What follows belongs to an exercise in optimizing a design on an open flow for small area and a short achievable clock period; a production flow would make more cautious choices.
At most, simulation tests tie the RTL to the original design; equivalence was not proved.
The series may have gaps, and a smaller design here may also do less where the tests do not look.
For runs 2 to 14, only the layout was checked, not whether the RTL still works.
No activity file was given, so power comes from the tool's default toggle rates.

File: design/flow/design.v
module ALU
(  
  input [2:0] Op_code,
  input [31:0] A, B,
  output reg [31:0] Y
);
always@(Op_code or A or B )
 begin
  case(Op_code)
    3'b000: Y = A;
    3'b001: Y = A + B;
    3'b010: Y = A - B;
    3'b011: Y = A & B;
    3'b100: Y = A | B;
    3'b101: Y = A + 1;
    3'b110: Y = A - 1;
    3'b111: Y = B;
    default:  Y = 8'h00000000;
  endcase
 end
endmodule
module alu_reg
( input         clk,
  input  [2:0]  Op_code,
  input  [31:0] A, B,
  output [31:0] Y
);
  reg  [2:0]  op_r;
  reg  [31:0] a_r, b_r, y_r;
  wire [31:0] y_c;
  ALU u_alu (.Op_code(op_r), .A(a_r), .B(b_r), .Y(y_c));
  always @(posedge clk) begin
    op_r <= Op_code;
    a_r  <= A;
    b_r  <= B;
    y_r  <= y_c;
  end
  assign Y = y_r;
endmodule
File: design/flow/run.sh
#!/bin/bash
# synth_recipe.tcl (not shown) runs the flow's synth.tcl, then flattens the netlist and writes it again
# the make line also repeats each setting of config.mk as NAME=value (left out here)
make -C /OpenROAD-flow-scripts/flow DESIGN_CONFIG=/design/flow/config.mk WORK_HOME=/design/flow/orfs CLKGATE_MAP_FILE= SYNTH_SCRIPT=/design/flow/synth_recipe.tcl finish
File: design/flow/config.mk
export PLATFORM = sky130hd
export DESIGN_NAME = alu_reg
export DESIGN_NICKNAME = alu_reg
export VERILOG_FILES = /design/flow/design.v
export SDC_FILE = /design/flow/constraint.sdc
export NUM_CORES = 8
export LEC_CHECK = 0
export CAP_MARGIN = 20
export CORE_MARGIN = 2
export CORE_UTILIZATION = 40
export SLEW_MARGIN = 20
File: design/flow/constraint.sdc
create_clock -name core_clock -period 4.5 [get_ports {clk}]
set_input_delay 0.9000 -clock core_clock [delete_from_list [all_inputs] [get_ports {clk}]]
set_output_delay 0.9000 -clock core_clock [all_outputs]
set_load 0.01 [all_outputs]
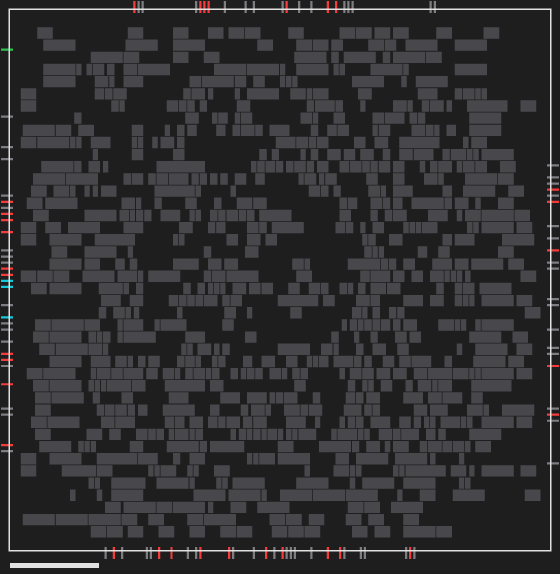
**Above:** run 1 (I/O pins on the die edge).
Scale bar: 20 um. Pins as bars across the die edge, other pins in grey.
Key: red = `B` [pins 32, direction input, edge 10 left, 10 bottom, 7 top, 5 right]; green = `clk` [pins 1, direction input, edge left]; cyan = `Op_code` [pins 3, direction input, edge left]
All pins by edge: 30 left, 28 bottom, 21 right, 21 top.
Port Buffers: 99
DIE HEIGHT: 121 um
Die X: 121 um

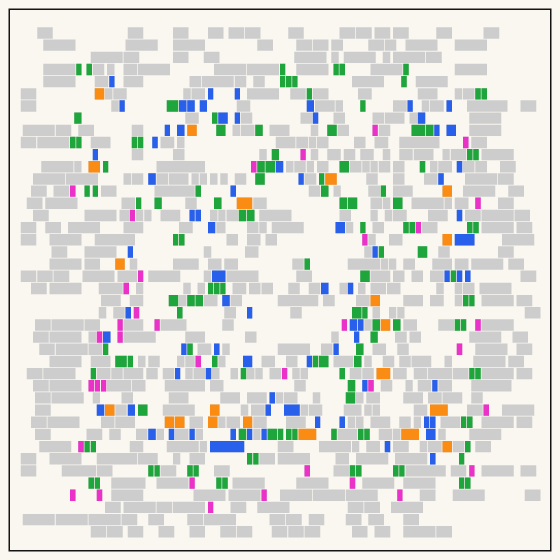
**Above:** run 1 (gate-type map).
Key: green = nand cells [cells 124, most used nand2_1, where spread over the die]; orange = and/or cells [cells 21, most used or3_1]; blue = nor cells [cells 75, most used nor2_1]; magenta = inv cells [cells 36, most used inv_1]
Post-Layout Cell Count: 953
fraction of area in multi-input gates: 0.458

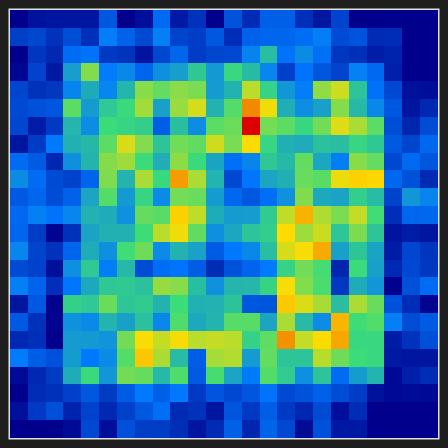
**Above:** run 1 (wire density map).
The die is cut into 24 by 24 equal tiles; dark blue is low, red is high, scaled to the fullest tile. Values are wire area over tile area, all layers added.
The fullest tile reaches 0.61. The densest ninth of the die: middle. 6.4% of the tiles are nearly empty. The mean over all tiles is 0.19.
total routed wirelength: 16.8 mm
routed len/inst: 17.6 um

==> results.json, run 1 <==
{
  "relSlewSlack": 0.275,
  "grt.busiest_layer": "met2",
  "cellPowerDensity_nw_per_um2": 369,
  "cp.required_ns": 4.72,
  "yosys_warnings": 2,
  "clk-power_mw": 0.767,
  "async_reset_ff_frac": 0,
  "min_period_over_period": 0.951,
  "synth-simple-area-share": 0.187,
  "num_rows": 42,
  "synthAdderAreaFrac": 0.0863,
  "seq_share": 0.279,
  "buffers": 130,
  "start_util": 0.410,
  "hold_depth": 2,
  "htree_levels": 3,
  "clkCellAreaFrac": 0.0410,
  "fin_skew_ns": 0.0159,
  "nNetsFinal": 878,
  "pg_seq_mw": 1.03,
  "finalSetupViolations": 0,
  "syn_avg_cell_area_um2": 8.11,
  "min_path_type": "reg -> reg",
  "taps": 176,
  "largestPowerGroup": "registers",
  "multi_input_area_um2": 3260,
  "postRouteAntennaNets": 0,
  "min_period_ns": 4.28,
  "ff_latch_area_um2": 1980,
  "synth_edf_count": 0,
  "switchingPower_mw": 0.813,
  "routed_via_density": 5.69,
  "hold_end": "y_r[0]$_DFF_P_",
  "crit-reg2reg-launch": "b_r[3]$_DFF_P_",
  "wl_met2_mm": 7.39,
  "num-clock-buffers": 9,
  "status": "no timing/DRC/antenna violations",
  "synth_compound_area_frac": 0.264,
  "muxShareOfSynthArea": 0.00184,
  "tritoncts": "done",
  "worst-endpoint-arrival_ns": 4.50,
  "start_kind": "flip-flop",
  "crit_end": "y_r[31]$_DFF_P_",
  "use_met3": 0.0420,
  "drive_gt1_frac": 0.0875
}
## run 1: per-stage QoR
| step | worst slack, ns | utilization | hold slack (ns) | std cells | power, mW |
|---|---|---|---|---|---|
| global route | 0.0271 | 0.535 | 0.526 | 953 | 2.77 |
| CTS | 0.103 | 0.530 | 0.499 | 952 | 2.63 |
| detailed placement | 0.113 | 0.508 | 0.482 | 937 | 1.86 |
| floorplan | 0.407 | - | 0.459 | 672 | 1.51 |
| global placement | 0.197 | 0.508 | 0.494 | 937 | 1.85 |
| finish | 0.221 | 0.535 | 0.495 | 953 | 2.63 |
## run 1: worst max-delay path: cells and delay by family (launching register included)
kind / cells / cell delay, ns
and+or+nand+nor: 6 / 1.70
AOI/OAI and AO/OA: 8 / 1.40
DFF: 1 / 0.36
adders and majority gates: 1 / 0.35
xor gates and xnor gates: 1 / 0.17
buffers and inverters: 1 / 0.16
## run 1: repair_timing
action,in CTS,in global routing
buffers inserted,0,1
hold endpoints to repair,0,0
gates resized for setup,0,15
endpoints found under the setup margin,0,8
## run 1: registers in the layout, summed over array words and instances (netlist names)
| name | flops |
|---|---|
| b_r | 32 |
| y_r | 32 |
| op_r | 3 |
| a_r | 32 |
==> inputs of run 2 (changes only) <==
==> design/flow/design.v (replaced) <==
module ALU_pre
( input  [2:0]  Op_code,
  input  [31:0] A, B,
  output [31:0] U,
  output [2:0] G
);
  wire cin   = (Op_code == 3'b010) | (Op_code == 3'b101);
  reg  [31:0] x, y;
  always @(*) begin
    case (Op_code)
      3'b011:  x = A & B;
      3'b100:  x = A | B;
      3'b111:  x = B;
      default: x = A;
    endcase
    case (Op_code)
      3'b001:  y = B;
      3'b010:  y = ~B;
      3'b110:  y = 32'hFFFFFFFF;
      default: y = 32'd0;
    endcase
  end
  assign {G[0], U[7:0]} = {1'b0, x[7:0]} + {1'b0, y[7:0]} + cin;
  assign {G[1], U[15:8]} = {1'b0, x[15:8]} + {1'b0, y[15:8]} + 1'b0;
  assign {G[2], U[23:16]} = {1'b0, x[23:16]} + {1'b0, y[23:16]} + 1'b0;
  assign U[31:24] = x[31:24] + y[31:24] + 1'b0;
endmodule
module ALU_post
( input  [31:0] U,
  input  [2:0] G,
  output [31:0] Y
);
  wire p0 = &U[7:0];
  wire p1 = &U[15:8];
  wire p2 = &U[23:16];
  wire p3 = &U[31:24];
  wire [3:0] c;
  assign c[0] = 1'b0;
  assign c[1] = (G[0]);
  assign c[2] = (G[0] & p1) | (G[1]);
  assign c[3] = (G[0] & p1 & p2) | (G[1] & p2) | (G[2]);
  assign Y[7:0] = U[7:0] + c[0];
  assign Y[15:8] = U[15:8] + c[1];
  assign Y[23:16] = U[23:16] + c[2];
  assign Y[31:24] = U[31:24] + c[3];
endmodule
module alu_reg
( input         clk,
  input  [2:0]  Op_code,
  input  [31:0] A, B,
  output [31:0] Y
);
  wire [31:0] u_c, y_c;
  wire [2:0]  g_c;
  reg  [31:0] u_r, y_r;
  reg  [2:0]  g_r;
  ALU_pre  u_pre  (.Op_code(Op_code), .A(A), .B(B), .U(u_c), .G(g_c));
  ALU_post u_post (.U(u_r), .G(g_r), .Y(y_c));
  always @(posedge clk) begin
    u_r <= u_c;
    g_r <= g_c;
    y_r <= y_c;
  end
  assign Y = y_r;
endmodule
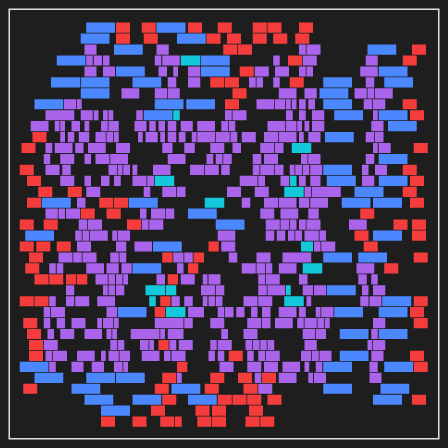
**Above:** run 2 (cell classes on the final placement).
Key: blue = sequential cells [cells 67]; purple = combinational and other logic [cells 366]; red = remaining buffers and delay cells [cells 110]; cyan = clock drivers and dummy loads [cells 15]
sequential cell area share: 0.245
final core utilization: 0.535
final instance area: 5480 um2

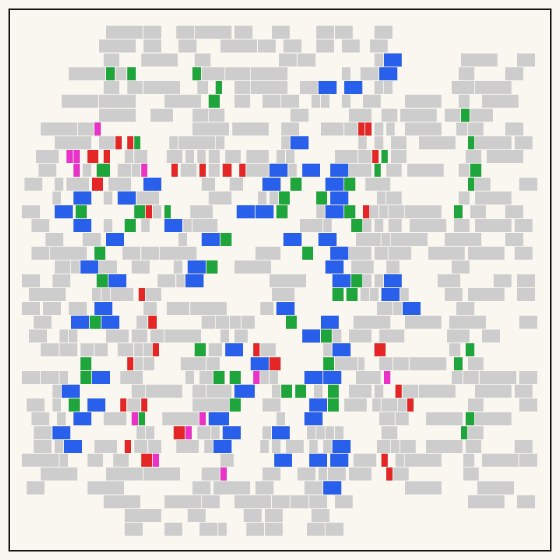
**Above:** run 2 (gate-type map).
Key: magenta = inv cells [cells 12, most used inv_1]; blue = mux cells [cells 63, most used mux2i_1]; green = nand cells [cells 53, most used nand2b_1]; red = nor cells [cells 30, most used nor2_1]
fraction of area in multi-input gates: 0.492
commonest non-fill, non-tap cell in the layout: clkdlybuf4s50_1
Post-Layout Cell Count: 694

==> results.json, run 2 <==
{
  "status": "no timing/DRC/antenna violations",
  "post_cts.repair.setup_buffers": 0,
  "post-place-ws_ns": 0.429,
  "multi_input_area_um2": 2690,
  "wl_per_cell_um": 14.1,
  "start_util": 0.410,
  "num_rows": 37,
  "min_path_type": "reg -> reg",
  "taps": 136,
  "power.total_mw": 1.91,
  "die_w_um": 106,
  "cts.repair.resized": 0,
  "finalSetupViolations": 0,
  "nNetsFinal": 663,
  "fin_ws_ns": 0.797,
  "start_kind": "input port",
  "switchingPower_mw": 0.582,
  "worst-endpoint-arrival_ns": 3.97,
  "cp.required_ns": 4.77,
  "async_reset_ff_frac": 0,
  "min_period_over_period": 0.823,
  "placedCellCount": 679,
  "fin_skew_ns": 0.0151,
  "min_period_ns": 3.70,
  "drive_gt1_frac": 0.0591,
  "ff_latch_area_um2": 1340,
  "routed_via_density": 5.12,
  "die_h_um": 106,
  "reg_top3": "u_r x32, y_r x32, g_r x3",
  "worst_hold_slack_ns": 0.322,
  "num-clock-buffers": 10,
  "htree_levels": 3
}
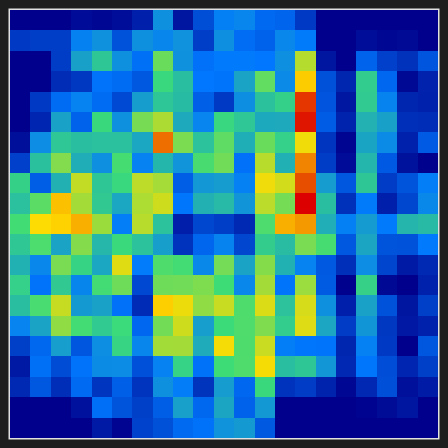
**Above:** run 2 (wire density map).
The die is cut into 21 by 21 equal tiles; dark blue is low, red is high, scaled to the fullest tile. Values are wire area over tile area, all layers added.
The emptiest ninth of the die: bottom right. 12% of the tiles are nearly empty. The fullest tile reaches 0.46. The densest ninth of the die: left middle. The mean over all tiles is 0.14. 19% of the tiles are over half the peak.
total number of vias: 3554
total routed wirelength: 9.77 mm
All-Layer GR Usage: 0.182

## run 2: cell families after synthesis
| family | after synthesis | share of synthesized area |
|---|---|---|
| mux | 63 | 0.151 |
| buf+inv | 36 | 0.0382 |
| simple gates | 96 | 0.123 |
| compound gates | 116 | 0.158 |
| xor+xnor | 38 | 0.0794 |
| fa+ha+maj | 41 | 0.131 |
| flops | 67 | 0.320 |
## run 2: layer usage
metal / part of all wire / GRT usage / vias up
met1: 0.43 / 0.210 / 1644
met3: 0.049 / 0.0466 / 15
met2: 0.50 / 0.320 / 89
met5: 0 / 0 / -
met4: 0.019 / 0.0705 / 0
li1: - / - / 1806
## run 2: path summary, 6_finish.rpt
check,cells after the start,endpoint
setup / recovery,10,u_r[6]$_DFF_P_
hold / removal,0,y_r[3]$_DFF_P_
setup reg to reg,9,y_r[31]$_DFF_P_
hold reg to reg,0,y_r[3]$_DFF_P_
## run 2: power by group through the flow
stage          clock network (mW)  registers (mW)  logic [mW]
2_1_floorplan                   0           0.871       0.318
3_3_place_gp                    0           0.839       0.653
3_5_place_dp                    0           0.841       0.659
4_1_cts                     0.443           0.829       0.663
5_1_grt                     0.466           0.844       0.723
6_report                    0.427           0.826       0.656
==> inputs of run 3 (changes only) <==
==> design/flow/design.v (replaced) <==
module ALU_pre
( input  [2:0]  Op_code,
  input  [31:0] A, B,
  output [31:0] U,
  output [6:0] G
);
  wire cin   = (Op_code == 3'b010) | (Op_code == 3'b101);
  reg  [31:0] x, y;
  always @(*) begin
    case (Op_code)
      3'b011:  x = A & B;
      3'b100:  x = A | B;
      3'b111:  x = B;
      default: x = A;
    endcase
    case (Op_code)
      3'b001:  y = B;
      3'b010:  y = ~B;
      3'b110:  y = 32'hFFFFFFFF;
      default: y = 32'd0;
    endcase
  end
  assign {G[0], U[3:0]} = {1'b0, x[3:0]} + {1'b0, y[3:0]} + cin;
  assign {G[1], U[7:4]} = {1'b0, x[7:4]} + {1'b0, y[7:4]} + 1'b0;
  assign {G[2], U[11:8]} = {1'b0, x[11:8]} + {1'b0, y[11:8]} + 1'b0;
  assign {G[3], U[15:12]} = {1'b0, x[15:12]} + {1'b0, y[15:12]} + 1'b0;
  assign {G[4], U[19:16]} = {1'b0, x[19:16]} + {1'b0, y[19:16]} + 1'b0;
  assign {G[5], U[23:20]} = {1'b0, x[23:20]} + {1'b0, y[23:20]} + 1'b0;
  assign {G[6], U[27:24]} = {1'b0, x[27:24]} + {1'b0, y[27:24]} + 1'b0;
  assign U[31:28] = x[31:28] + y[31:28] + 1'b0;
endmodule
module ALU_post
( input  [31:0] U,
  input  [6:0] G,
  output [31:0] Y
);
  wire p0 = &U[3:0];
  wire p1 = &U[7:4];
  wire p2 = &U[11:8];
  wire p3 = &U[15:12];
  wire p4 = &U[19:16];
  wire p5 = &U[23:20];
  wire p6 = &U[27:24];
  wire p7 = &U[31:28];
  wire [7:0] c;
  assign c[0] = 1'b0;
  assign c[1] = (G[0]);
  assign c[2] = (G[0] & p1) | (G[1]);
  assign c[3] = (G[0] & p1 & p2) | (G[1] & p2) | (G[2]);
  assign c[4] = (G[0] & p1 & p2 & p3) | (G[1] & p2 & p3) | (G[2] & p3) | (G[3]);
  assign c[5] = (G[0] & p1 & p2 & p3 & p4) | (G[1] & p2 & p3 & p4) | (G[2] & p3 & p4) | (G[3] & p4) | (G[4]);
  assign c[6] = (G[0] & p1 & p2 & p3 & p4 & p5) | (G[1] & p2 & p3 & p4 & p5) | (G[2] & p3 & p4 & p5) | (G[3] & p4 & p5) | (G[4] & p5) | (G[5]);
  assign c[7] = (G[0] & p1 & p2 & p3 & p4 & p5 & p6) | (G[1] & p2 & p3 & p4 & p5 & p6) | (G[2] & p3 & p4 & p5 & p6) | (G[3] & p4 & p5 & p6) | (G[4] & p5 & p6) | (G[5] & p6) | (G[6]);
  assign Y[3:0] = U[3:0] + c[0];
  assign Y[7:4] = U[7:4] + c[1];
  assign Y[11:8] = U[11:8] + c[2];
  assign Y[15:12] = U[15:12] + c[3];
  assign Y[19:16] = U[19:16] + c[4];
  assign Y[23:20] = U[23:20] + c[5];
  assign Y[27:24] = U[27:24] + c[6];
  assign Y[31:28] = U[31:28] + c[7];
endmodule
module alu_reg
( input         clk,
  input  [2:0]  Op_code,
  input  [31:0] A, B,
  output [31:0] Y
);
  wire [31:0] u_c, y_c;
  wire [6:0]  g_c;
  reg  [31:0] u_r, y_r;
  reg  [6:0]  g_r;
  ALU_pre  u_pre  (.Op_code(Op_code), .A(A), .B(B), .U(u_c), .G(g_c));
  ALU_post u_post (.U(u_r), .G(g_r), .Y(y_c));
  always @(posedge clk) begin
    u_r <= u_c;
    g_r <= g_c;
    y_r <= y_c;
  end
  assign Y = y_r;
endmodule
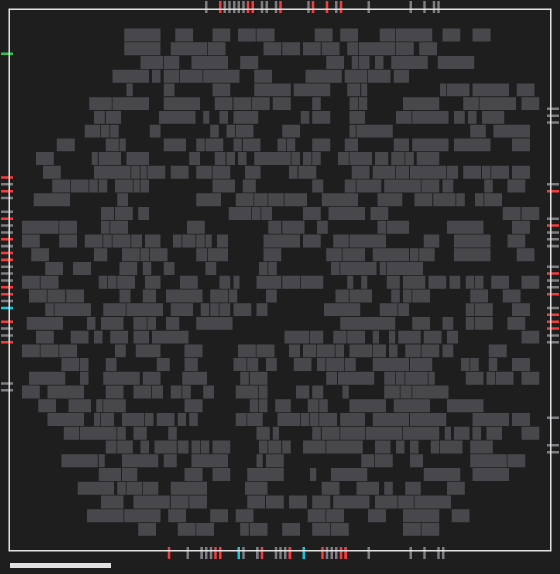
**Above:** run 3 (I/O pins on the die edge).
Scale bar: 20 um. Pins as bars across the die edge, other pins in grey.
Key: cyan = `Op_code` [pins 3, direction input, edge 2 bottom, 1 left]; red = `B` [pins 32, direction input, edge 10 left, 8 bottom, 7 right, 7 top]; green = `clk` [pins 1, direction input, edge left]
DIE HEIGHT: 107 um
Die X: 107 um

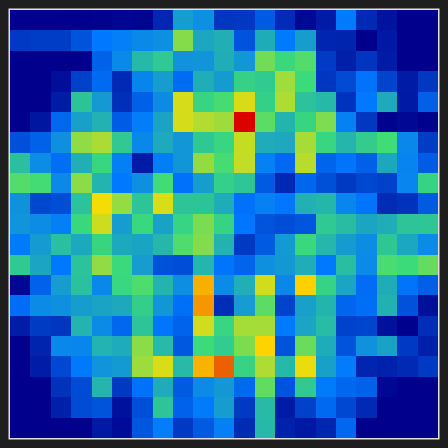
**Above:** run 3 (wire density map).
The die is cut into 21 by 21 equal tiles; dark blue is low, red is high, scaled to the fullest tile. Values are wire area over tile area, all layers added.
The densest ninth of the die: top middle. 13% of the tiles are over half the peak. The mean over all tiles is 0.14.
All-Layer GR Usage: 0.180
routed len/inst: 14.9 um

==> results.json, run 3 <==
{
  "routed_via_density": 5.01,
  "post-place-ws_ns": 1.01,
  "dr.pass1.iters": 4,
  "start_kind": "input port",
  "hold_end": "y_r[1]$_DFF_P_",
  "synthAdderAreaFrac": 0.172,
  "fin_area_um2": 5520,
  "yosys_warnings": 2,
  "grtUsageMet2": 0.291,
  "largestPowerGroup": "registers",
  "final_util": 0.535,
  "placedCellCount": 652,
  "pg_seq_mw": 0.865,
  "cp.required_ns": 4.74,
  "post_cts.repair.setup_buffers": 0,
  "wl_met2_mm": 4.58,
  "timing.rr.end": "y_r[30]$_DFF_P_",
  "wl_met3_um": 443,
  "worst_hold_slack_ns": 0.328,
  "cts.repair.resized": 0,
  "crit-reg2reg-launch": "u_r[10]$_DFF_P_",
  "min_period_over_period": 0.693,
  "reg_top3": "u_r x32, y_r x32, g_r x7",
  "grt.busiest_layer": "met2",
  "wl_met1_mm": 4.79,
  "cp_cell_sequence": "buf_2 > nand2b_4 > and2_1 > buf_4 > a21oi_1 > a21oi_1 > fa_1 > fa_1 > a21o_1 > a21o_1",
  "synth-simple-area-share": 0.0998,
  "start_util": 0.411,
  "nNetsFinal": 648,
  "min_period_ns": 3.12,
  "drt-total-wl_mm": 9.94,
  "hold_depth": 0,
  "status": "no timing/DRC/antenna violations",
  "async_reset_ff_frac": 0,
  "finalSetupViolations": 0,
  "final_common_cell": "clkdlybuf4s50_1",
  "grt.met1_usage": 0.240,
  "synth_compound_area_frac": 0.144,
  "drive_gt1_frac": 0.0489,
  "muxShareOfSynthArea": 0.144,
  "min_path_type": "reg -> reg",
  "num_rows": 37,
  "synth_xor_area_frac": 0.0620,
  "synth_top_family_by_area": "adder cells",
  "fin_ws_ns": 1.38,
  "fin_skew_ns": 0.00961,
  "vias": 3346,
  "worst-endpoint-arrival_ns": 3.36,
  "pg_comb_mw": 0.624
}
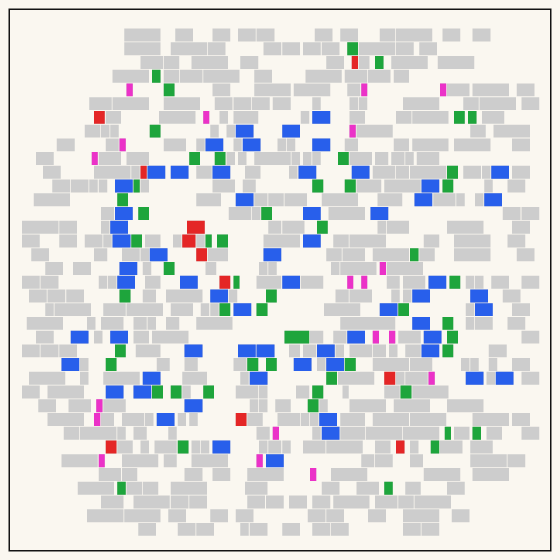
**Above:** run 3 (gate-type map).
Key: blue = mux cells [cells 61, most used mux2i_1]; green = nand cells [cells 53, most used nand2b_1]; magenta = inv cells [cells 19, most used inv_1]; red = nor cells [cells 11, most used nor2b_1]
fraction of area in multi-input gates: 0.478
Post-Layout Cell Count: 668

## run 3: final cells by class
| cell class | instances | area, um2 | area share |
|---|---|---|---|
| timing repair buffer | 106 | 1030 | 0.187 |
| clock inverter | 6 | 61.3 | 0.0111 |
| inverter | 19 | 71.3 | 0.0129 |
| multi-input combinational | 320 | 2640 | 0.478 |
| clock buffer | 10 | 128 | 0.0231 |
| tap | 136 | 170 | 0.0308 |
| sequential | 71 | 1420 | 0.257 |
## run 3: worst max path at each step
stage          startpoint              to  slack (ns)  cells after the start
2_1_floorplan  Op_code[0]  g_r[0]$_DFF_P_        1.51                      9
5_1_grt        Op_code[0]  g_r[4]$_DFF_P_        1.26                      8
3_5_place_dp   Op_code[0]  g_r[0]$_DFF_P_        1.01                     10
6_report       Op_code[0]  g_r[0]$_DFF_P_        1.38                     10
4_1_cts        Op_code[0]  g_r[0]$_DFF_P_        1.39                     10
3_3_place_gp   Op_code[0]  g_r[0]$_DFF_P_        1.06                     10
## run 3: kinds of logic after synthesis
kind of cell,after synthesis
AOI/OAI and AO/OA,107
DFF,71
and+or+nand+nor,69
muxes,61
adders and majority gates,53
buffers and inverters,42
xor gates and xnor gates,30
==> inputs of run 4 (changes only) <==
--- a/design/flow/config.mk
+++ b/design/flow/config.mk
@@ -6,6 +6,8 @@
 export NUM_CORES = 8
 export LEC_CHECK = 0
+export ABC_CLOCK_PERIOD_IN_PS = 1500
 export CAP_MARGIN = 20
 export CORE_MARGIN = 2
 export CORE_UTILIZATION = 40
+export SETUP_SLACK_MARGIN = 2.9
 export SLEW_MARGIN = 20
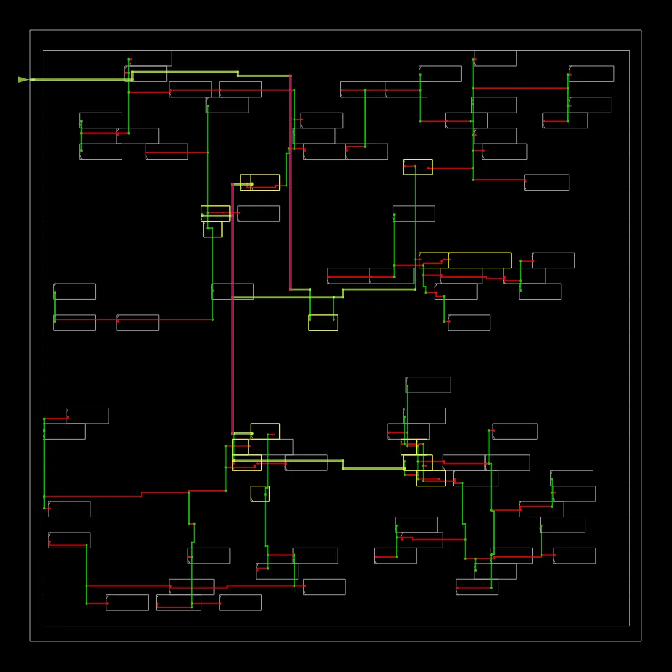
**Above:** run 4 (the clock network).
Clk Latency, worst-skew pair: 0.34 ns
# clk buffers: 9
CTS Buf Count: 9

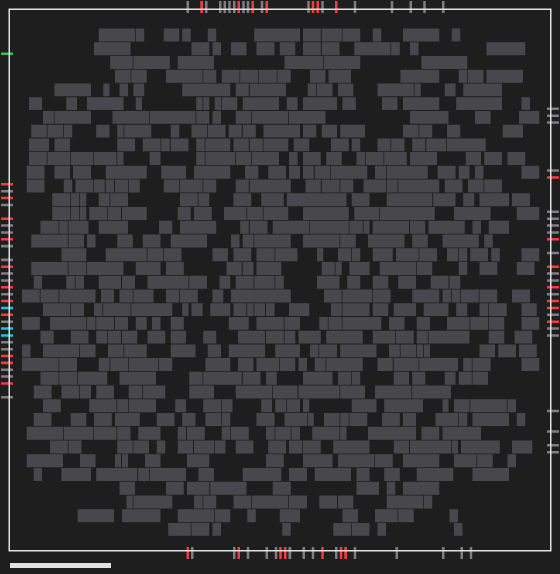
**Above:** run 4 (I/O pins on the die edge).
Scale bar: 20 um. Pins as bars across the die edge, other pins in grey.
Key: red = `B` [pins 32, direction input, edge 11 left, 7 bottom, 7 right, 7 top]; green = `clk` [pins 1, direction input, edge left]; cyan = `Op_code` [pins 3, direction input, edge left]

==> results.json, run 4 <==
{
  "dr.pass1.iters": 4,
  "post-place-ws_ns": 1.13,
  "fin_area_um2": 6540,
  "worst-endpoint-arrival_ns": 2.66,
  "worst_hold_slack_ns": 0.345,
  "die_h_um": 107,
  "final_util": 0.633,
  "grt.met1_usage": 0.279,
  "start_util": 0.411,
  "ff_latch_area_um2": 1440,
  "fin_ws_ns": 2.08,
  "grt.busiest_layer": "met2",
  "yosys_warnings": 2,
  "start_kind": "input port",
  "largestPowerGroup": "registers",
  "multi_input_area_um2": 3160,
  "wl_met2_mm": 5.83,
  "min_period_over_period": 0.537,
  "fin_skew_ns": 0.00650,
  "drt-total-wl_mm": 12.2,
  "placedCellCount": 649,
  "pg_comb_mw": 0.732,
  "reg_top3": "u_r x32, y_r x32, g_r x7",
  "routed_via_density": 5.06,
  "nNetsFinal": 698,
  "cts.repair.resized": 235,
  "die_w_um": 107,
  "status": "no timing/DRC/antenna violations",
  "grtUsageMet2": 0.363,
  "grt_use_total": 0.216,
  "peakVddDrop_uv": 192,
  "synth_largest_area_cell": "dfxtp_1"
}
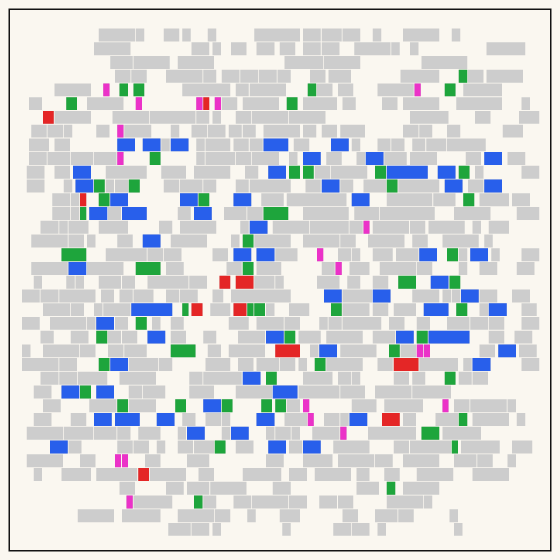
**Above:** run 4 (gate-type map).
fraction of area in multi-input gates: 0.484
Post-Layout Cell Count: 718

-- run 4: cell counts after synthesis --
Identical to the previous run, type by type.
-- run 4: kinds of logic after synthesis --
| group | count (synthesis) | share of synthesized area |
|---|---|---|
| AOI/OAI and AO/OA | 107 | 0.144 |
| xor gates and xnor gates | 30 | 0.0620 |
| adders and majority gates | 53 | 0.172 |
| buffers and inverters | 42 | 0.0422 |
| DFF | 71 | 0.335 |
| muxes | 61 | 0.144 |
| and+or+nand+nor | 69 | 0.0998 |
-- run 4: worst paths after layout --
check	slack, ns	startpoint	cells past startpoint	endpoint
worst max-delay path	2.08	Op_code[1]	11	g_r[4]$_DFF_P_
worst min-delay path	0.35	u_r[3]$_DFF_P_	0	y_r[3]$_DFF_P_
worst max register to register	2.70	g_r[0]$_DFF_P_	8	y_r[30]$_DFF_P_
worst min register to register	0.35	u_r[3]$_DFF_P_	0	y_r[3]$_DFF_P_
-- run 4: cell type report --
cell class	count	area share
multi-input cells	323	0.484
repair buffers	153	0.229
flip-flops and latches	71	0.221
well taps	136	0.0260
clock buffers	9	0.0189
clock inverters	7	0.0111
inverters	19	0.0109
==> inputs of run 5 (changes only) <==
--- a/design/flow/config.mk
+++ b/design/flow/config.mk
@@ -6,8 +6,8 @@
 export NUM_CORES = 8
 export LEC_CHECK = 0
-export ABC_CLOCK_PERIOD_IN_PS = 1500
+export ABC_CLOCK_PERIOD_IN_PS = 2000
 export CAP_MARGIN = 20
 export CORE_MARGIN = 2
 export CORE_UTILIZATION = 40
-export SETUP_SLACK_MARGIN = 2.9
+export SETUP_SLACK_MARGIN = 2.5
 export SLEW_MARGIN = 20
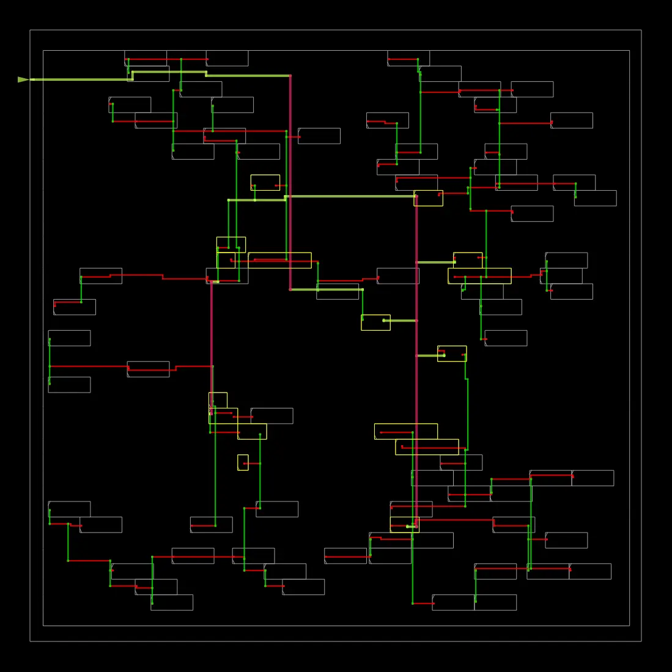
**Above:** run 5 (the clock network).
flip-flop and latch count: 71
Clk. pwr: 0.691 mW
clock sink count: 71
Clk Latency, worst-skew pair: 0.35 ns
Final Skew: 0.00962 ns

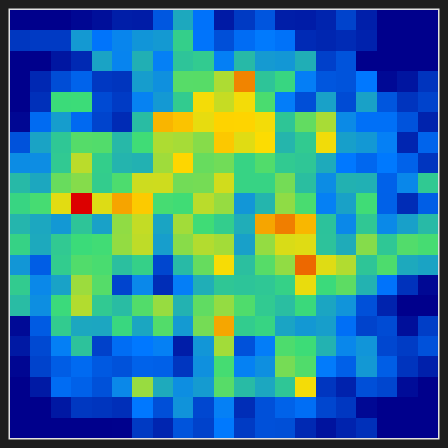
**Above:** run 5 (wire density map).
The die is cut into 21 by 21 equal tiles; dark blue is low, red is high, scaled to the fullest tile. Values are wire area over tile area, all layers added.
9.3% of the tiles are nearly empty. 24% of the tiles are over half the peak. The fullest tile reaches 0.49. The mean over all tiles is 0.16.
total number of vias: 3633
total routed wirelength: 11.6 mm
All-Layer GR Usage: 0.204
routed len/inst: 16.1 um

==> results.json, run 5 <==
{
  "status": "no timing/DRC/antenna violations",
  "die_w_um": 107,
  "post-place-ws_ns": 1.02,
  "cp_max_fo": 7,
  "grt.busiest_layer": "met2",
  "largestPowerGroup": "registers",
  "timing.rr.end": "y_r[30]$_DFF_P_",
  "synth.net_count": 554,
  "reg_top3": "u_r x32, y_r x32, g_r x7",
  "synth_largest_area_cell": "dfxtp_1",
  "crit_end": "g_r[0]$_DFF_P_",
  "start_kind": "input port",
  "root_buffer": "clkbuf_8",
  "peakVddDrop_uv": 196,
  "grtUsageMet2": 0.320,
  "clk_path_buf_depth": 2,
  "min_period_over_period": 0.537,
  "grt.met1_usage": 0.274,
  "nNetsFinal": 701,
  "min-delay-start": "u_r[3]$_DFF_P_",
  "die_h_um": 107,
  "start_util": 0.411,
  "cts.repair.resized": 119,
  "dr.pass1.iters": 4,
  "wl_met2_mm": 5.35,
  "critical_path.startpoint": "Op_code[1]",
  "fin_ws_ns": 2.08,
  "cts_made_buffers": 9
}
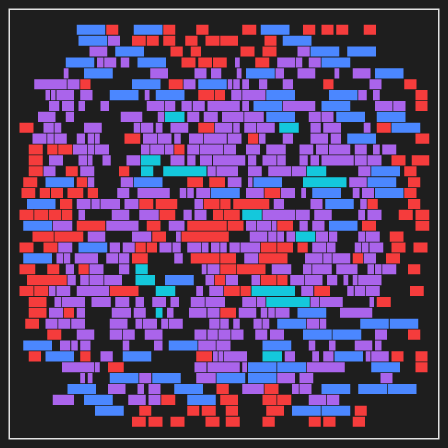
**Above:** run 5 (cell classes on the final placement).
Key: cyan = clock drivers and dummy loads [cells 16]; purple = combinational and other logic [cells 341]; red = remaining buffers and delay cells [cells 157]; blue = sequential cells [cells 71]
# rows: 37
final core utilization: 0.638
final instance area: 6590 um2

run 5: cell counts after synthesis:
Identical to the previous run, type by type.
run 5: per-stage QoR:
stage / power (mW) / util / instance area [um2] / instances / hold slack, ns
after floorplan: 1.20 / - / 4380 / 433 / 0.310
after global placement: 1.51 / 0.524 / 5410 / 649 / 0.319
after detailed placement: 1.51 / 0.524 / 5410 / 649 / 0.321
after CTS: 2.23 / 0.611 / 6310 / 711 / 0.334
after global routing: 2.38 / 0.638 / 6590 / 721 / 0.340
final: 2.25 / 0.638 / 6590 / 721 / 0.330
run 5: cell type report:
type                       instances  area [um2]  area share
clock inverter                     7         143      0.0217
clock buffer                       9         124      0.0188
multi-input combinational        322        3010       0.457
sequential                        71        1420       0.216
timing repair buffer             157        1650       0.250
inverter                          19        71.3      0.0108
tap                              136         170      0.0258
run 5: cells by family (layout without fill, tap and decap cells):
kind of cell             Yosys count  count (layout)  synth area share
AO/OA/AOI/OAI                    107             107             0.144
XOR/XNOR                          30              30            0.0620
adder cells (fa/ha/maj)           53              53             0.172
buffers and inverters             42             192            0.0422
flip-flops                        71              71             0.335
multiplexers                      61              61             0.144
AND/OR/NAND/NOR                   69              71            0.0998
==> inputs of run 6 (changes only) <==
--- a/design/flow/config.mk
+++ b/design/flow/config.mk
@@ -6,8 +6,7 @@
 export NUM_CORES = 8
 export LEC_CHECK = 0
-export ABC_CLOCK_PERIOD_IN_PS = 2000
 export CAP_MARGIN = 20
 export CORE_MARGIN = 2
 export CORE_UTILIZATION = 40
-export SETUP_SLACK_MARGIN = 2.5
+export SETUP_SLACK_MARGIN = 2.0
 export SLEW_MARGIN = 20
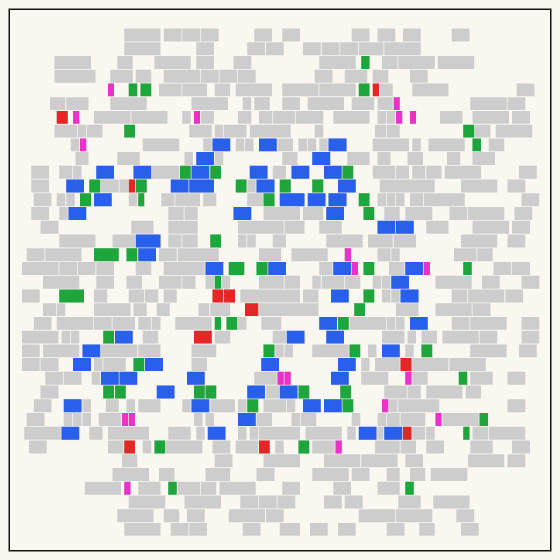
**Above:** run 6 (gate-type map).
Key: magenta = inv cells [cells 19, most used inv_1]; green = nand cells [cells 54, most used nand2b_1]; blue = mux cells [cells 61, most used mux2i_1]; red = nor cells [cells 11, most used nor2b_1]
Post-Layout Cell Count: 684
fraction of area in multi-input gates: 0.465

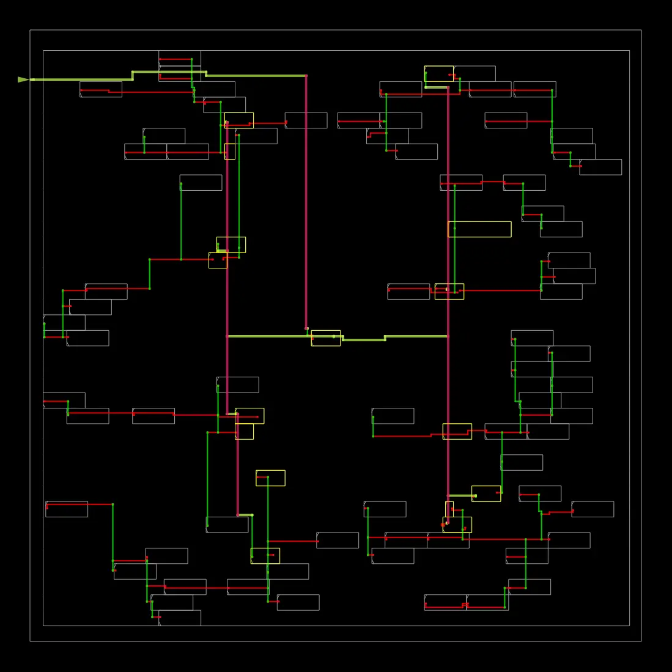
**Above:** run 6 (the clock network).
# clk buffers: 12
Clk Latency, worst-skew pair: 0.36 ns
Final Skew: 0.00647 ns
Clk. pwr: 0.541 mW

==> results.json, run 6 <==
{
  "cts_sinks": 71,
  "synth_compound_area_frac": 0.144,
  "fin_area_um2": 5890,
  "num_rows": 37,
  "placed_cell_area_um2": 5360,
  "buffers": 121,
  "taps": 136,
  "n_all_inverters": 19,
  "multi_input_area_um2": 2740,
  "cts_made_buffers": 9,
  "placedCellCount": 650,
  "die_h_um": 107,
  "synth-simple-area-share": 0.0998,
  "cp_max_fo": 36,
  "clkCellAreaFrac": 0.0352,
  "flops_and_latches": 71,
  "status": "no timing/DRC/antenna violations",
  "synth_xor_area_frac": 0.0620,
  "min_period_over_period": 0.548,
  "power.total_mw": 2.08,
  "muxShareOfSynthArea": 0.144,
  "final_util": 0.571,
  "clk_path_buf_depth": 2,
  "hold_violations": 0,
  "nNetsFinal": 664,
  "reg_top3": "u_r x32, y_r x32, g_r x7",
  "htree_levels": 3,
  "root_buffer": "clkbuf_8",
  "worst_hold_slack_ns": 0.331,
  "min_period_ns": 2.46,
  "synth.net_count": 554,
  "grt_max_degree": 43,
  "start_util": 0.411,
  "start_kind": "input port",
  "ff_latch_area_um2": 1420,
  "dr.pass1.iters": 4,
  "largestPowerGroup": "registers"
}
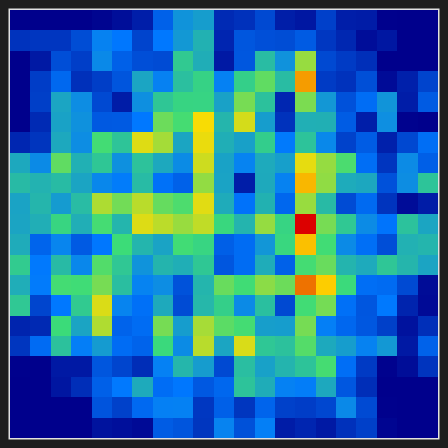
**Above:** run 6 (wire density map).
The die is cut into 21 by 21 equal tiles; dark blue is low, red is high, scaled to the fullest tile. Values are wire area over tile area, all layers added.
14% of the tiles are over half the peak. The fullest tile reaches 0.53. 9.3% of the tiles are nearly empty. The mean over all tiles is 0.15.
total number of vias: 3484
total routed wirelength: 10.9 mm
routed len/inst: 16.0 um
All-Layer GR Usage: 0.196

[run 6: changes by cell type in the layout (fill, tap and decap cells not counted), sizes merged]
cell / previous run / this run
and2: 3 / 2
buf: 59 / 20
bufbuf: 1 / 2
bufinv: 4 / 1
clkbuf: 10 / 14
clkdlybuf4s15: 0 / 1
clkdlybuf4s50: 51 / 94
dlygate4sd2: 39 / 0
dlymetal6s2s: 6 / 2
[run 6: path summary, 6_finish.rpt]
path / start / to / slack [ns] / cells after the start
worst min register to register: u_r[2]$_DFF_P_ / y_r[2]$_DFF_P_ / 0.33 / 0
worst max-delay path: Op_code[2] / g_r[0]$_DFF_P_ / 2.04 / 8
worst max register to register: u_r[10]$_DFF_P_ / y_r[26]$_DFF_P_ / 2.23 / 6
worst min-delay path: u_r[2]$_DFF_P_ / y_r[2]$_DFF_P_ / 0.33 / 0
[run 6: layer usage]
layer,up-vias,track usage,routed length [um]
li1,1747,-,-
met1,1639,0.265,5390
met2,85,0.307,4820
met3,13,0.0347,509
met4,0,0.0844,189
met5,-,0,0
==> inputs of run 7 (changes only) <==
--- a/design/flow/config.mk
+++ b/design/flow/config.mk
@@ -6,7 +6,8 @@
 export NUM_CORES = 8
 export LEC_CHECK = 0
+export ABC_AREA = 1
 export CAP_MARGIN = 20
 export CORE_MARGIN = 2
 export CORE_UTILIZATION = 40
-export SETUP_SLACK_MARGIN = 2.0
+export SETUP_SLACK_MARGIN = 2.7
 export SLEW_MARGIN = 20
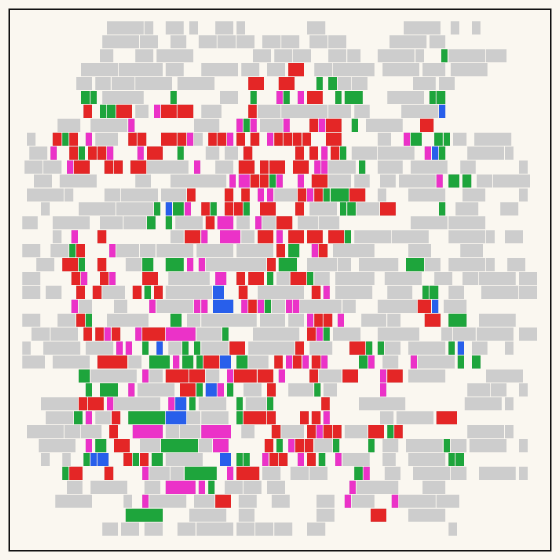
**Above:** run 7 (gate-type map).
Post-Layout Cell Count: 807
commonest non-fill, non-tap cell in the layout: inv_1
fraction of area in multi-input gates: 0.431

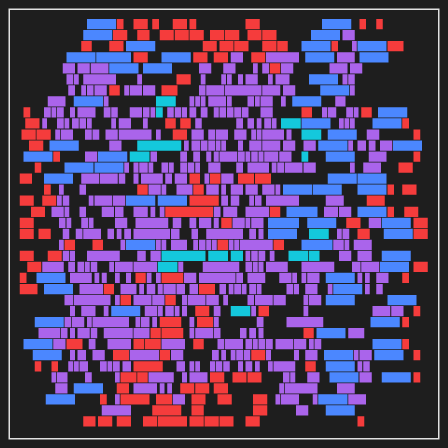
**Above:** run 7 (cell classes on the final placement).
Key: purple = combinational and other logic [cells 440]; blue = sequential cells [cells 71]; red = remaining buffers and delay cells [cells 145]; cyan = clock drivers and dummy loads [cells 15]
Core Region: 10100 um2
final instance area: 6300 um2

==> results.json, run 7 <==
{
  "status": "no timing/DRC/antenna violations",
  "power.total_mw": 2.13,
  "min-delay-start": "u_r[0]$_DFF_P_",
  "min_path_type": "reg -> reg",
  "cp_cell_sequence": "buf_12 > clkinv_8 > nand2_8 > nand3_4 > buf_8 > buf_6 > buf_6 > nand2_4 > a22oi_2 > buf_4 > fa_2 > inv_2",
  "min_period_over_period": 0.506,
  "synth_compound_area_frac": 0.186,
  "multi_input_area_um2": 2720,
  "cp_max_fo": 4,
  "crit-reg2reg-launch": "g_r[0]$_DFF_P_",
  "leakagePower_nw": 3.08,
  "cts_made_buffers": 9,
  "synth-simple-area-share": 0.122,
  "start_util": 0.406,
  "clock_latency_ns": 0.34,
  "grt_pass1_wl_mm": 18.4,
  "grt_use_total": 0.214,
  "rrSetupSlack_ns": 2.78,
  "root_buffer": "clkbuf_8",
  "drt-total-wl_mm": 11.9,
  "clk_path_buf_depth": 2,
  "synth_xor_area_frac": 0.0616,
  "hold_violations": 0,
  "fin_skew_ns": 0.00752,
  "start_kind": "input port",
  "hold_depth": 0,
  "reg2regPathDepth": 10,
  "worst-endpoint-arrival_ns": 2.52,
  "nNetsFinal": 788,
  "cts_sinks": 71,
  "grt_max_degree": 32,
  "muxShareOfSynthArea": 0,
  "wl_per_cell_um": 14.7,
  "area_delta_synth_final_pct": 53.0,
  "clk-power_mw": 0.546,
  "largestPowerGroup": "registers",
  "min_period_ns": 2.28,
  "yosys_warnings": 2,
  "critical_path.startpoint": "Op_code[0]",
  "placedCellCount": 742,
  "synth.net_count": 642,
  "timing.rr.end": "y_r[29]$_DFF_P_",
  "die_h_um": 105,
  "reg_top3": "u_r x32, y_r x32, g_r x7",
  "dr.pass1.iters": 4,
  "num_rows": 37,
  "ff_latch_area_um2": 1430,
  "ys_top_cells_by_area": "dfxtp_1, ha_1, a21oi_1",
  "htree_levels": 3,
  "placed_cell_area_um2": 5280,
  "worst_hold_slack_ns": 0.332,
  "synthTopCellsByCount": "a21oi_1, inv_1, nand2_1",
  "ys_types": 30,
  "hold_end": "y_r[0]$_DFF_P_",
  "vias": 3897,
  "synth_top_family_by_area": "compound AO/OA/AOI/OAI gates"
}
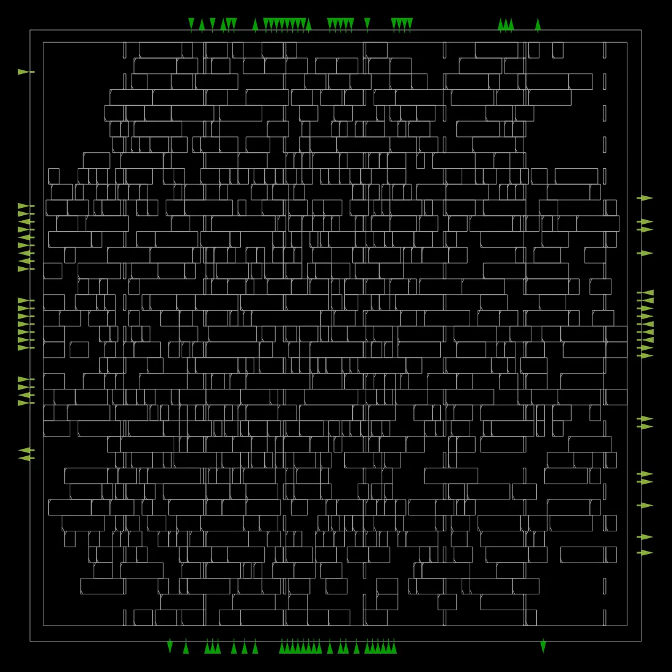
**Above:** run 7 (cell outlines without signal wires).
# Taps: 136
final core utilization: 0.622
number of fill cells: 858
sequential cell area share: 0.227

==> run 7: cell count changes after synthesis, moves of 10 or more <==
cell,change
inv_1,+64
a21o_1,-20
mux2i_1,-61
o21ai_1,+27
nand2_1,+73
a21oi_1,+23
nand3_1,+13
nand2b_1,-36
nor2_1,+10
==> run 7: final cells by class <==
cell class                      count  area share
Timing Repair inverter              4     0.00516
Multi-Input combinational cell    344       0.431
Sequential cell                    71       0.227
Inverter                           92      0.0635
Clock inverter                      6      0.0137
Timing Repair Buffer              145       0.213
Clock buffer                        9      0.0196
Tap cell                          136      0.0270
==> run 7: critical path: cells and delay by family <==
family	cells	cell delay (ns)
simple gates	3	0.26
fa+ha+maj	1	0.52
buf+inv	7	0.76
compound gates	1	0.07
==> run 7: layer usage <==
metal,track usage,vias to the layer above,wire length (um)
met5,0,-,0
met4,0.109,0,488
met3,0.0309,36,524
met2,0.361,111,5830
met1,0.264,1765,5050
li1,-,1985,-
==> run 7: repair_timing <==
item                       in CTS  in global routing
gates cloned                    6                  1
hold endpoints to repair        0                  0
resized for setup             178                 90
buffers inserted               29                 14
setup endpoints to repair      75                 62
pin swaps                      44                 54
==> run 8: a larger rewrite; changed files in full <==
==> design/flow/design.v <==
module ALU_pre
( input  [2:0]  Op_code,
  input  [31:0] A, B,
  output [31:0] U,
  output [6:0] G
);
  wire eb  = (Op_code == 3'b001) | (Op_code == 3'b010);
  wire inv = (Op_code == 3'b010) | (Op_code == 3'b110);
  wire cin = (Op_code == 3'b010) | (Op_code == 3'b101);
  wire s_and = (Op_code == 3'b011);
  wire s_or  = (Op_code == 3'b100);
  wire s_b   = (Op_code == 3'b111);
  wire [31:0] y = ({32{eb}} & B) ^ {32{inv}};
  wire [31:0] x = s_b ? B : s_and ? (A & B) : s_or ? (A | B) : A;
  wire [31:0] p = x ^ y;
  wire [31:0] g = A & y;
  assign U[0] = p[0] ^ ((cin));
  assign U[1] = p[1] ^ ((g[0]) | (cin & p[0]));
  assign U[2] = p[2] ^ ((g[0] & p[1]) | (g[1]) | (cin & p[0] & p[1]));
  assign U[3] = p[3] ^ ((g[0] & p[1] & p[2]) | (g[1] & p[2]) | (g[2]) | (cin & p[0] & p[1] & p[2]));
  assign G[0] = (g[0] & p[1] & p[2] & p[3]) | (g[1] & p[2] & p[3]) | (g[2] & p[3]) | (g[3]) | (cin & p[0] & p[1] & p[2] & p[3]);
  assign U[4] = p[4] ^ (1'b0);
  assign U[5] = p[5] ^ ((g[4]));
  assign U[6] = p[6] ^ ((g[4] & p[5]) | (g[5]));
  assign U[7] = p[7] ^ ((g[4] & p[5] & p[6]) | (g[5] & p[6]) | (g[6]));
  assign G[1] = (g[4] & p[5] & p[6] & p[7]) | (g[5] & p[6] & p[7]) | (g[6] & p[7]) | (g[7]);
  assign U[8] = p[8] ^ (1'b0);
  assign U[9] = p[9] ^ ((g[8]));
  assign U[10] = p[10] ^ ((g[8] & p[9]) | (g[9]));
  assign U[11] = p[11] ^ ((g[8] & p[9] & p[10]) | (g[9] & p[10]) | (g[10]));
  assign G[2] = (g[8] & p[9] & p[10] & p[11]) | (g[9] & p[10] & p[11]) | (g[10] & p[11]) | (g[11]);
  assign U[12] = p[12] ^ (1'b0);
  assign U[13] = p[13] ^ ((g[12]));
  assign U[14] = p[14] ^ ((g[12] & p[13]) | (g[13]));
  assign U[15] = p[15] ^ ((g[12] & p[13] & p[14]) | (g[13] & p[14]) | (g[14]));
  assign G[3] = (g[12] & p[13] & p[14] & p[15]) | (g[13] & p[14] & p[15]) | (g[14] & p[15]) | (g[15]);
  assign U[16] = p[16] ^ (1'b0);
  assign U[17] = p[17] ^ ((g[16]));
  assign U[18] = p[18] ^ ((g[16] & p[17]) | (g[17]));
  assign U[19] = p[19] ^ ((g[16] & p[17] & p[18]) | (g[17] & p[18]) | (g[18]));
  assign G[4] = (g[16] & p[17] & p[18] & p[19]) | (g[17] & p[18] & p[19]) | (g[18] & p[19]) | (g[19]);
  assign U[20] = p[20] ^ (1'b0);
  assign U[21] = p[21] ^ ((g[20]));
  assign U[22] = p[22] ^ ((g[20] & p[21]) | (g[21]));
  assign U[23] = p[23] ^ ((g[20] & p[21] & p[22]) | (g[21] & p[22]) | (g[22]));
  assign G[5] = (g[20] & p[21] & p[22] & p[23]) | (g[21] & p[22] & p[23]) | (g[22] & p[23]) | (g[23]);
  assign U[24] = p[24] ^ (1'b0);
  assign U[25] = p[25] ^ ((g[24]));
  assign U[26] = p[26] ^ ((g[24] & p[25]) | (g[25]));
  assign U[27] = p[27] ^ ((g[24] & p[25] & p[26]) | (g[25] & p[26]) | (g[26]));
  assign G[6] = (g[24] & p[25] & p[26] & p[27]) | (g[25] & p[26] & p[27]) | (g[26] & p[27]) | (g[27]);
  assign U[28] = p[28] ^ (1'b0);
  assign U[29] = p[29] ^ ((g[28]));
  assign U[30] = p[30] ^ ((g[28] & p[29]) | (g[29]));
  assign U[31] = p[31] ^ ((g[28] & p[29] & p[30]) | (g[29] & p[30]) | (g[30]));
endmodule
module ALU_post
( input  [31:0] U,
  input  [6:0] G,
  output [31:0] Y
);
  wire p0 = &U[3:0];
  wire p1 = &U[7:4];
  wire p2 = &U[11:8];
  wire p3 = &U[15:12];
  wire p4 = &U[19:16];
  wire p5 = &U[23:20];
  wire p6 = &U[27:24];
  wire p7 = &U[31:28];
  wire [7:0] c;
  assign c[0] = 1'b0;
  assign c[1] = (G[0]);
  assign c[2] = (G[0] & p1) | (G[1]);
  assign c[3] = (G[0] & p1 & p2) | (G[1] & p2) | (G[2]);
  assign c[4] = (G[0] & p1 & p2 & p3) | (G[1] & p2 & p3) | (G[2] & p3) | (G[3]);
  assign c[5] = (G[0] & p1 & p2 & p3 & p4) | (G[1] & p2 & p3 & p4) | (G[2] & p3 & p4) | (G[3] & p4) | (G[4]);
  assign c[6] = (G[0] & p1 & p2 & p3 & p4 & p5) | (G[1] & p2 & p3 & p4 & p5) | (G[2] & p3 & p4 & p5) | (G[3] & p4 & p5) | (G[4] & p5) | (G[5]);
  assign c[7] = (G[0] & p1 & p2 & p3 & p4 & p5 & p6) | (G[1] & p2 & p3 & p4 & p5 & p6) | (G[2] & p3 & p4 & p5 & p6) | (G[3] & p4 & p5 & p6) | (G[4] & p5 & p6) | (G[5] & p6) | (G[6]);
  assign Y[0] = U[0];
  assign Y[1] = U[1];
  assign Y[2] = U[2];
  assign Y[3] = U[3];
  assign Y[4] = U[4] ^ c[1];
  assign Y[5] = U[5] ^ (c[1] & (&U[4:4]));
  assign Y[6] = U[6] ^ (c[1] & (&U[5:4]));
  assign Y[7] = U[7] ^ (c[1] & (&U[6:4]));
  assign Y[8] = U[8] ^ c[2];
  assign Y[9] = U[9] ^ (c[2] & (&U[8:8]));
  assign Y[10] = U[10] ^ (c[2] & (&U[9:8]));
  assign Y[11] = U[11] ^ (c[2] & (&U[10:8]));
  assign Y[12] = U[12] ^ c[3];
  assign Y[13] = U[13] ^ (c[3] & (&U[12:12]));
  assign Y[14] = U[14] ^ (c[3] & (&U[13:12]));
  assign Y[15] = U[15] ^ (c[3] & (&U[14:12]));
  assign Y[16] = U[16] ^ c[4];
  assign Y[17] = U[17] ^ (c[4] & (&U[16:16]));
  assign Y[18] = U[18] ^ (c[4] & (&U[17:16]));
  assign Y[19] = U[19] ^ (c[4] & (&U[18:16]));
  assign Y[20] = U[20] ^ c[5];
  assign Y[21] = U[21] ^ (c[5] & (&U[20:20]));
  assign Y[22] = U[22] ^ (c[5] & (&U[21:20]));
  assign Y[23] = U[23] ^ (c[5] & (&U[22:20]));
  assign Y[24] = U[24] ^ c[6];
  assign Y[25] = U[25] ^ (c[6] & (&U[24:24]));
  assign Y[26] = U[26] ^ (c[6] & (&U[25:24]));
  assign Y[27] = U[27] ^ (c[6] & (&U[26:24]));
  assign Y[28] = U[28] ^ c[7];
  assign Y[29] = U[29] ^ (c[7] & (&U[28:28]));
  assign Y[30] = U[30] ^ (c[7] & (&U[29:28]));
  assign Y[31] = U[31] ^ (c[7] & (&U[30:28]));
endmodule
module alu_reg
( input         clk,
  input  [2:0]  Op_code,
  input  [31:0] A, B,
  output [31:0] Y
);
  wire [31:0] u_c, y_c;
  wire [6:0]  g_c;
  reg  [31:0] u_r, y_r;
  reg  [6:0]  g_r;
  ALU_pre  u_pre  (.Op_code(Op_code), .A(A), .B(B), .U(u_c), .G(g_c));
  ALU_post u_post (.U(u_r), .G(g_r), .Y(y_c));
  always @(posedge clk) begin
    u_r <= u_c;
    g_r <= g_c;
    y_r <= y_c;
  end
  assign Y = y_r;
endmodule
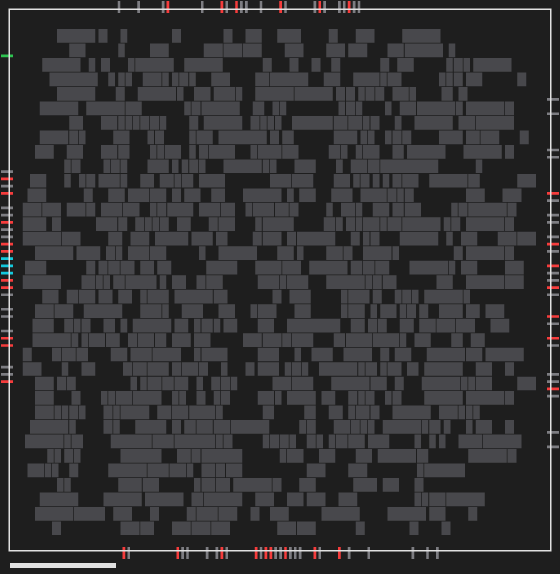
**Above:** run 8 (I/O pins on the die edge).
Scale bar: 20 um. Pins as bars across the die edge, other pins in grey.
Die X: 101 um
DIE HEIGHT: 101 um

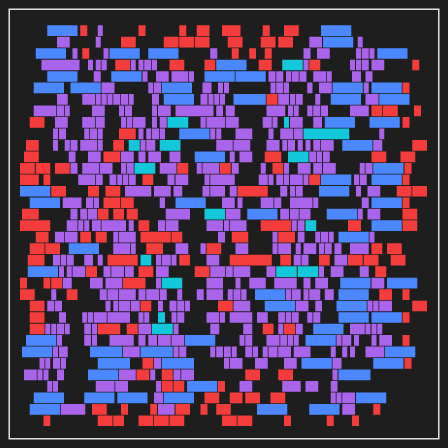
**Above:** run 8 (cell classes on the final placement).
final instance area: 5760 um2
sequential cell area share: 0.248

==> results.json, run 8 <==
{
  "use_met3": 0.0442,
  "wl_met1_mm": 4.34,
  "multi_input_area_share": 0.422,
  "synth_compound_area_frac": 0.240,
  "grt.busiest_layer": "met2",
  "buf_share": 0.229,
  "start_util": 0.411,
  "wl_met3_um": 563,
  "core_area_um2": 9240,
  "leakagePower_nw": 2.72,
  "placed_cell_area_um2": 4970,
  "grtUsageMet2": 0.404,
  "wl_per_cell_um": 13.2,
  "grt_use_total": 0.212,
  "num-clock-buffers": 11,
  "start_kind": "input port",
  "worst-endpoint-arrival_ns": 2.52,
  "area_delta_synth_final_pct": 51.7,
  "buffers": 148,
  "min_path_type": "reg -> reg",
  "min_period_over_period": 0.509,
  "status": "no timing/DRC/antenna violations",
  "muxShareOfSynthArea": 0,
  "crit-reg2reg-launch": "u_r[5]$_DFF_P_",
  "grt.met1_usage": 0.239,
  "clock_latency_ns": 0.35,
  "hold_violations": 0,
  "clkCellAreaFrac": 0.0345,
  "synthTopCellsByCount": "nand2_1, dfxtp_1, o21ai_0",
  "reg_top3": "u_r x32, y_r x32, g_r x7",
  "clk_path_buf_depth": 2,
  "grt_max_degree": 34,
  "vias": 3885,
  "min_period_ns": 2.29,
  "reg2regPathDepth": 14,
  "timing.rr.end": "y_r[27]$_DFF_P_",
  "final_common_cell": "nand2_1",
  "multi_input_area_um2": 2430,
  "htree_levels": 3,
  "flops_and_latches": 71,
  "ys_types": 27,
  "min-delay-start": "u_r[2]$_DFF_P_",
  "cts_sinks": 71,
  "grt_pass1_wl_mm": 17.2
}
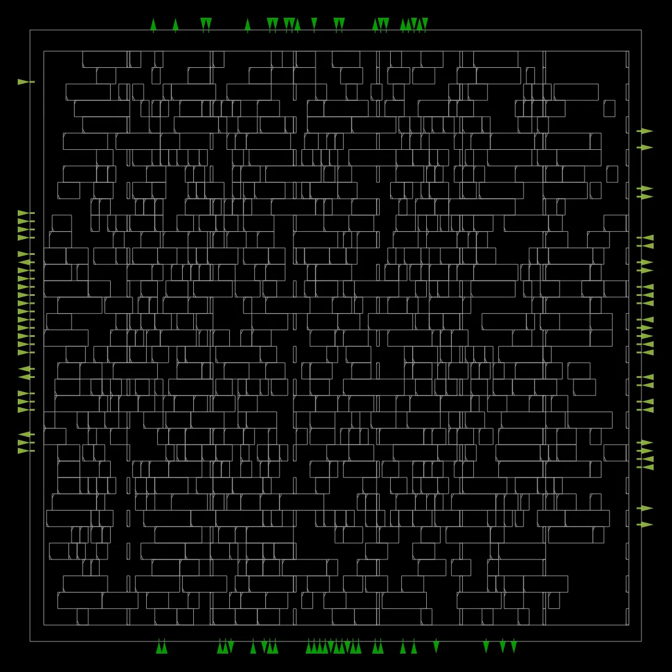
**Above:** run 8 (cell outlines without signal wires).
number of fill cells: 844
Post-Layout Cell Count: 792
# Taps: 129

==> run 8: cell count changes after synthesis, sizes merged, moves of 29 or more <==
cell   change
inv       -37
a21oi     -64
nand2     +35
ha        -29
nor2      +31
o21ai     +54
==> run 8: timing repair <==
item	4_1_cts	5_1_grt
setup endpoints to repair	79	70
hold endpoints to repair	0	0
gates cloned	1	0
pin swaps	28	23
gates resized for setup	176	76
buffers inserted	34	10
==> run 8: worst max-delay path, cell delays in order <==
cell and delay (ns):
buf_12 0.11, a21oi_4 0.18, buf_12 0.15, buf_12 0.14, nand2_4 0.06, nand2_2 0.06, o21ai_2 0.08, nor2_1 0.15
a21oi_2 0.05, ha_2 0.16, a21o_1 0.16, nand2_1 0.07, nand2_2 0.06, a22o_1 0.18
==> run 8: power by group <==
part,internal [mW],switching (mW),leakage (nW)
combinational,0.300,0.326,2.03
clock,0.270,0.252,0.0916
sequential,0.780,0.0569,0.598
==> run 8: metrics by stage <==
step                      std cells  total power, mW  hold WS, ns
after floorplan                 514             1.15        0.310
after global placement          731             1.43        0.319
after detailed placement        731             1.44        0.314
after CTS                       782             2.00        0.334
after global routing            792             2.12        0.351
final                           792             1.99        0.332
==> inputs of run 9 (changes only) <==
--- a/design/flow/config.mk
+++ b/design/flow/config.mk
@@ -10,4 +10,4 @@
 export CORE_MARGIN = 2
 export CORE_UTILIZATION = 40
-export SETUP_SLACK_MARGIN = 2.7
+export SETUP_SLACK_MARGIN = 2.3
 export SLEW_MARGIN = 20
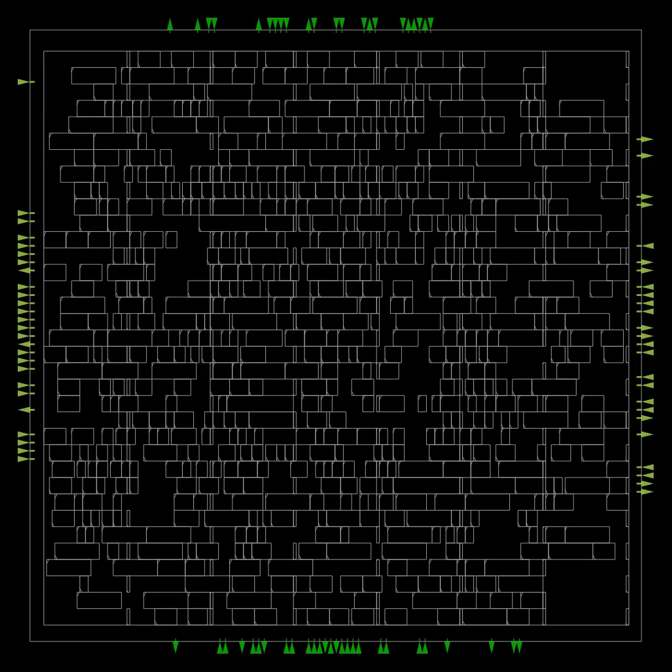
**Above:** run 9 (cell outlines without signal wires).
sequential cell area share: 0.247
final core utilization: 0.622
number of fill cells: 822
Post-Layout Cell Count: 784
# rows: 35

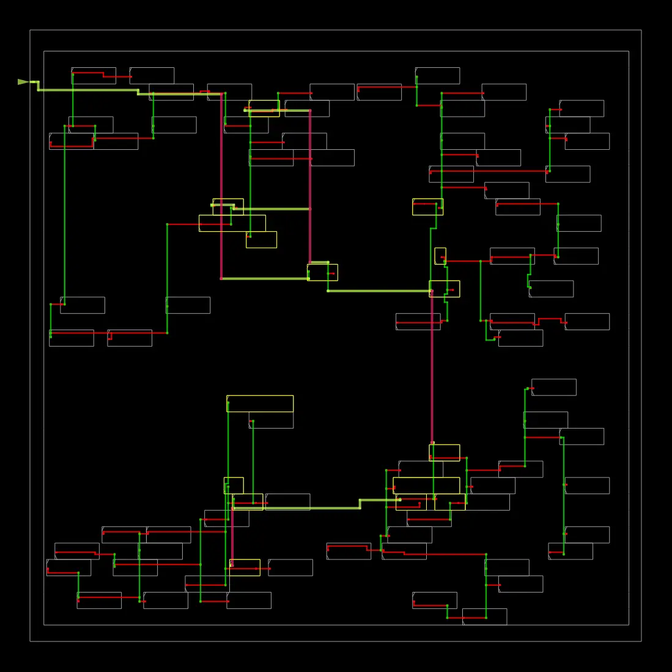
**Above:** run 9 (the clock network).
Final Skew: 0.00731 ns
Clk Latency, worst-skew pair: 0.35 ns
# clk buffers: 11
Clk. pwr: 0.649 mW

==> results.json, run 9 <==
{
  "first_iter_violations": 118,
  "area_delta_synth_final_pct": 51.4,
  "synthTopCellsByCount": "nand2_1, dfxtp_1, o21ai_0",
  "hold_violations": 0,
  "multi_input_area_um2": 2310,
  "clk_path_buf_depth": 2,
  "final_cell_mix": "nand2_1, clkdlybuf4s50_1, dfxtp_1, inv_1, o21ai_0",
  "crit-reg2reg-launch": "u_r[5]$_DFF_P_",
  "die_w_um": 101,
  "worst-endpoint-arrival_ns": 2.46,
  "cts_sinks": 71,
  "reg2regPathDepth": 14,
  "min_path_type": "reg -> reg",
  "pwr-share-comb": 0.307,
  "timing.rr.end": "y_r[29]$_DFF_P_",
  "yosysMostFrequentCell": "nand2_1",
  "relSlewSlack": 0.780,
  "netlist.area_leader.share": 0.374,
  "multi_input_area_share": 0.402,
  "grt_pass1_wl_mm": 16.5,
  "path_clk_slew_ns": 0.08,
  "start_util": 0.411,
  "pg_seq_mw": 0.834,
  "worst_hold_slack_ns": 0.340,
  "pwr-share-seq": 0.389,
  "clkCellAreaFrac": 0.0444,
  "grt_max_degree": 26,
  "htree_levels": 3,
  "min_period_ns": 2.22,
  "power.total_mw": 2.14,
  "cp_slowest_stage_delay_ns": 0.20,
  "ys_types": 27,
  "cellPowerDensity_nw_per_um2": 372,
  "cts_hold_buffers": 0,
  "fin_area_um2": 5750,
  "grt_pass1_vias": 3582,
  "drc": 0,
  "cp_cell_sequence": "buf_12 > a21oi_4 > buf_6 > buf_6 > nand2_4 > nand2_4 > o21ai_4 > nor2_1 > a21oi_1 > ha_2 > a21o_1 > nand2_1 > nand2_1 > xor2_1",
  "min_period_over_period": 0.493,
  "leakagePower_nw": 2.71,
  "cts_made_buffers": 9,
  "start_kind": "input port",
  "flops_and_latches": 71,
  "critPathSlowestCell": "a21oi_4",
  "p_int_mw": 1.53,
  "placedCellCount": 734,
  "die_h_um": 101,
  "taps": 129,
  "pg_comb_mw": 0.658,
  "status": "no timing/DRC/antenna violations"
}
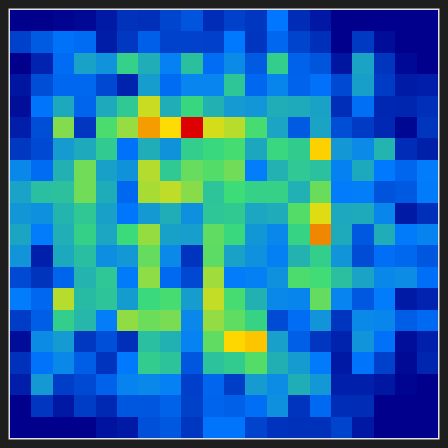
**Above:** run 9 (wire density map).
The die is cut into 20 by 20 equal tiles; dark blue is low, red is high, scaled to the fullest tile. Values are wire area over tile area, all layers added.
total number of vias: 3838
routed len/inst: 13.3 um
All-Layer GR Usage: 0.204

-- run 9: cell counts after synthesis --
Identical to the previous run, type by type.
-- run 9: cells by family after synthesis --
group	synth area share
and+or+nand+nor	0.184
adders and majority gates	0.0494
xor gates and xnor gates	0.0738
DFF	0.374
buffers and inverters	0.0784
AOI/OAI and AO/OA	0.240
-- run 9: metal layers --
| metal | vias to the layer above | GRT usage | part of all wire |
|---|---|---|---|
| li1 | 1975 | - | - |
| met5 | - | 0 | 0 |
| met1 | 1752 | 0.246 | 0.44 |
| met2 | 92 | 0.353 | 0.49 |
| met4 | 0 | 0.0738 | 0.017 |
| met3 | 19 | 0.0504 | 0.053 |
-- run 9: timing repair --
action	CTS	global route
resized for setup	52	67
pin swaps	3	18
gates cloned	1	0
buffers inserted	18	14
setup endpoints to repair	39	22
-- run 9: critical path: cells and delay by family --
| kind | cells | cell delay [ns] |
|---|---|---|
| compound gates | 4 | 0.48 |
| buf+inv | 3 | 0.40 |
| simple gates | 5 | 0.36 |
| fa+ha+maj | 1 | 0.17 |
| xor+xnor | 1 | 0.13 |
==> inputs of run 10 (changes only) <==
==> design/flow/flow/run.sh (new file) <==
#!/bin/bash
# Own flow: the standard layout (standard.sh), with the ports buffered by
# the smallest buffer rather than the one buffer_ports picks by itself.
set -euo pipefail
bash standard.sh "BUFFER_PORTS_ARGS=-buffer_cell sky130_fd_sc_hd__buf_1" finish > standard_make.log 2>&1
==> design/flow/standard.sh (new file) <==
#!/bin/bash
# synth_recipe.tcl (not shown) runs the flow's synth.tcl, then flattens the netlist and writes it again
# the make line also repeats each setting of config.mk as NAME=value (left out here)
make -C /OpenROAD-flow-scripts/flow DESIGN_CONFIG=/design/flow/config.mk WORK_HOME=/design/flow/orfs CLKGATE_MAP_FILE= SYNTH_SCRIPT=/design/flow/synth_recipe.tcl "${@:-finish}"
removed: design/flow/run.sh
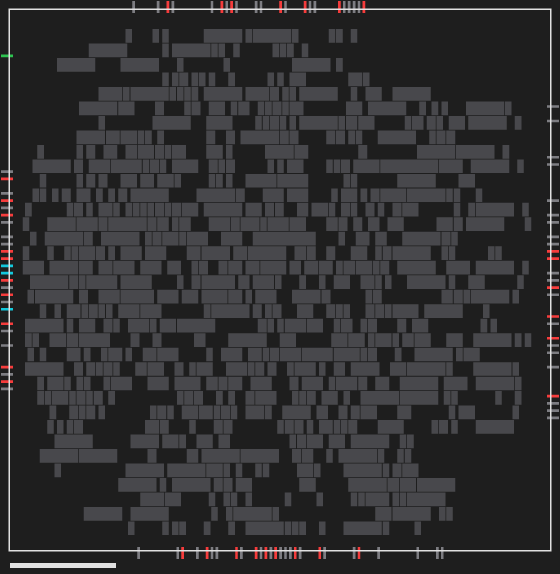
**Above:** run 10 (I/O pins on the die edge).
Scale bar: 20 um. Pins as bars across the die edge, other pins in grey.
Key: green = `clk` [pins 1, direction input, edge left]; cyan = `Op_code` [pins 3, direction input, edge left]; red = `B` [pins 32, direction input, edge 10 left, 9 bottom, 7 top, 6 right]
All pins by edge: 27 bottom, 26 left, 25 right, 22 top.

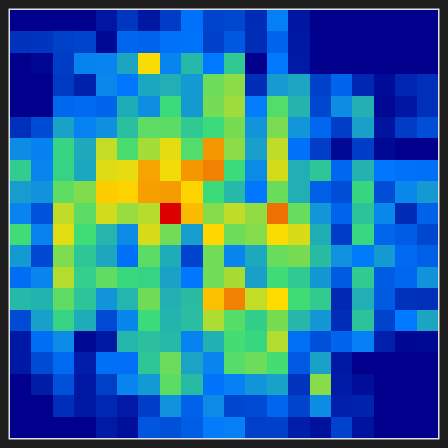
**Above:** run 10 (wire density map).
The die is cut into 20 by 20 equal tiles; dark blue is low, red is high, scaled to the fullest tile. Values are wire area over tile area, all layers added.
21% of the tiles are over half the peak. 14% of the tiles are nearly empty. The fullest tile reaches 0.54. The mean over all tiles is 0.16. The densest ninth of the die: middle. The emptiest ninth of the die: top right.
total number of vias: 3825
routed len/inst: 13.2 um

==> results.json, run 10 <==
{
  "cts.repair.resized": 59,
  "grt_pass1_vias": 3556,
  "cts_hold_buffers": 0,
  "synth_xor_area_frac": 0.0738,
  "synthTopCellsByCount": "nand2_1, dfxtp_1, o21ai_0",
  "num_rows": 35,
  "die_h_um": 101,
  "min_period_ns": 2.27,
  "critPathSlowestCell": "a22o_1",
  "start_kind": "input port",
  "drc": 0,
  "placed_cell_area_um2": 4310,
  "netlist.area_leader.share": 0.374,
  "ys_top_cells_by_area": "dfxtp_1, nand2_1, o21ai_0",
  "start_util": 0.411,
  "grt_pass1_wl_mm": 16.3,
  "cts_made_buffers": 9,
  "fmax_mhz": 441,
  "muxShareOfSynthArea": 0,
  "yosysMostFrequentCell": "nand2_1",
  "min_path_type": "reg -> reg",
  "worst-path-buf-inv": 3,
  "fill_cells": 913,
  "placedCellCount": 730,
  "synth_compound_area_frac": 0.240,
  "synth-simple-area-share": 0.184,
  "leakagePower_nw": 2.37,
  "hold_violations": 0,
  "htree_levels": 3,
  "synth_top_family_by_area": "compound AO/OA/AOI/OAI gates",
  "relSlewSlack": 0.715,
  "cp_slowest_stage_delay_ns": 0.19,
  "worst-endpoint-arrival_ns": 2.50,
  "min_period_over_period": 0.504,
  "ys_types": 27,
  "final_util": 0.562,
  "status": "no timing/DRC/antenna violations",
  "fin_area_um2": 5200,
  "post_cts.repair.setup_buffers": 18,
  "clock_latency_ns": 0.35,
  "power.total_mw": 1.88,
  "die_w_um": 101,
  "clk_path_buf_depth": 2,
  "synthAdderAreaFrac": 0.0494,
  "path_clk_slew_ns": 0.08,
  "grt_max_degree": 18,
  "worst_hold_slack_ns": 0.340,
  "final_cell_mix": "buf_1, nand2_1, dfxtp_1, inv_1, o21ai_0"
}
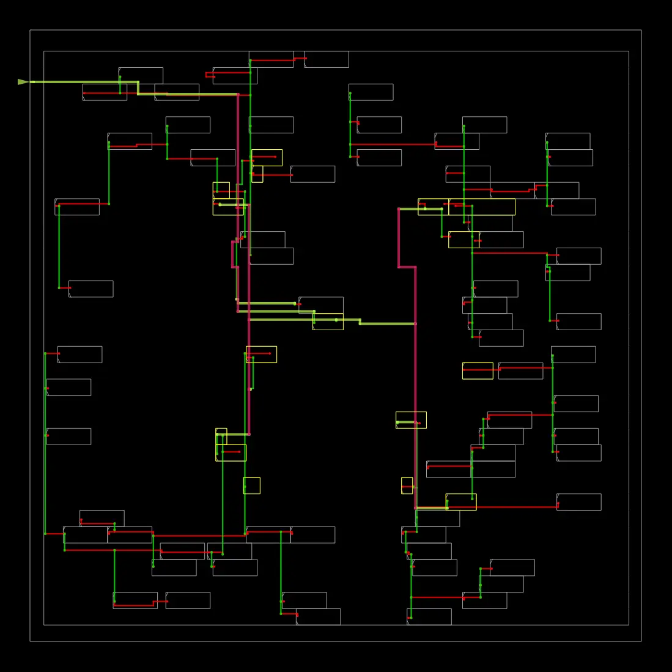
**Above:** run 10 (the clock network).
Final Skew: 0.00792 ns
Clk. pwr: 0.513 mW
# clk buffers: 10

[run 10: cell counts after synthesis]
Identical to the previous run, type by type.
[run 10: cell type report]
cell class / count / area (um2) / area share
clock inverters: 6 / 60.1 / 0.0116
well taps: 129 / 161 / 0.0311
multi-input cells: 376 / 2430 / 0.468
flip-flops and latches: 71 / 1420 / 0.273
inverters: 55 / 216 / 0.0416
repair buffers: 132 / 759 / 0.146
clock buffers: 10 / 138 / 0.0265
repair inverters: 1 / 6.26 / 0.00120
[run 10: metal layers]
layer,vias up,part of all wire,GRT usage
met3,16,0.055,0.0497
met5,-,0,0
met4,0,0.019,0.0707
li1,1974,-,-
met1,1746,0.42,0.242
met2,89,0.51,0.350
[run 10: final timing paths]
path                   from              end  slack, ns  cells past startpoint
max              Op_code[0]   g_r[2]$_DFF_P_       2.23                     13
min          u_r[1]$_DFF_P_   y_r[1]$_DFF_P_       0.34                      0
max reg2reg  u_r[5]$_DFF_P_  y_r[29]$_DFF_P_       2.60                     14
min reg2reg  u_r[1]$_DFF_P_   y_r[1]$_DFF_P_       0.34                      0
[run 10: report_power, final]
group          internal (mW)  switching, mW  total, mW
clock network          0.268          0.245      0.513
registers              0.777         0.0542      0.832
logic                  0.221          0.317      0.538
--- run 11 (changed files replaced; the others as in run 10) ---
removed: design/flow/flow/run.sh
removed: design/flow/standard.sh
==> design/flow/design.v <==
module ALU_pre
( input  [2:0]  Op_code,
  input  [31:0] A, B,
  output [31:0] U,
  output [14:0] G
);
  wire eb  = (Op_code == 3'b001) | (Op_code == 3'b010);
  wire inv = (Op_code == 3'b010) | (Op_code == 3'b110);
  wire cin = (Op_code == 3'b010) | (Op_code == 3'b101);
  wire s_and = (Op_code == 3'b011);
  wire s_or  = (Op_code == 3'b100);
  wire s_b   = (Op_code == 3'b111);
  wire [31:0] y = ({32{eb}} & B) ^ {32{inv}};
  wire [31:0] x = s_b ? B : s_and ? (A & B) : s_or ? (A | B) : A;
  wire [31:0] p = x ^ y;
  wire [31:0] g = A & y;
  assign U[0] = p[0] ^ ((cin));
  assign U[1] = p[1] ^ ((g[0]) | (cin & p[0]));
  assign G[0] = (g[0] & p[1]) | (g[1]) | (cin & p[0] & p[1]);
  assign U[2] = p[2] ^ (1'b0);
  assign U[3] = p[3] ^ ((g[2]));
  assign G[1] = (g[2] & p[3]) | (g[3]);
  assign U[4] = p[4] ^ (1'b0);
  assign U[5] = p[5] ^ ((g[4]));
  assign G[2] = (g[4] & p[5]) | (g[5]);
  assign U[6] = p[6] ^ (1'b0);
  assign U[7] = p[7] ^ ((g[6]));
  assign G[3] = (g[6] & p[7]) | (g[7]);
  assign U[8] = p[8] ^ (1'b0);
  assign U[9] = p[9] ^ ((g[8]));
  assign G[4] = (g[8] & p[9]) | (g[9]);
  assign U[10] = p[10] ^ (1'b0);
  assign U[11] = p[11] ^ ((g[10]));
  assign G[5] = (g[10] & p[11]) | (g[11]);
  assign U[12] = p[12] ^ (1'b0);
  assign U[13] = p[13] ^ ((g[12]));
  assign G[6] = (g[12] & p[13]) | (g[13]);
  assign U[14] = p[14] ^ (1'b0);
  assign U[15] = p[15] ^ ((g[14]));
  assign G[7] = (g[14] & p[15]) | (g[15]);
  assign U[16] = p[16] ^ (1'b0);
  assign U[17] = p[17] ^ ((g[16]));
  assign G[8] = (g[16] & p[17]) | (g[17]);
  assign U[18] = p[18] ^ (1'b0);
  assign U[19] = p[19] ^ ((g[18]));
  assign G[9] = (g[18] & p[19]) | (g[19]);
  assign U[20] = p[20] ^ (1'b0);
  assign U[21] = p[21] ^ ((g[20]));
  assign G[10] = (g[20] & p[21]) | (g[21]);
  assign U[22] = p[22] ^ (1'b0);
  assign U[23] = p[23] ^ ((g[22]));
  assign G[11] = (g[22] & p[23]) | (g[23]);
  assign U[24] = p[24] ^ (1'b0);
  assign U[25] = p[25] ^ ((g[24]));
  assign G[12] = (g[24] & p[25]) | (g[25]);
  assign U[26] = p[26] ^ (1'b0);
  assign U[27] = p[27] ^ ((g[26]));
  assign G[13] = (g[26] & p[27]) | (g[27]);
  assign U[28] = p[28] ^ (1'b0);
  assign U[29] = p[29] ^ ((g[28]));
  assign G[14] = (g[28] & p[29]) | (g[29]);
  assign U[30] = p[30] ^ (1'b0);
  assign U[31] = p[31] ^ ((g[30]));
endmodule
module ALU_post
( input  [31:0] U,
  input  [14:0] G,
  output [31:0] Y
);
  wire p0 = &U[1:0];
  wire p1 = &U[3:2];
  wire p2 = &U[5:4];
  wire p3 = &U[7:6];
  wire p4 = &U[9:8];
  wire p5 = &U[11:10];
  wire p6 = &U[13:12];
  wire p7 = &U[15:14];
  wire p8 = &U[17:16];
  wire p9 = &U[19:18];
  wire p10 = &U[21:20];
  wire p11 = &U[23:22];
  wire p12 = &U[25:24];
  wire p13 = &U[27:26];
  wire p14 = &U[29:28];
  wire p15 = &U[31:30];
  wire [15:0] c;
  assign c[0] = 1'b0;
  assign c[1] = (G[0]);
  assign c[2] = (G[0] & p1) | (G[1]);
  assign c[3] = (G[0] & p1 & p2) | (G[1] & p2) | (G[2]);
  assign c[4] = (G[0] & p1 & p2 & p3) | (G[1] & p2 & p3) | (G[2] & p3) | (G[3]);
  assign c[5] = (G[0] & p1 & p2 & p3 & p4) | (G[1] & p2 & p3 & p4) | (G[2] & p3 & p4) | (G[3] & p4) | (G[4]);
  assign c[6] = (G[0] & p1 & p2 & p3 & p4 & p5) | (G[1] & p2 & p3 & p4 & p5) | (G[2] & p3 & p4 & p5) | (G[3] & p4 & p5) | (G[4] & p5) | (G[5]);
  assign c[7] = (G[0] & p1 & p2 & p3 & p4 & p5 & p6) | (G[1] & p2 & p3 & p4 & p5 & p6) | (G[2] & p3 & p4 & p5 & p6) | (G[3] & p4 & p5 & p6) | (G[4] & p5 & p6) | (G[5] & p6) | (G[6]);
  assign c[8] = (G[0] & p1 & p2 & p3 & p4 & p5 & p6 & p7) | (G[1] & p2 & p3 & p4 & p5 & p6 & p7) | (G[2] & p3 & p4 & p5 & p6 & p7) | (G[3] & p4 & p5 & p6 & p7) | (G[4] & p5 & p6 & p7) | (G[5] & p6 & p7) | (G[6] & p7) | (G[7]);
  assign c[9] = (G[0] & p1 & p2 & p3 & p4 & p5 & p6 & p7 & p8) | (G[1] & p2 & p3 & p4 & p5 & p6 & p7 & p8) | (G[2] & p3 & p4 & p5 & p6 & p7 & p8) | (G[3] & p4 & p5 & p6 & p7 & p8) | (G[4] & p5 & p6 & p7 & p8) | (G[5] & p6 & p7 & p8) | (G[6] & p7 & p8) | (G[7] & p8) | (G[8]);
  assign c[10] = (G[0] & p1 & p2 & p3 & p4 & p5 & p6 & p7 & p8 & p9) | (G[1] & p2 & p3 & p4 & p5 & p6 & p7 & p8 & p9) | (G[2] & p3 & p4 & p5 & p6 & p7 & p8 & p9) | (G[3] & p4 & p5 & p6 & p7 & p8 & p9) | (G[4] & p5 & p6 & p7 & p8 & p9) | (G[5] & p6 & p7 & p8 & p9) | (G[6] & p7 & p8 & p9) | (G[7] & p8 & p9) | (G[8] & p9) | (G[9]);
  assign c[11] = (G[0] & p1 & p2 & p3 & p4 & p5 & p6 & p7 & p8 & p9 & p10) | (G[1] & p2 & p3 & p4 & p5 & p6 & p7 & p8 & p9 & p10) | (G[2] & p3 & p4 & p5 & p6 & p7 & p8 & p9 & p10) | (G[3] & p4 & p5 & p6 & p7 & p8 & p9 & p10) | (G[4] & p5 & p6 & p7 & p8 & p9 & p10) | (G[5] & p6 & p7 & p8 & p9 & p10) | (G[6] & p7 & p8 & p9 & p10) | (G[7] & p8 & p9 & p10) | (G[8] & p9 & p10) | (G[9] & p10) | (G[10]);
  assign c[12] = (G[0] & p1 & p2 & p3 & p4 & p5 & p6 & p7 & p8 & p9 & p10 & p11) | (G[1] & p2 & p3 & p4 & p5 & p6 & p7 & p8 & p9 & p10 & p11) | (G[2] & p3 & p4 & p5 & p6 & p7 & p8 & p9 & p10 & p11) | (G[3] & p4 & p5 & p6 & p7 & p8 & p9 & p10 & p11) | (G[4] & p5 & p6 & p7 & p8 & p9 & p10 & p11) | (G[5] & p6 & p7 & p8 & p9 & p10 & p11) | (G[6] & p7 & p8 & p9 & p10 & p11) | (G[7] & p8 & p9 & p10 & p11) | (G[8] & p9 & p10 & p11) | (G[9] & p10 & p11) | (G[10] & p11) | (G[11]);
  assign c[13] = (G[0] & p1 & p2 & p3 & p4 & p5 & p6 & p7 & p8 & p9 & p10 & p11 & p12) | (G[1] & p2 & p3 & p4 & p5 & p6 & p7 & p8 & p9 & p10 & p11 & p12) | (G[2] & p3 & p4 & p5 & p6 & p7 & p8 & p9 & p10 & p11 & p12) | (G[3] & p4 & p5 & p6 & p7 & p8 & p9 & p10 & p11 & p12) | (G[4] & p5 & p6 & p7 & p8 & p9 & p10 & p11 & p12) | (G[5] & p6 & p7 & p8 & p9 & p10 & p11 & p12) | (G[6] & p7 & p8 & p9 & p10 & p11 & p12) | (G[7] & p8 & p9 & p10 & p11 & p12) | (G[8] & p9 & p10 & p11 & p12) | (G[9] & p10 & p11 & p12) | (G[10] & p11 & p12) | (G[11] & p12) | (G[12]);
  assign c[14] = (G[0] & p1 & p2 & p3 & p4 & p5 & p6 & p7 & p8 & p9 & p10 & p11 & p12 & p13) | (G[1] & p2 & p3 & p4 & p5 & p6 & p7 & p8 & p9 & p10 & p11 & p12 & p13) | (G[2] & p3 & p4 & p5 & p6 & p7 & p8 & p9 & p10 & p11 & p12 & p13) | (G[3] & p4 & p5 & p6 & p7 & p8 & p9 & p10 & p11 & p12 & p13) | (G[4] & p5 & p6 & p7 & p8 & p9 & p10 & p11 & p12 & p13) | (G[5] & p6 & p7 & p8 & p9 & p10 & p11 & p12 & p13) | (G[6] & p7 & p8 & p9 & p10 & p11 & p12 & p13) | (G[7] & p8 & p9 & p10 & p11 & p12 & p13) | (G[8] & p9 & p10 & p11 & p12 & p13) | (G[9] & p10 & p11 & p12 & p13) | (G[10] & p11 & p12 & p13) | (G[11] & p12 & p13) | (G[12] & p13) | (G[13]);
  assign c[15] = (G[0] & p1 & p2 & p3 & p4 & p5 & p6 & p7 & p8 & p9 & p10 & p11 & p12 & p13 & p14) | (G[1] & p2 & p3 & p4 & p5 & p6 & p7 & p8 & p9 & p10 & p11 & p12 & p13 & p14) | (G[2] & p3 & p4 & p5 & p6 & p7 & p8 & p9 & p10 & p11 & p12 & p13 & p14) | (G[3] & p4 & p5 & p6 & p7 & p8 & p9 & p10 & p11 & p12 & p13 & p14) | (G[4] & p5 & p6 & p7 & p8 & p9 & p10 & p11 & p12 & p13 & p14) | (G[5] & p6 & p7 & p8 & p9 & p10 & p11 & p12 & p13 & p14) | (G[6] & p7 & p8 & p9 & p10 & p11 & p12 & p13 & p14) | (G[7] & p8 & p9 & p10 & p11 & p12 & p13 & p14) | (G[8] & p9 & p10 & p11 & p12 & p13 & p14) | (G[9] & p10 & p11 & p12 & p13 & p14) | (G[10] & p11 & p12 & p13 & p14) | (G[11] & p12 & p13 & p14) | (G[12] & p13 & p14) | (G[13] & p14) | (G[14]);
  assign Y[0] = U[0];
  assign Y[1] = U[1];
  assign Y[2] = U[2] ^ c[1];
  assign Y[3] = U[3] ^ (c[1] & (&U[2:2]));
  assign Y[4] = U[4] ^ c[2];
  assign Y[5] = U[5] ^ (c[2] & (&U[4:4]));
  assign Y[6] = U[6] ^ c[3];
  assign Y[7] = U[7] ^ (c[3] & (&U[6:6]));
  assign Y[8] = U[8] ^ c[4];
  assign Y[9] = U[9] ^ (c[4] & (&U[8:8]));
  assign Y[10] = U[10] ^ c[5];
  assign Y[11] = U[11] ^ (c[5] & (&U[10:10]));
  assign Y[12] = U[12] ^ c[6];
  assign Y[13] = U[13] ^ (c[6] & (&U[12:12]));
  assign Y[14] = U[14] ^ c[7];
  assign Y[15] = U[15] ^ (c[7] & (&U[14:14]));
  assign Y[16] = U[16] ^ c[8];
  assign Y[17] = U[17] ^ (c[8] & (&U[16:16]));
  assign Y[18] = U[18] ^ c[9];
  assign Y[19] = U[19] ^ (c[9] & (&U[18:18]));
  assign Y[20] = U[20] ^ c[10];
  assign Y[21] = U[21] ^ (c[10] & (&U[20:20]));
  assign Y[22] = U[22] ^ c[11];
  assign Y[23] = U[23] ^ (c[11] & (&U[22:22]));
  assign Y[24] = U[24] ^ c[12];
  assign Y[25] = U[25] ^ (c[12] & (&U[24:24]));
  assign Y[26] = U[26] ^ c[13];
  assign Y[27] = U[27] ^ (c[13] & (&U[26:26]));
  assign Y[28] = U[28] ^ c[14];
  assign Y[29] = U[29] ^ (c[14] & (&U[28:28]));
  assign Y[30] = U[30] ^ c[15];
  assign Y[31] = U[31] ^ (c[15] & (&U[30:30]));
endmodule
module alu_reg
( input         clk,
  input  [2:0]  Op_code,
  input  [31:0] A, B,
  output [31:0] Y
);
  wire [31:0] u_c, y_c;
  wire [14:0]  g_c;
  reg  [31:0] u_r, y_r;
  reg  [14:0]  g_r;
  ALU_pre  u_pre  (.Op_code(Op_code), .A(A), .B(B), .U(u_c), .G(g_c));
  ALU_post u_post (.U(u_r), .G(g_r), .Y(y_c));
  always @(posedge clk) begin
    u_r <= u_c;
    g_r <= g_c;
    y_r <= y_c;
  end
  assign Y = y_r;
endmodule
==> design/flow/run.sh <==
#!/bin/bash
# synth_recipe.tcl (not shown) runs the flow's synth.tcl, then flattens the netlist and writes it again
# the make line also repeats each setting of config.mk as NAME=value (left out here)
make -C /OpenROAD-flow-scripts/flow DESIGN_CONFIG=/design/flow/config.mk WORK_HOME=/design/flow/orfs CLKGATE_MAP_FILE= SYNTH_SCRIPT=/design/flow/synth_recipe.tcl finish
==> design/flow/config.mk <==
export PLATFORM = sky130hd
export DESIGN_NAME = alu_reg
export DESIGN_NICKNAME = alu_reg
export VERILOG_FILES = /design/flow/design.v
export SDC_FILE = /design/flow/constraint.sdc
export NUM_CORES = 8
export LEC_CHECK = 0
export ABC_AREA = 1
export CAP_MARGIN = 20
export CORE_MARGIN = 2
export CORE_UTILIZATION = 40
export SETUP_SLACK_MARGIN = 2.7
export SLEW_MARGIN = 20
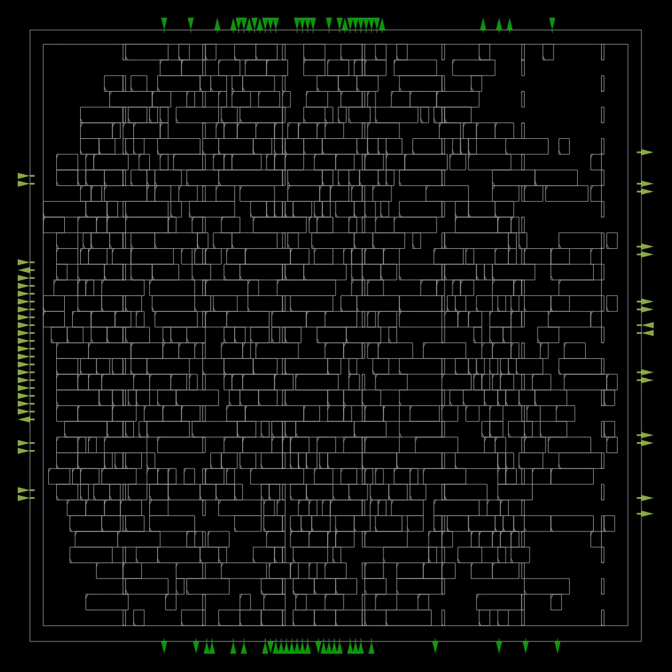
**Above:** run 11 (cell outlines without signal wires).
Core Region: 10200 um2
flip-flop and latch count: 79
sequential cell area share: 0.244

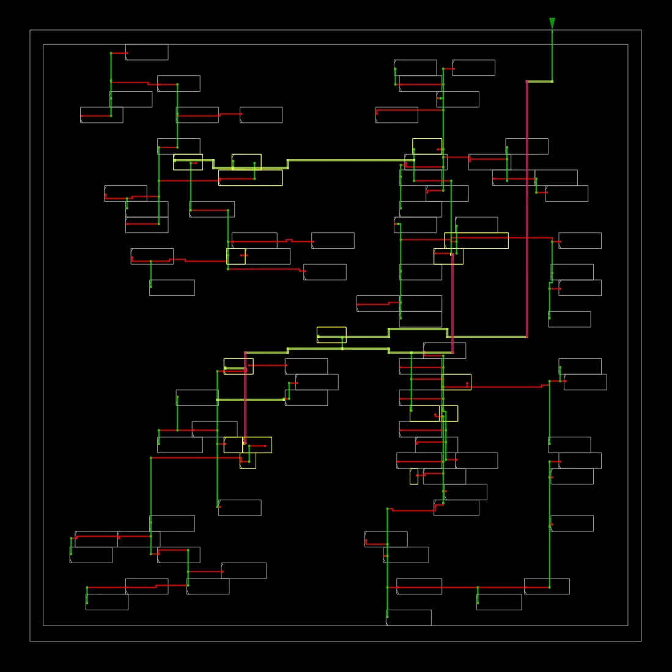
**Above:** run 11 (the clock network).
Clk. pwr: 0.589 mW
clock sink count: 79
Final Skew: 0.00906 ns

==> results.json, run 11 <==
{
  "ys_types": 40,
  "cts_hold_buffers": 0,
  "crit-reg2reg-launch": "u_r[5]$_DFF_P_",
  "multi_input_cells": 338,
  "fmax_mhz": 476,
  "cts_made_buffers": 9,
  "clkCellAreaFrac": 0.0336,
  "placed_cell_area_um2": 5350,
  "crit_end": "g_r[8]$_DFF_P_",
  "pwr-share-clk": 0.259,
  "drc": 0,
  "relSlewSlack": 0.771,
  "status": "no timing/DRC/antenna violations",
  "hold_violations": 0,
  "grt_max_degree": 17,
  "pwr-share-seq": 0.424,
  "wl_met2_mm": 6.23,
  "p_int_mw": 1.54,
  "netlist.area_leader.share": 0.381,
  "min-delay-start": "u_r[0]$_DFF_P_",
  "worst_hold_slack_ns": 0.335,
  "yosysMostFrequentCell": "o21ai_0",
  "path_clk_slew_ns": 0.08,
  "multi_input_area_um2": 2760,
  "start_util": 0.407,
  "timing.rr.end": "y_r[31]$_DFF_P_",
  "grt_pass1_wl_mm": 18.6,
  "post_cts.repair.setup_buffers": 30,
  "rrSetupSlack_ns": 2.56,
  "cp_num_cells": 7,
  "grt.busiest_layer": "met2",
  "final_util": 0.644,
  "wl_met1_mm": 5.19,
  "critical_path.startpoint": "A[17]",
  "worst-path-buf-inv": 2,
  "buffers": 150,
  "final_cell_mix": "inv_1, dfxtp_1, clkdlybuf4s50_1, o21ai_2, xor2_1",
  "critPathSlowestCell": "clkdlybuf4s50_1",
  "power.total_mw": 2.28,
  "reg2regPathDepth": 14,
  "min_period_ns": 2.10,
  "multi_input_area_share": 0.420,
  "fill_cells": 843,
  "min_path_type": "reg -> reg",
  "synthTopCellsByCount": "o21ai_0, dfxtp_1, inv_1",
  "start_kind": "input port",
  "grt_pass1_vias": 3969,
  "ys_top_cells_by_area": "dfxtp_1, o21ai_0, xor2_1",
  "highest_layer": "met4",
  "n_all_inverters": 82,
  "pwr-share-comb": 0.318,
  "hold_depth": 0,
  "grtUsageMet2": 0.366,
  "wl_met3_um": 776,
  "htree_levels": 3,
  "num-clock-buffers": 10
}
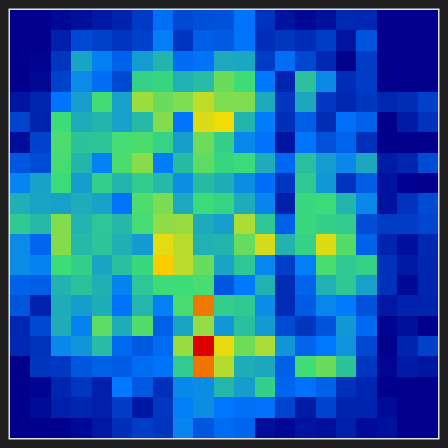
**Above:** run 11 (wire density map).
The die is cut into 21 by 21 equal tiles; dark blue is low, red is high, scaled to the fullest tile. Values are wire area over tile area, all layers added.
The mean over all tiles is 0.18. The fullest tile reaches 0.69. 13% of the tiles are over half the peak. The emptiest ninth of the die: top right.
All-Layer GR Usage: 0.212
total routed wirelength: 12.5 mm
routed len/inst: 15.6 um
total number of vias: 4048

==> run 11: changes by cell type in the layout (fill, tap and decap cells not counted), sizes merged, moves of 14 or more <==
cell	before	now
nand2	115	47
clkdlybuf4s50	0	62
buf	131	76
a21oi	32	3
inv	56	81
o21ai	92	113
xor2	31	47
ha	15	30
o21bai	0	14
==> run 11: power groups by stage <==
stage | Combinational [mW] | Clock, mW | Sequential, mW
2_1_floorplan | 0.284 | 0 | 1.01
3_3_place_gp | 0.647 | 0 | 0.967
3_5_place_dp | 0.654 | 0 | 0.971
4_1_cts | 0.693 | 0.597 | 0.960
5_1_grt | 0.789 | 0.633 | 0.983
6_report | 0.723 | 0.589 | 0.964
==> run 11: kinds of logic (layout without fill, tap and decap cells) <==
family | after synthesis | count (layout) | synth area share
AO/OA/AOI/OAI | 146 | 146 | 0.196
XOR/XNOR | 49 | 49 | 0.103
adder cells (fa/ha/maj) | 30 | 30 | 0.0905
buffers and inverters | 96 | 248 | 0.0899
flip-flops | 79 | 79 | 0.381
AND/OR/NAND/NOR | 110 | 113 | 0.139
--- run 12: outline of the changes from run 11 ---
design/flow/design.v: 154 -> 307 lines; modules unchanged: 0
  ALU_mux2i: new, 6 lines
  ALU_ctl: new, 19 lines
  ALU_bit: new, 9 lines
  ALU_grp2c: new, 13 lines
  ALU_grp2: new, 13 lines
  ALU_alln2: new, 6 lines
  ALU_dot000: new, 7 lines
  ALU_dot000q0: new, 8 lines
  ALU_dot111: new, 7 lines
  ALU_dot111q1: new, 8 lines
  ALU_dot001: new, 7 lines
  ALU_dot110: new, 7 lines
  ALU_inc2n: new, 9 lines
  ALU_inc2: new, 9 lines
  alu_reg: edited, 19 -> 179 lines
  removed: ALU_pre, ALU_post
==> module ALU_dot000 as of run 12 <==
module ALU_dot000
( input  gh, qh, gl,
  output g
);
  wire G = ~gh | (~qh & ~gl);
  assign g = G;
endmodule
==> module ALU_ctl as of run 12 <==
module ALU_ctl
( input  [2:0] op,
  output y1, y0, w1, w0, cin
);
  reg [3:0] t;
  always @(*)
    case (op)            
      3'b000: t = 4'b0011;
      3'b001: t = 4'b1001;
      3'b010: t = 4'b0110;
      3'b011: t = 4'b0010;
      3'b100: t = 4'b1011;
      3'b101: t = 4'b0011;
      3'b110: t = 4'b1100;
      default: t = 4'b1010;
    endcase
  assign {y1, y0, w1, w0} = t;
  assign cin = (op == 3'b010) | (op == 3'b101);
endmodule
==> module ALU_dot111 as of run 12 <==
module ALU_dot111
( input  gh, qh, gl,
  output g
);
  wire G = gh | (qh & gl);
  assign g = ~G;
endmodule
==> module ALU_dot000q0 as of run 12 <==
module ALU_dot000q0
( input  gh, qh, gl, ql,
  output g, q
);
  wire G = ~gh | (~qh & ~gl);
  assign g = G;
  assign q = (~qh & ~ql);
endmodule
==> module ALU_dot110 as of run 12 <==
module ALU_dot110
( input  gh, qh, gl,
  output g
);
  wire G = gh | (qh & ~gl);
  assign g = ~G;
endmodule
==> module ALU_grp2 as of run 12 <==
module ALU_grp2
( input  [1:0] p, yn,
  output [1:1] u,
  output con
);
  wire [1:0] g = ~p & ~yn;
  wire [2:0] c;
  assign c[0] = 1'b0;
  assign c[1] = (g[0]);
  assign c[2] = (g[0] & p[1]) | (g[1]);
  assign u = p[1:1] ^ c[1:1];
  assign con = ~c[2];
endmodule
==> module ALU_bit as of run 12 <==
module ALU_bit
( input  a, b, y1, y0, w1, w0,
  output p, yn
);
  wire wn;
  ALU_mux2i my (.s(b), .a1(y1), .a0(y0), .y(yn));
  ALU_mux2i mw (.s(b), .a1(w1), .a0(w0), .y(wn));
  ALU_mux2i mp (.s(a), .a1(wn), .a0(yn), .y(p));
endmodule
==> module ALU_mux2i as of run 12 <==
module ALU_mux2i
( input s, a1, a0,
  output y
);
  assign y = ~(s ? a1 : a0);
endmodule
==> module ALU_inc2 as of run 12 <==
module ALU_inc2
( input  [1:0] u,
  input  ci,
  output [1:0] y
);
  wire c = ci;
  assign y[0] = u[0] ^ c;
  assign y[1] = u[1] ^ (c & (&u[0:0]));
endmodule
==> module ALU_inc2n as of run 12 <==
module ALU_inc2n
( input  [1:0] u,
  input  ci,
  output [1:0] y
);
  wire c = ~ci;
  assign y[0] = u[0] ^ c;
  assign y[1] = u[1] ^ (c & (&u[0:0]));
endmodule
==> module ALU_grp2c as of run 12 <==
module ALU_grp2c
( input  [1:0] p, yn, input ci,
  output [1:0] u,
  output con
);
  wire [1:0] g = ~p & ~yn;
  wire [2:0] c;
  assign c[0] = ci;
  assign c[1] = (g[0]) | (ci & p[0]);
  assign c[2] = (g[0] & p[1]) | (g[1]) | (ci & p[0] & p[1]);
  assign u = p[1:0] ^ c[1:0];
  assign con = ~c[2];
endmodule
==> module ALU_dot111q1 as of run 12 <==
module ALU_dot111q1
( input  gh, qh, gl, ql,
  output g, q
);
  wire G = gh | (qh & gl);
  assign g = ~G;
  assign q = ~(qh & ql);
endmodule
==> module ALU_alln2 as of run 12 <==
module ALU_alln2
( input  [1:0] u,
  output qn
);
  assign qn = ~&u;
endmodule
==> module ALU_dot001 as of run 12 <==
module ALU_dot001
( input  gh, qh, gl,
  output g
);
  wire G = ~gh | (~qh & gl);
  assign g = G;
endmodule
==> design/flow/flow/run.sh (new file) <==
#!/bin/bash
# Own flow: the standard layout (standard.sh), with the ports buffered by
# the smallest buffer rather than the one buffer_ports picks by itself.
set -euo pipefail
bash standard.sh "BUFFER_PORTS_ARGS=-buffer_cell sky130_fd_sc_hd__buf_1" finish > standard_make.log 2>&1
==> design/flow/standard.sh (new file) <==
#!/bin/bash
# synth_recipe.tcl (not shown) runs the flow's synth.tcl, then flattens the netlist and writes it again
# the make line also repeats each setting of config.mk as NAME=value (left out here)
make -C /OpenROAD-flow-scripts/flow DESIGN_CONFIG=/design/flow/config.mk WORK_HOME=/design/flow/orfs CLKGATE_MAP_FILE= SYNTH_SCRIPT=/design/flow/synth_recipe.tcl "${@:-finish}"
--- a/design/flow/config.mk
+++ b/design/flow/config.mk
@@ -6,8 +6,8 @@
 export NUM_CORES = 8
 export LEC_CHECK = 0
-export ABC_AREA = 1
 export CAP_MARGIN = 20
 export CORE_MARGIN = 2
 export CORE_UTILIZATION = 40
-export SETUP_SLACK_MARGIN = 2.7
+export SETUP_SLACK_MARGIN = 2.9
 export SLEW_MARGIN = 20
+export SYNTH_HIERARCHICAL = 1
removed: design/flow/run.sh
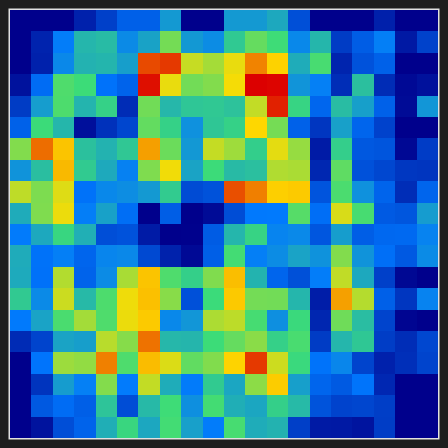
**Above:** run 12 (wire density map).
The die is cut into 20 by 20 equal tiles; dark blue is low, red is high, scaled to the fullest tile. Values are wire area over tile area, all layers added.
27% of the tiles are over half the peak. 9.2% of the tiles are nearly empty. The fullest tile reaches 0.41. The mean over all tiles is 0.14.
total number of vias: 3018
total routed wirelength: 9.19 mm
All-Layer GR Usage: 0.176

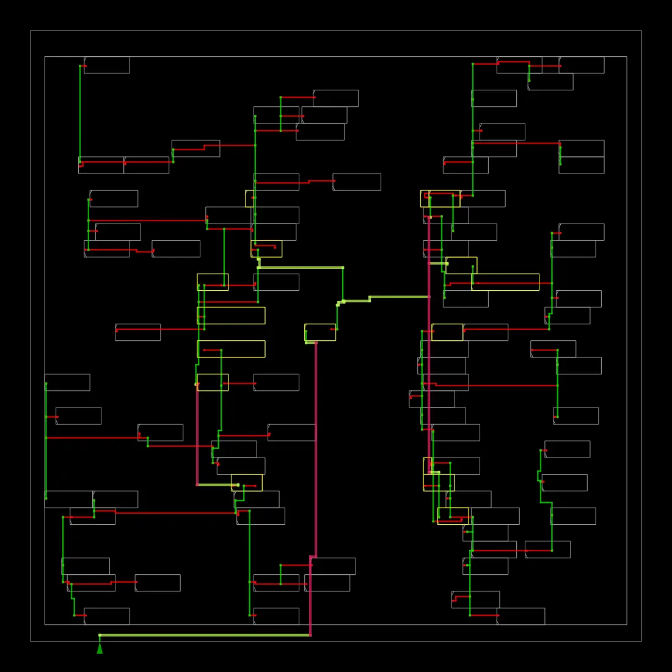
**Above:** run 12 (the clock network).
Final Skew: 0.00894 ns
Clk. pwr: 0.627 mW
Clk Latency, worst-skew pair: 0.34 ns
# clk buffers: 13

==> results.json, run 12 <==
{
  "syn-instance-count": 335,
  "rrSetupSlack_ns": 2.73,
  "drive_gt1_frac": 0.512,
  "path_clk_slew_ns": 0.07,
  "fill_cells": 638,
  "p_int_mw": 1.71,
  "drc": 0,
  "min_period_ns": 1.97,
  "grt_pass1_wl_mm": 13.5,
  "htree_levels": 3,
  "cts_hold_buffers": 0,
  "status": "no timing/DRC/antenna violations",
  "wl_per_cell_um": 14.6,
  "core_area_um2": 8760,
  "pwr-share-clk": 0.259,
  "grt_max_degree": 17,
  "pg_seq_mw": 0.957,
  "setup_tns_ns": 0,
  "rsz0062_at_grt": "true",
  "start_util": 0.416,
  "worst-path-buf-inv": 2,
  "grt_pass1_vias": 3003,
  "placed_cell_area_um2": 4250,
  "worst_hold_slack_ns": 0.343,
  "post_cts.repair.setup_buffers": 52,
  "place.detailed.hpwl_mm": 5.63,
  "cts_sinks": 79,
  "hold_violations": 0,
  "critPathSlowestCell": "mux2i_2",
  "pwr-share-seq": 0.395,
  "gp_congestion": 0.902,
  "start_kind": "input port",
  "largestPowerGroup": "registers",
  "final_cell_mix": "buf_1, dfxtp_1, buf_4, mux2i_2, mux2i_1",
  "post-place-ws_ns": 1.52,
  "pg_comb_mw": 0.838,
  "cts_made_buffers": 9
}
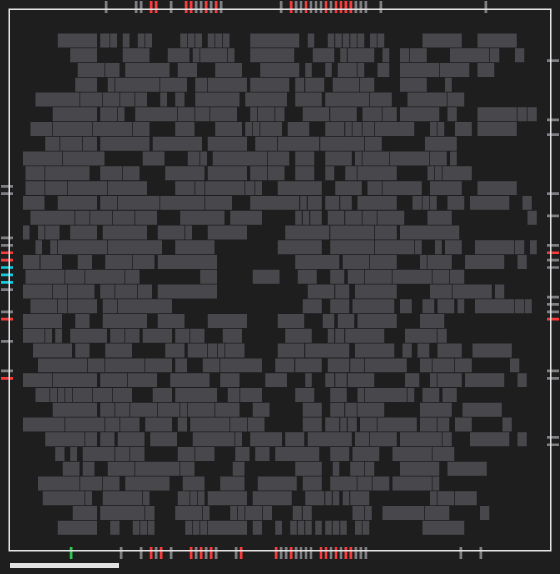
**Above:** run 12 (I/O pins on the die edge).
Scale bar: 20 um. Pins as bars across the die edge, other pins in grey.
DIE HEIGHT: 99.4 um
Die X: 99.4 um

## run 12: routing by layer
layer,global-route usage,vias to the layer above,part of all wire
li1,-,1522,-
met1,0.200,1422,0.41
met2,0.323,58,0.55
met3,0.0344,16,0.025
met4,0.0695,0,0.021
met5,0,-,0
## run 12: layout make-up
cell class,instances,area (um2),area share
well taps,108,135,0.0226
inverters,15,73.8,0.0123
repair buffers,170,1200,0.200
clock buffers,13,149,0.0249
multi-input cells,241,2740,0.457
clock inverters,3,90.1,0.0150
flip-flops and latches,79,1600,0.268
## run 12: worst paths after layout
| kind | from | endpoint | cells after the start |
|---|---|---|---|
| hold reg to reg | u_r[0]$_DFF_P_ | y_r[0]$_DFF_P_ | 0 |
| hold / removal | u_r[0]$_DFF_P_ | y_r[0]$_DFF_P_ | 0 |
| setup / recovery | Op_code[1] | u_r[1]$_DFF_P_ | 9 |
| setup reg to reg | u_r[10]$_DFF_P_ | y_r[27]$_DFF_P_ | 11 |
## run 12: stage by stage
step / utilization / power, mW / instances
after floorplan: - / 1.28 / 335
after global placement: 0.485 / 1.44 / 542
after detailed placement: 0.485 / 1.46 / 542
after CTS: 0.617 / 2.29 / 613
after global routing: 0.683 / 2.55 / 629
final: 0.683 / 2.42 / 629
==> inputs of run 13 (changes only) <==
--- a/design/flow/config.mk
+++ b/design/flow/config.mk
@@ -9,5 +9,5 @@
 export CORE_MARGIN = 2
 export CORE_UTILIZATION = 40
-export SETUP_SLACK_MARGIN = 2.9
+export SETUP_SLACK_MARGIN = 2.6
 export SLEW_MARGIN = 20
 export SYNTH_HIERARCHICAL = 1
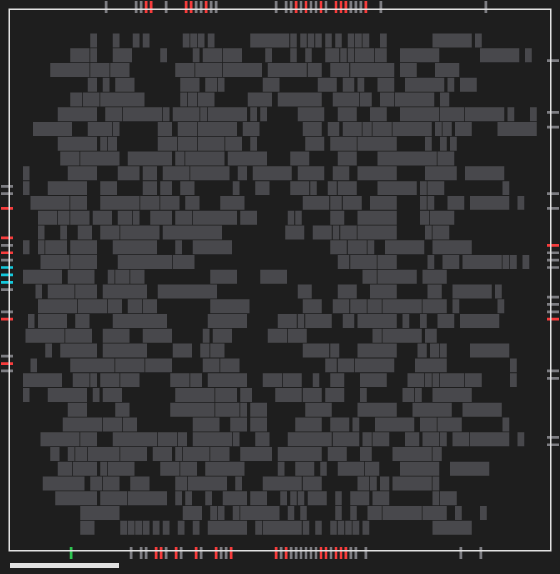
**Above:** run 13 (I/O pins on the die edge).
Scale bar: 20 um. Pins as bars across the die edge, other pins in grey.
Key: cyan = `Op_code` [pins 3, direction input, edge left]; green = `clk` [pins 1, direction input, edge bottom]; red = `B` [pins 32, direction input, edge 13 bottom, 12 top, 5 left, 2 right]

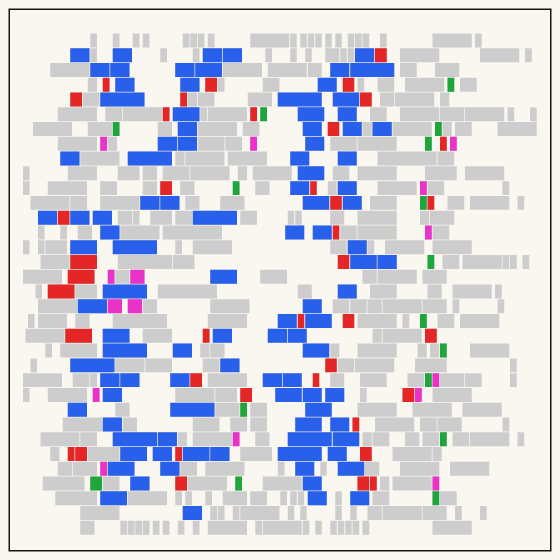
**Above:** run 13 (gate-type map).
Key: blue = mux cells [cells 101, most used mux2i_1]; green = nand cells [cells 16, most used nand2_1]; magenta = inv cells [cells 15, most used inv_1]; red = nor cells [cells 39, most used nor2_2]
Post-Layout Cell Count: 596
fraction of area in multi-input gates: 0.463

==> results.json, run 13 <==
{
  "final_util": 0.587,
  "hold_depth": 0,
  "gp_congestion": 0.936,
  "cts_sinks": 79,
  "grtUsageMet2": 0.283,
  "wl_met3_um": 274,
  "grt_pass1_wl_mm": 12.3,
  "highest_layer": "met4",
  "start_util": 0.416,
  "path_clk_slew_ns": 0.08,
  "status": "no timing/DRC/antenna violations",
  "worst_hold_slack_ns": 0.331,
  "cts_hold_buffers": 0,
  "reg2regPathDepth": 10,
  "hold_violations": 0,
  "place.detailed.hpwl_mm": 5.42,
  "post-place-ws_ns": 1.53,
  "start_kind": "input port",
  "wl_met1_mm": 3.42,
  "rrSetupSlack_ns": 2.70,
  "grt_max_degree": 17,
  "placedCellCount": 542,
  "grt_pass1_vias": 2774,
  "drt-total-wl_mm": 7.98,
  "final_cell_mix": "buf_1, dfxtp_1, mux2i_1, xor2_1, buf_4",
  "worst-path-buf-inv": 2,
  "setup_tns_ns": 0,
  "timing.rr.end": "y_r[31]$_DFF_P_",
  "fill_cells": 781,
  "min_period_ns": 1.94,
  "cts_made_buffers": 9,
  "drive_gt1_frac": 0.291,
  "grt.met1_usage": 0.183,
  "syn-instance-count": 335,
  "power.total_mw": 2.16,
  "clock_latency_ns": 0.34,
  "vias": 2854,
  "grt_use_total": 0.159,
  "htree_levels": 3,
  "die_h_um": 99.4,
  "critPathSlowestCell": "nor2b_4",
  "drc": 0,
  "path_class": "in -> reg",
  "core_area_um2": 8760,
  "wl_per_cell_um": 13.4,
  "die_w_um": 99.4,
  "use_met3": 0.0337,
  "crit-reg2reg-launch": "u_r[3]$_DFF_P_",
  "grt.busiest_layer": "met2",
  "placed_cell_area_um2": 4240,
  "min-delay-start": "u_r[1]$_DFF_P_"
}
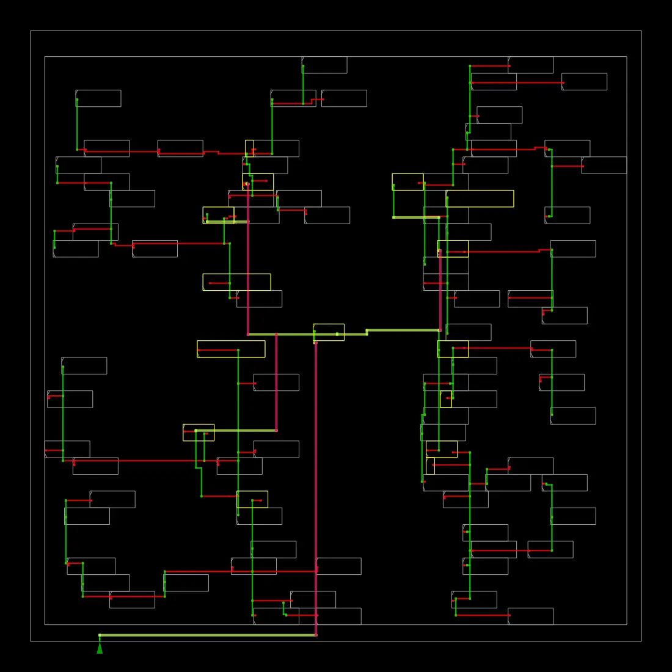
**Above:** run 13 (the clock network).
# clk buffers: 11
Final Skew: 0.0107 ns
Clk. pwr: 0.604 mW

==> run 13: timing repair <==
action,CTS,global route
pin swaps,4,11
setup buffers,24,13
resized for setup,33,54
cloned,2,0
setup endpoints to repair,55,35
==> run 13: power by group <==
group	leakage, nW	internal [mW]	total (mW)	switching (mW)
registers	0.666	0.875	0.938	0.0628
clock network	0.113	0.365	0.604	0.239
logic	1.46	0.283	0.618	0.335
==> run 13: worst max path at each step <==
stage / cells after the start / slack (ns) / startpoint / to
after global routing: 8 / 2.48 / Op_code[2] / u_r[23]$_DFF_P_
final: 8 / 2.56 / Op_code[0] / u_r[17]$_DFF_P_
after detailed placement: 8 / 1.53 / Op_code[1] / u_r[1]$_DFF_P_
after floorplan: 7 / 2.19 / Op_code[1] / u_r[1]$_DFF_P_
after global placement: 8 / 1.63 / Op_code[1] / u_r[1]$_DFF_P_
after CTS: 8 / 2.57 / Op_code[2] / u_r[1]$_DFF_P_
==> run 13: final cells by class <==
cell class                      count  area [um2]  share of cell area
Multi-Input combinational cell    242        2380               0.463
Sequential cell                    79        1580               0.308
Timing Repair Buffer              137         751               0.146
Tap cell                          108         135              0.0263
Clock buffer                       11         131              0.0255
Clock inverter                      4        95.1              0.0185
Inverter                           15        67.6              0.0131
--- run 14: outline of the changes from run 13 ---
design/flow/design.v: 307 -> 289 lines; modules unchanged: 11
  ALU_grp3c: new, 14 lines
  ALU_grp3: new, 14 lines
  ALU_alln3: new, 6 lines
  ALU_inc3n: new, 10 lines
  ALU_inc3: new, 10 lines
  alu_reg: edited, 179 -> 135 lines
  removed: ALU_grp2c, ALU_alln2, ALU_inc2
==> module ALU_grp3c as of run 14 <==
module ALU_grp3c
( input  [2:0] p, yn, input ci,
  output [2:0] u,
  output con
);
  wire [2:0] g = ~p & ~yn;
  wire [3:0] c;
  assign c[0] = ci;
  assign c[1] = (g[0]) | (ci & p[0]);
  assign c[2] = (g[0] & p[1]) | (g[1]) | (ci & p[0] & p[1]);
  assign c[3] = (g[0] & p[1] & p[2]) | (g[1] & p[2]) | (g[2]) | (ci & p[0] & p[1] & p[2]);
  assign u = p[2:0] ^ c[2:0];
  assign con = ~c[3];
endmodule
==> module ALU_alln3 as of run 14 <==
module ALU_alln3
( input  [2:0] u,
  output qn
);
  assign qn = ~&u;
endmodule
==> module ALU_inc3 as of run 14 <==
module ALU_inc3
( input  [2:0] u,
  input  ci,
  output [2:0] y
);
  wire c = ci;
  assign y[0] = u[0] ^ c;
  assign y[1] = u[1] ^ (c & (&u[0:0]));
  assign y[2] = u[2] ^ (c & (&u[1:0]));
endmodule
==> module ALU_grp3 as of run 14 <==
module ALU_grp3
( input  [2:0] p, yn,
  output [2:1] u,
  output con
);
  wire [2:0] g = ~p & ~yn;
  wire [3:0] c;
  assign c[0] = 1'b0;
  assign c[1] = (g[0]);
  assign c[2] = (g[0] & p[1]) | (g[1]);
  assign c[3] = (g[0] & p[1] & p[2]) | (g[1] & p[2]) | (g[2]);
  assign u = p[2:1] ^ c[2:1];
  assign con = ~c[3];
endmodule
==> module ALU_inc3n as of run 14 <==
module ALU_inc3n
( input  [2:0] u,
  input  ci,
  output [2:0] y
);
  wire c = ~ci;
  assign y[0] = u[0] ^ c;
  assign y[1] = u[1] ^ (c & (&u[0:0]));
  assign y[2] = u[2] ^ (c & (&u[1:0]));
endmodule
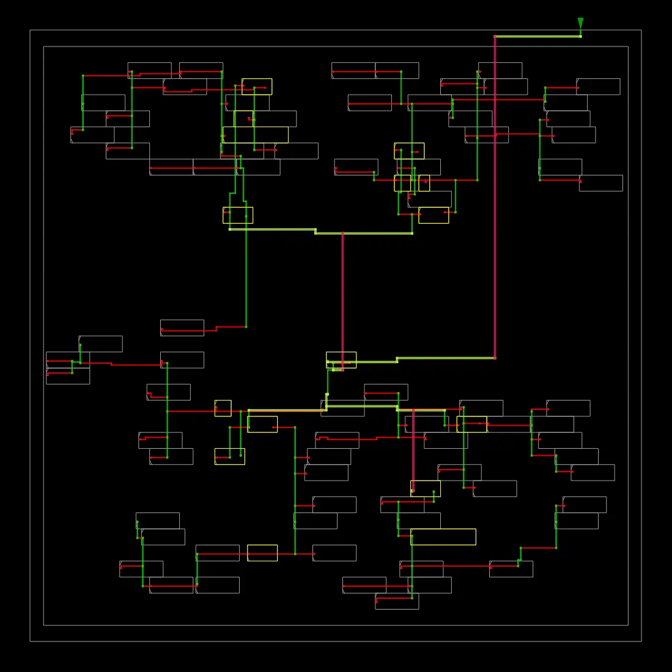
**Above:** run 14 (the clock network).
Final Skew: 0.00865 ns
Clk. pwr: 0.582 mW

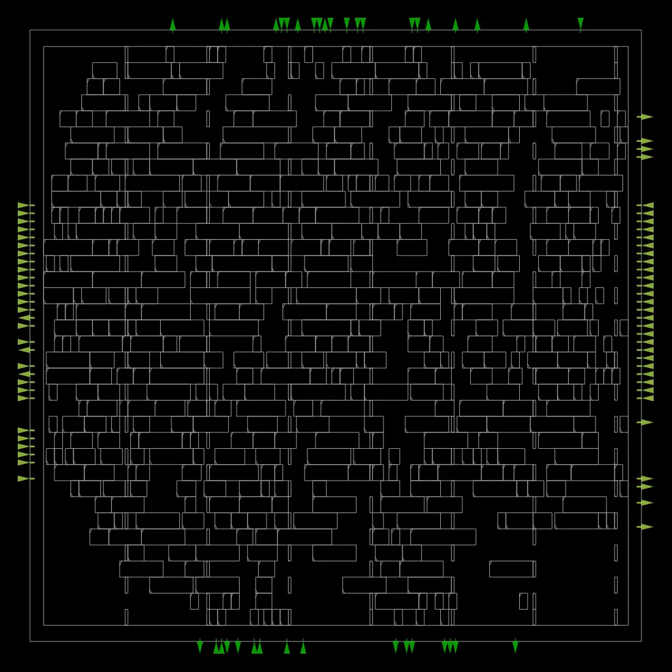
**Above:** run 14 (cell outlines without signal wires).
# rows: 36
sequential cell area share: 0.251

==> results.json, run 14 <==
{
  "status": "no timing/DRC/antenna violations",
  "grt.met1_usage": 0.204,
  "power.total_mw": 2.27,
  "die_h_um": 103,
  "cts_hold_buffers": 0,
  "critPathSlowestCell": "or3b_4",
  "crit-reg2reg-launch": "u_r[6]$_DFF_P_",
  "p_int_mw": 1.55,
  "min_period_ns": 2.32,
  "switchingPower_mw": 0.720,
  "placedCellCount": 596,
  "start_util": 0.408,
  "cts_sinks": 74,
  "pg_comb_mw": 0.780,
  "die_w_um": 103,
  "crit_end": "u_r[8]$_DFF_P_",
  "drc": 0,
  "gp_congestion": 0.857,
  "htree_levels": 3,
  "reg2regPathDepth": 8,
  "worst_hold_slack_ns": 0.341,
  "post-place-ws_ns": 1.37,
  "hold_violations": 0,
  "path_clk_slew_ns": 0.08,
  "grt_max_degree": 17,
  "wl_met3_um": 597,
  "start_kind": "input port",
  "pwr-share-seq": 0.401,
  "core_area_um2": 9680,
  "drt-total-wl_mm": 9.47,
  "largestPowerGroup": "registers",
  "placed_cell_area_um2": 4640,
  "wl_met1_mm": 3.97,
  "syn-instance-count": 364,
  "use_met3": 0.0544,
  "path_class": "in -> reg",
  "highest_layer": "met4",
  "pwr-share-clk": 0.256,
  "cts_made_buffers": 9,
  "pg_seq_mw": 0.911,
  "worst-path-buf-inv": 3,
  "wl_per_cell_um": 14.0,
  "timing.rr.end": "y_r[22]$_DFF_P_",
  "pwr-share-comb": 0.343
}
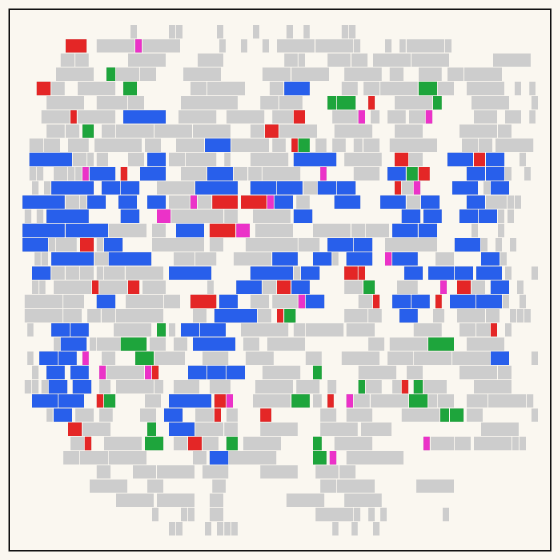
**Above:** run 14 (gate-type map).
Post-Layout Cell Count: 674
fraction of area in multi-input gates: 0.492
commonest non-fill, non-tap cell in the layout: buf_1

==> run 14: timing repair <==
| action | CTS | global route |
|---|---|---|
| gates cloned | 2 | 0 |
| resized for setup | 44 | 50 |
| endpoints found under the setup margin | 50 | 38 |
| buffers inserted | 42 | 18 |
| pin swaps | 14 | 16 |
==> run 14: worst min path at each step <==
| stage | end | slack [ns] | cells past startpoint |
|---|---|---|---|
| after detailed placement | y_r[0]$_DFF_P_ | 0.32 | 0 |
| after global placement | y_r[1]$_DFF_P_ | 0.32 | 0 |
| after CTS | y_r[0]$_DFF_P_ | 0.35 | 0 |
| after floorplan | y_r[0]$_DFF_P_ | 0.31 | 0 |
| after global routing | y_r[1]$_DFF_P_ | 0.36 | 0 |
| final | y_r[0]$_DFF_P_ | 0.34 | 0 |
==> run 14: cell type report <==
cell class,instances,area (um2)
Clock inverter,6,88.8
Timing Repair Buffer,161,1040
Inverter,20,82.6
Multi-Input combinational cell,270,2910
Clock buffer,10,138
Fill cell,822,3770
Tap cell,133,166
Sequential cell,74,1480

## separate check: timing with driven ports
In the flow no input, the clock included, has a driving cell. The finished layouts below were timed again as built, in two steps.
Step 1 assumes that a clkbuf_16 drives the clock port and a buf_2 every other input.
Step 2 moves the port delays by t, midway between the first and last clock arrival at a register: inputs arrive t later, outputs are due t later. That takes back most of the time a late clock gives input paths.
Three values: ideal ports, drivers, drivers and shift; two values: the first two.
| run | t (ns) | setup slack, ns | hold WS [ns] | slew at the worst register clock pin (ns) |
|---|---|---|---|---|
| run 1 | 0.399 | 0.221 / 0.221 / 0.221 | 0.495 / 0.495 / 0.495 | 0.08 / 0.08 |
| run 2 | 0.373 | 0.797 / 0.805 / 0.432 | 0.322 / 0.322 / 0.322 | 0.08 / 0.08 |
| run 3 | 0.375 | 1.381 / 1.394 / 1.019 | 0.328 / 0.328 / 0.328 | 0.08 / 0.08 |
| run 4 | 0.376 | 2.083 / 2.078 / 1.702 | 0.345 / 0.345 / 0.345 | 0.08 / 0.08 |
| run 5 | 0.383 | 2.084 / 2.069 / 1.686 | 0.330 / 0.330 / 0.330 | 0.08 / 0.08 |
| run 6 | 0.395 | 2.035 / 2.049 / 1.655 | 0.331 / 0.331 / 0.331 | 0.08 / 0.08 |
| run 7 | 0.372 | 2.223 / 2.181 / 1.809 | 0.332 / 0.332 / 0.332 | 0.08 / 0.08 |
| run 8 | 0.376 | 2.208 / 2.196 / 1.820 | 0.332 / 0.332 / 0.332 | 0.08 / 0.08 |
| run 9 | 0.378 | 2.284 / 2.259 / 1.882 | 0.340 / 0.340 / 0.340 | 0.08 / 0.08 |
| run 10 | 0.378 | 2.234 / 2.202 / 1.825 | 0.340 / 0.340 / 0.340 | 0.08 / 0.08 |
| run 11 | 0.381 | 2.398 / 2.384 / 2.003 | 0.335 / 0.335 / 0.335 | 0.09 / 0.09 |
| run 12 | 0.368 | 2.532 / 2.517 / 2.148 | 0.343 / 0.343 / 0.343 | 0.08 / 0.08 |
| run 13 | 0.365 | 2.556 / 2.529 / 2.164 | 0.331 / 0.331 / 0.331 | 0.08 / 0.08 |
| run 14 | 0.376 | 2.185 / 2.153 / 1.777 | 0.341 / 0.341 / 0.341 | 0.08 / 0.08 |
After both steps setup and hold are still met in every run listed. The setup slack of run 7, which loses most, moves by -0.042 ns with the drivers and by -0.414 ns with both steps.
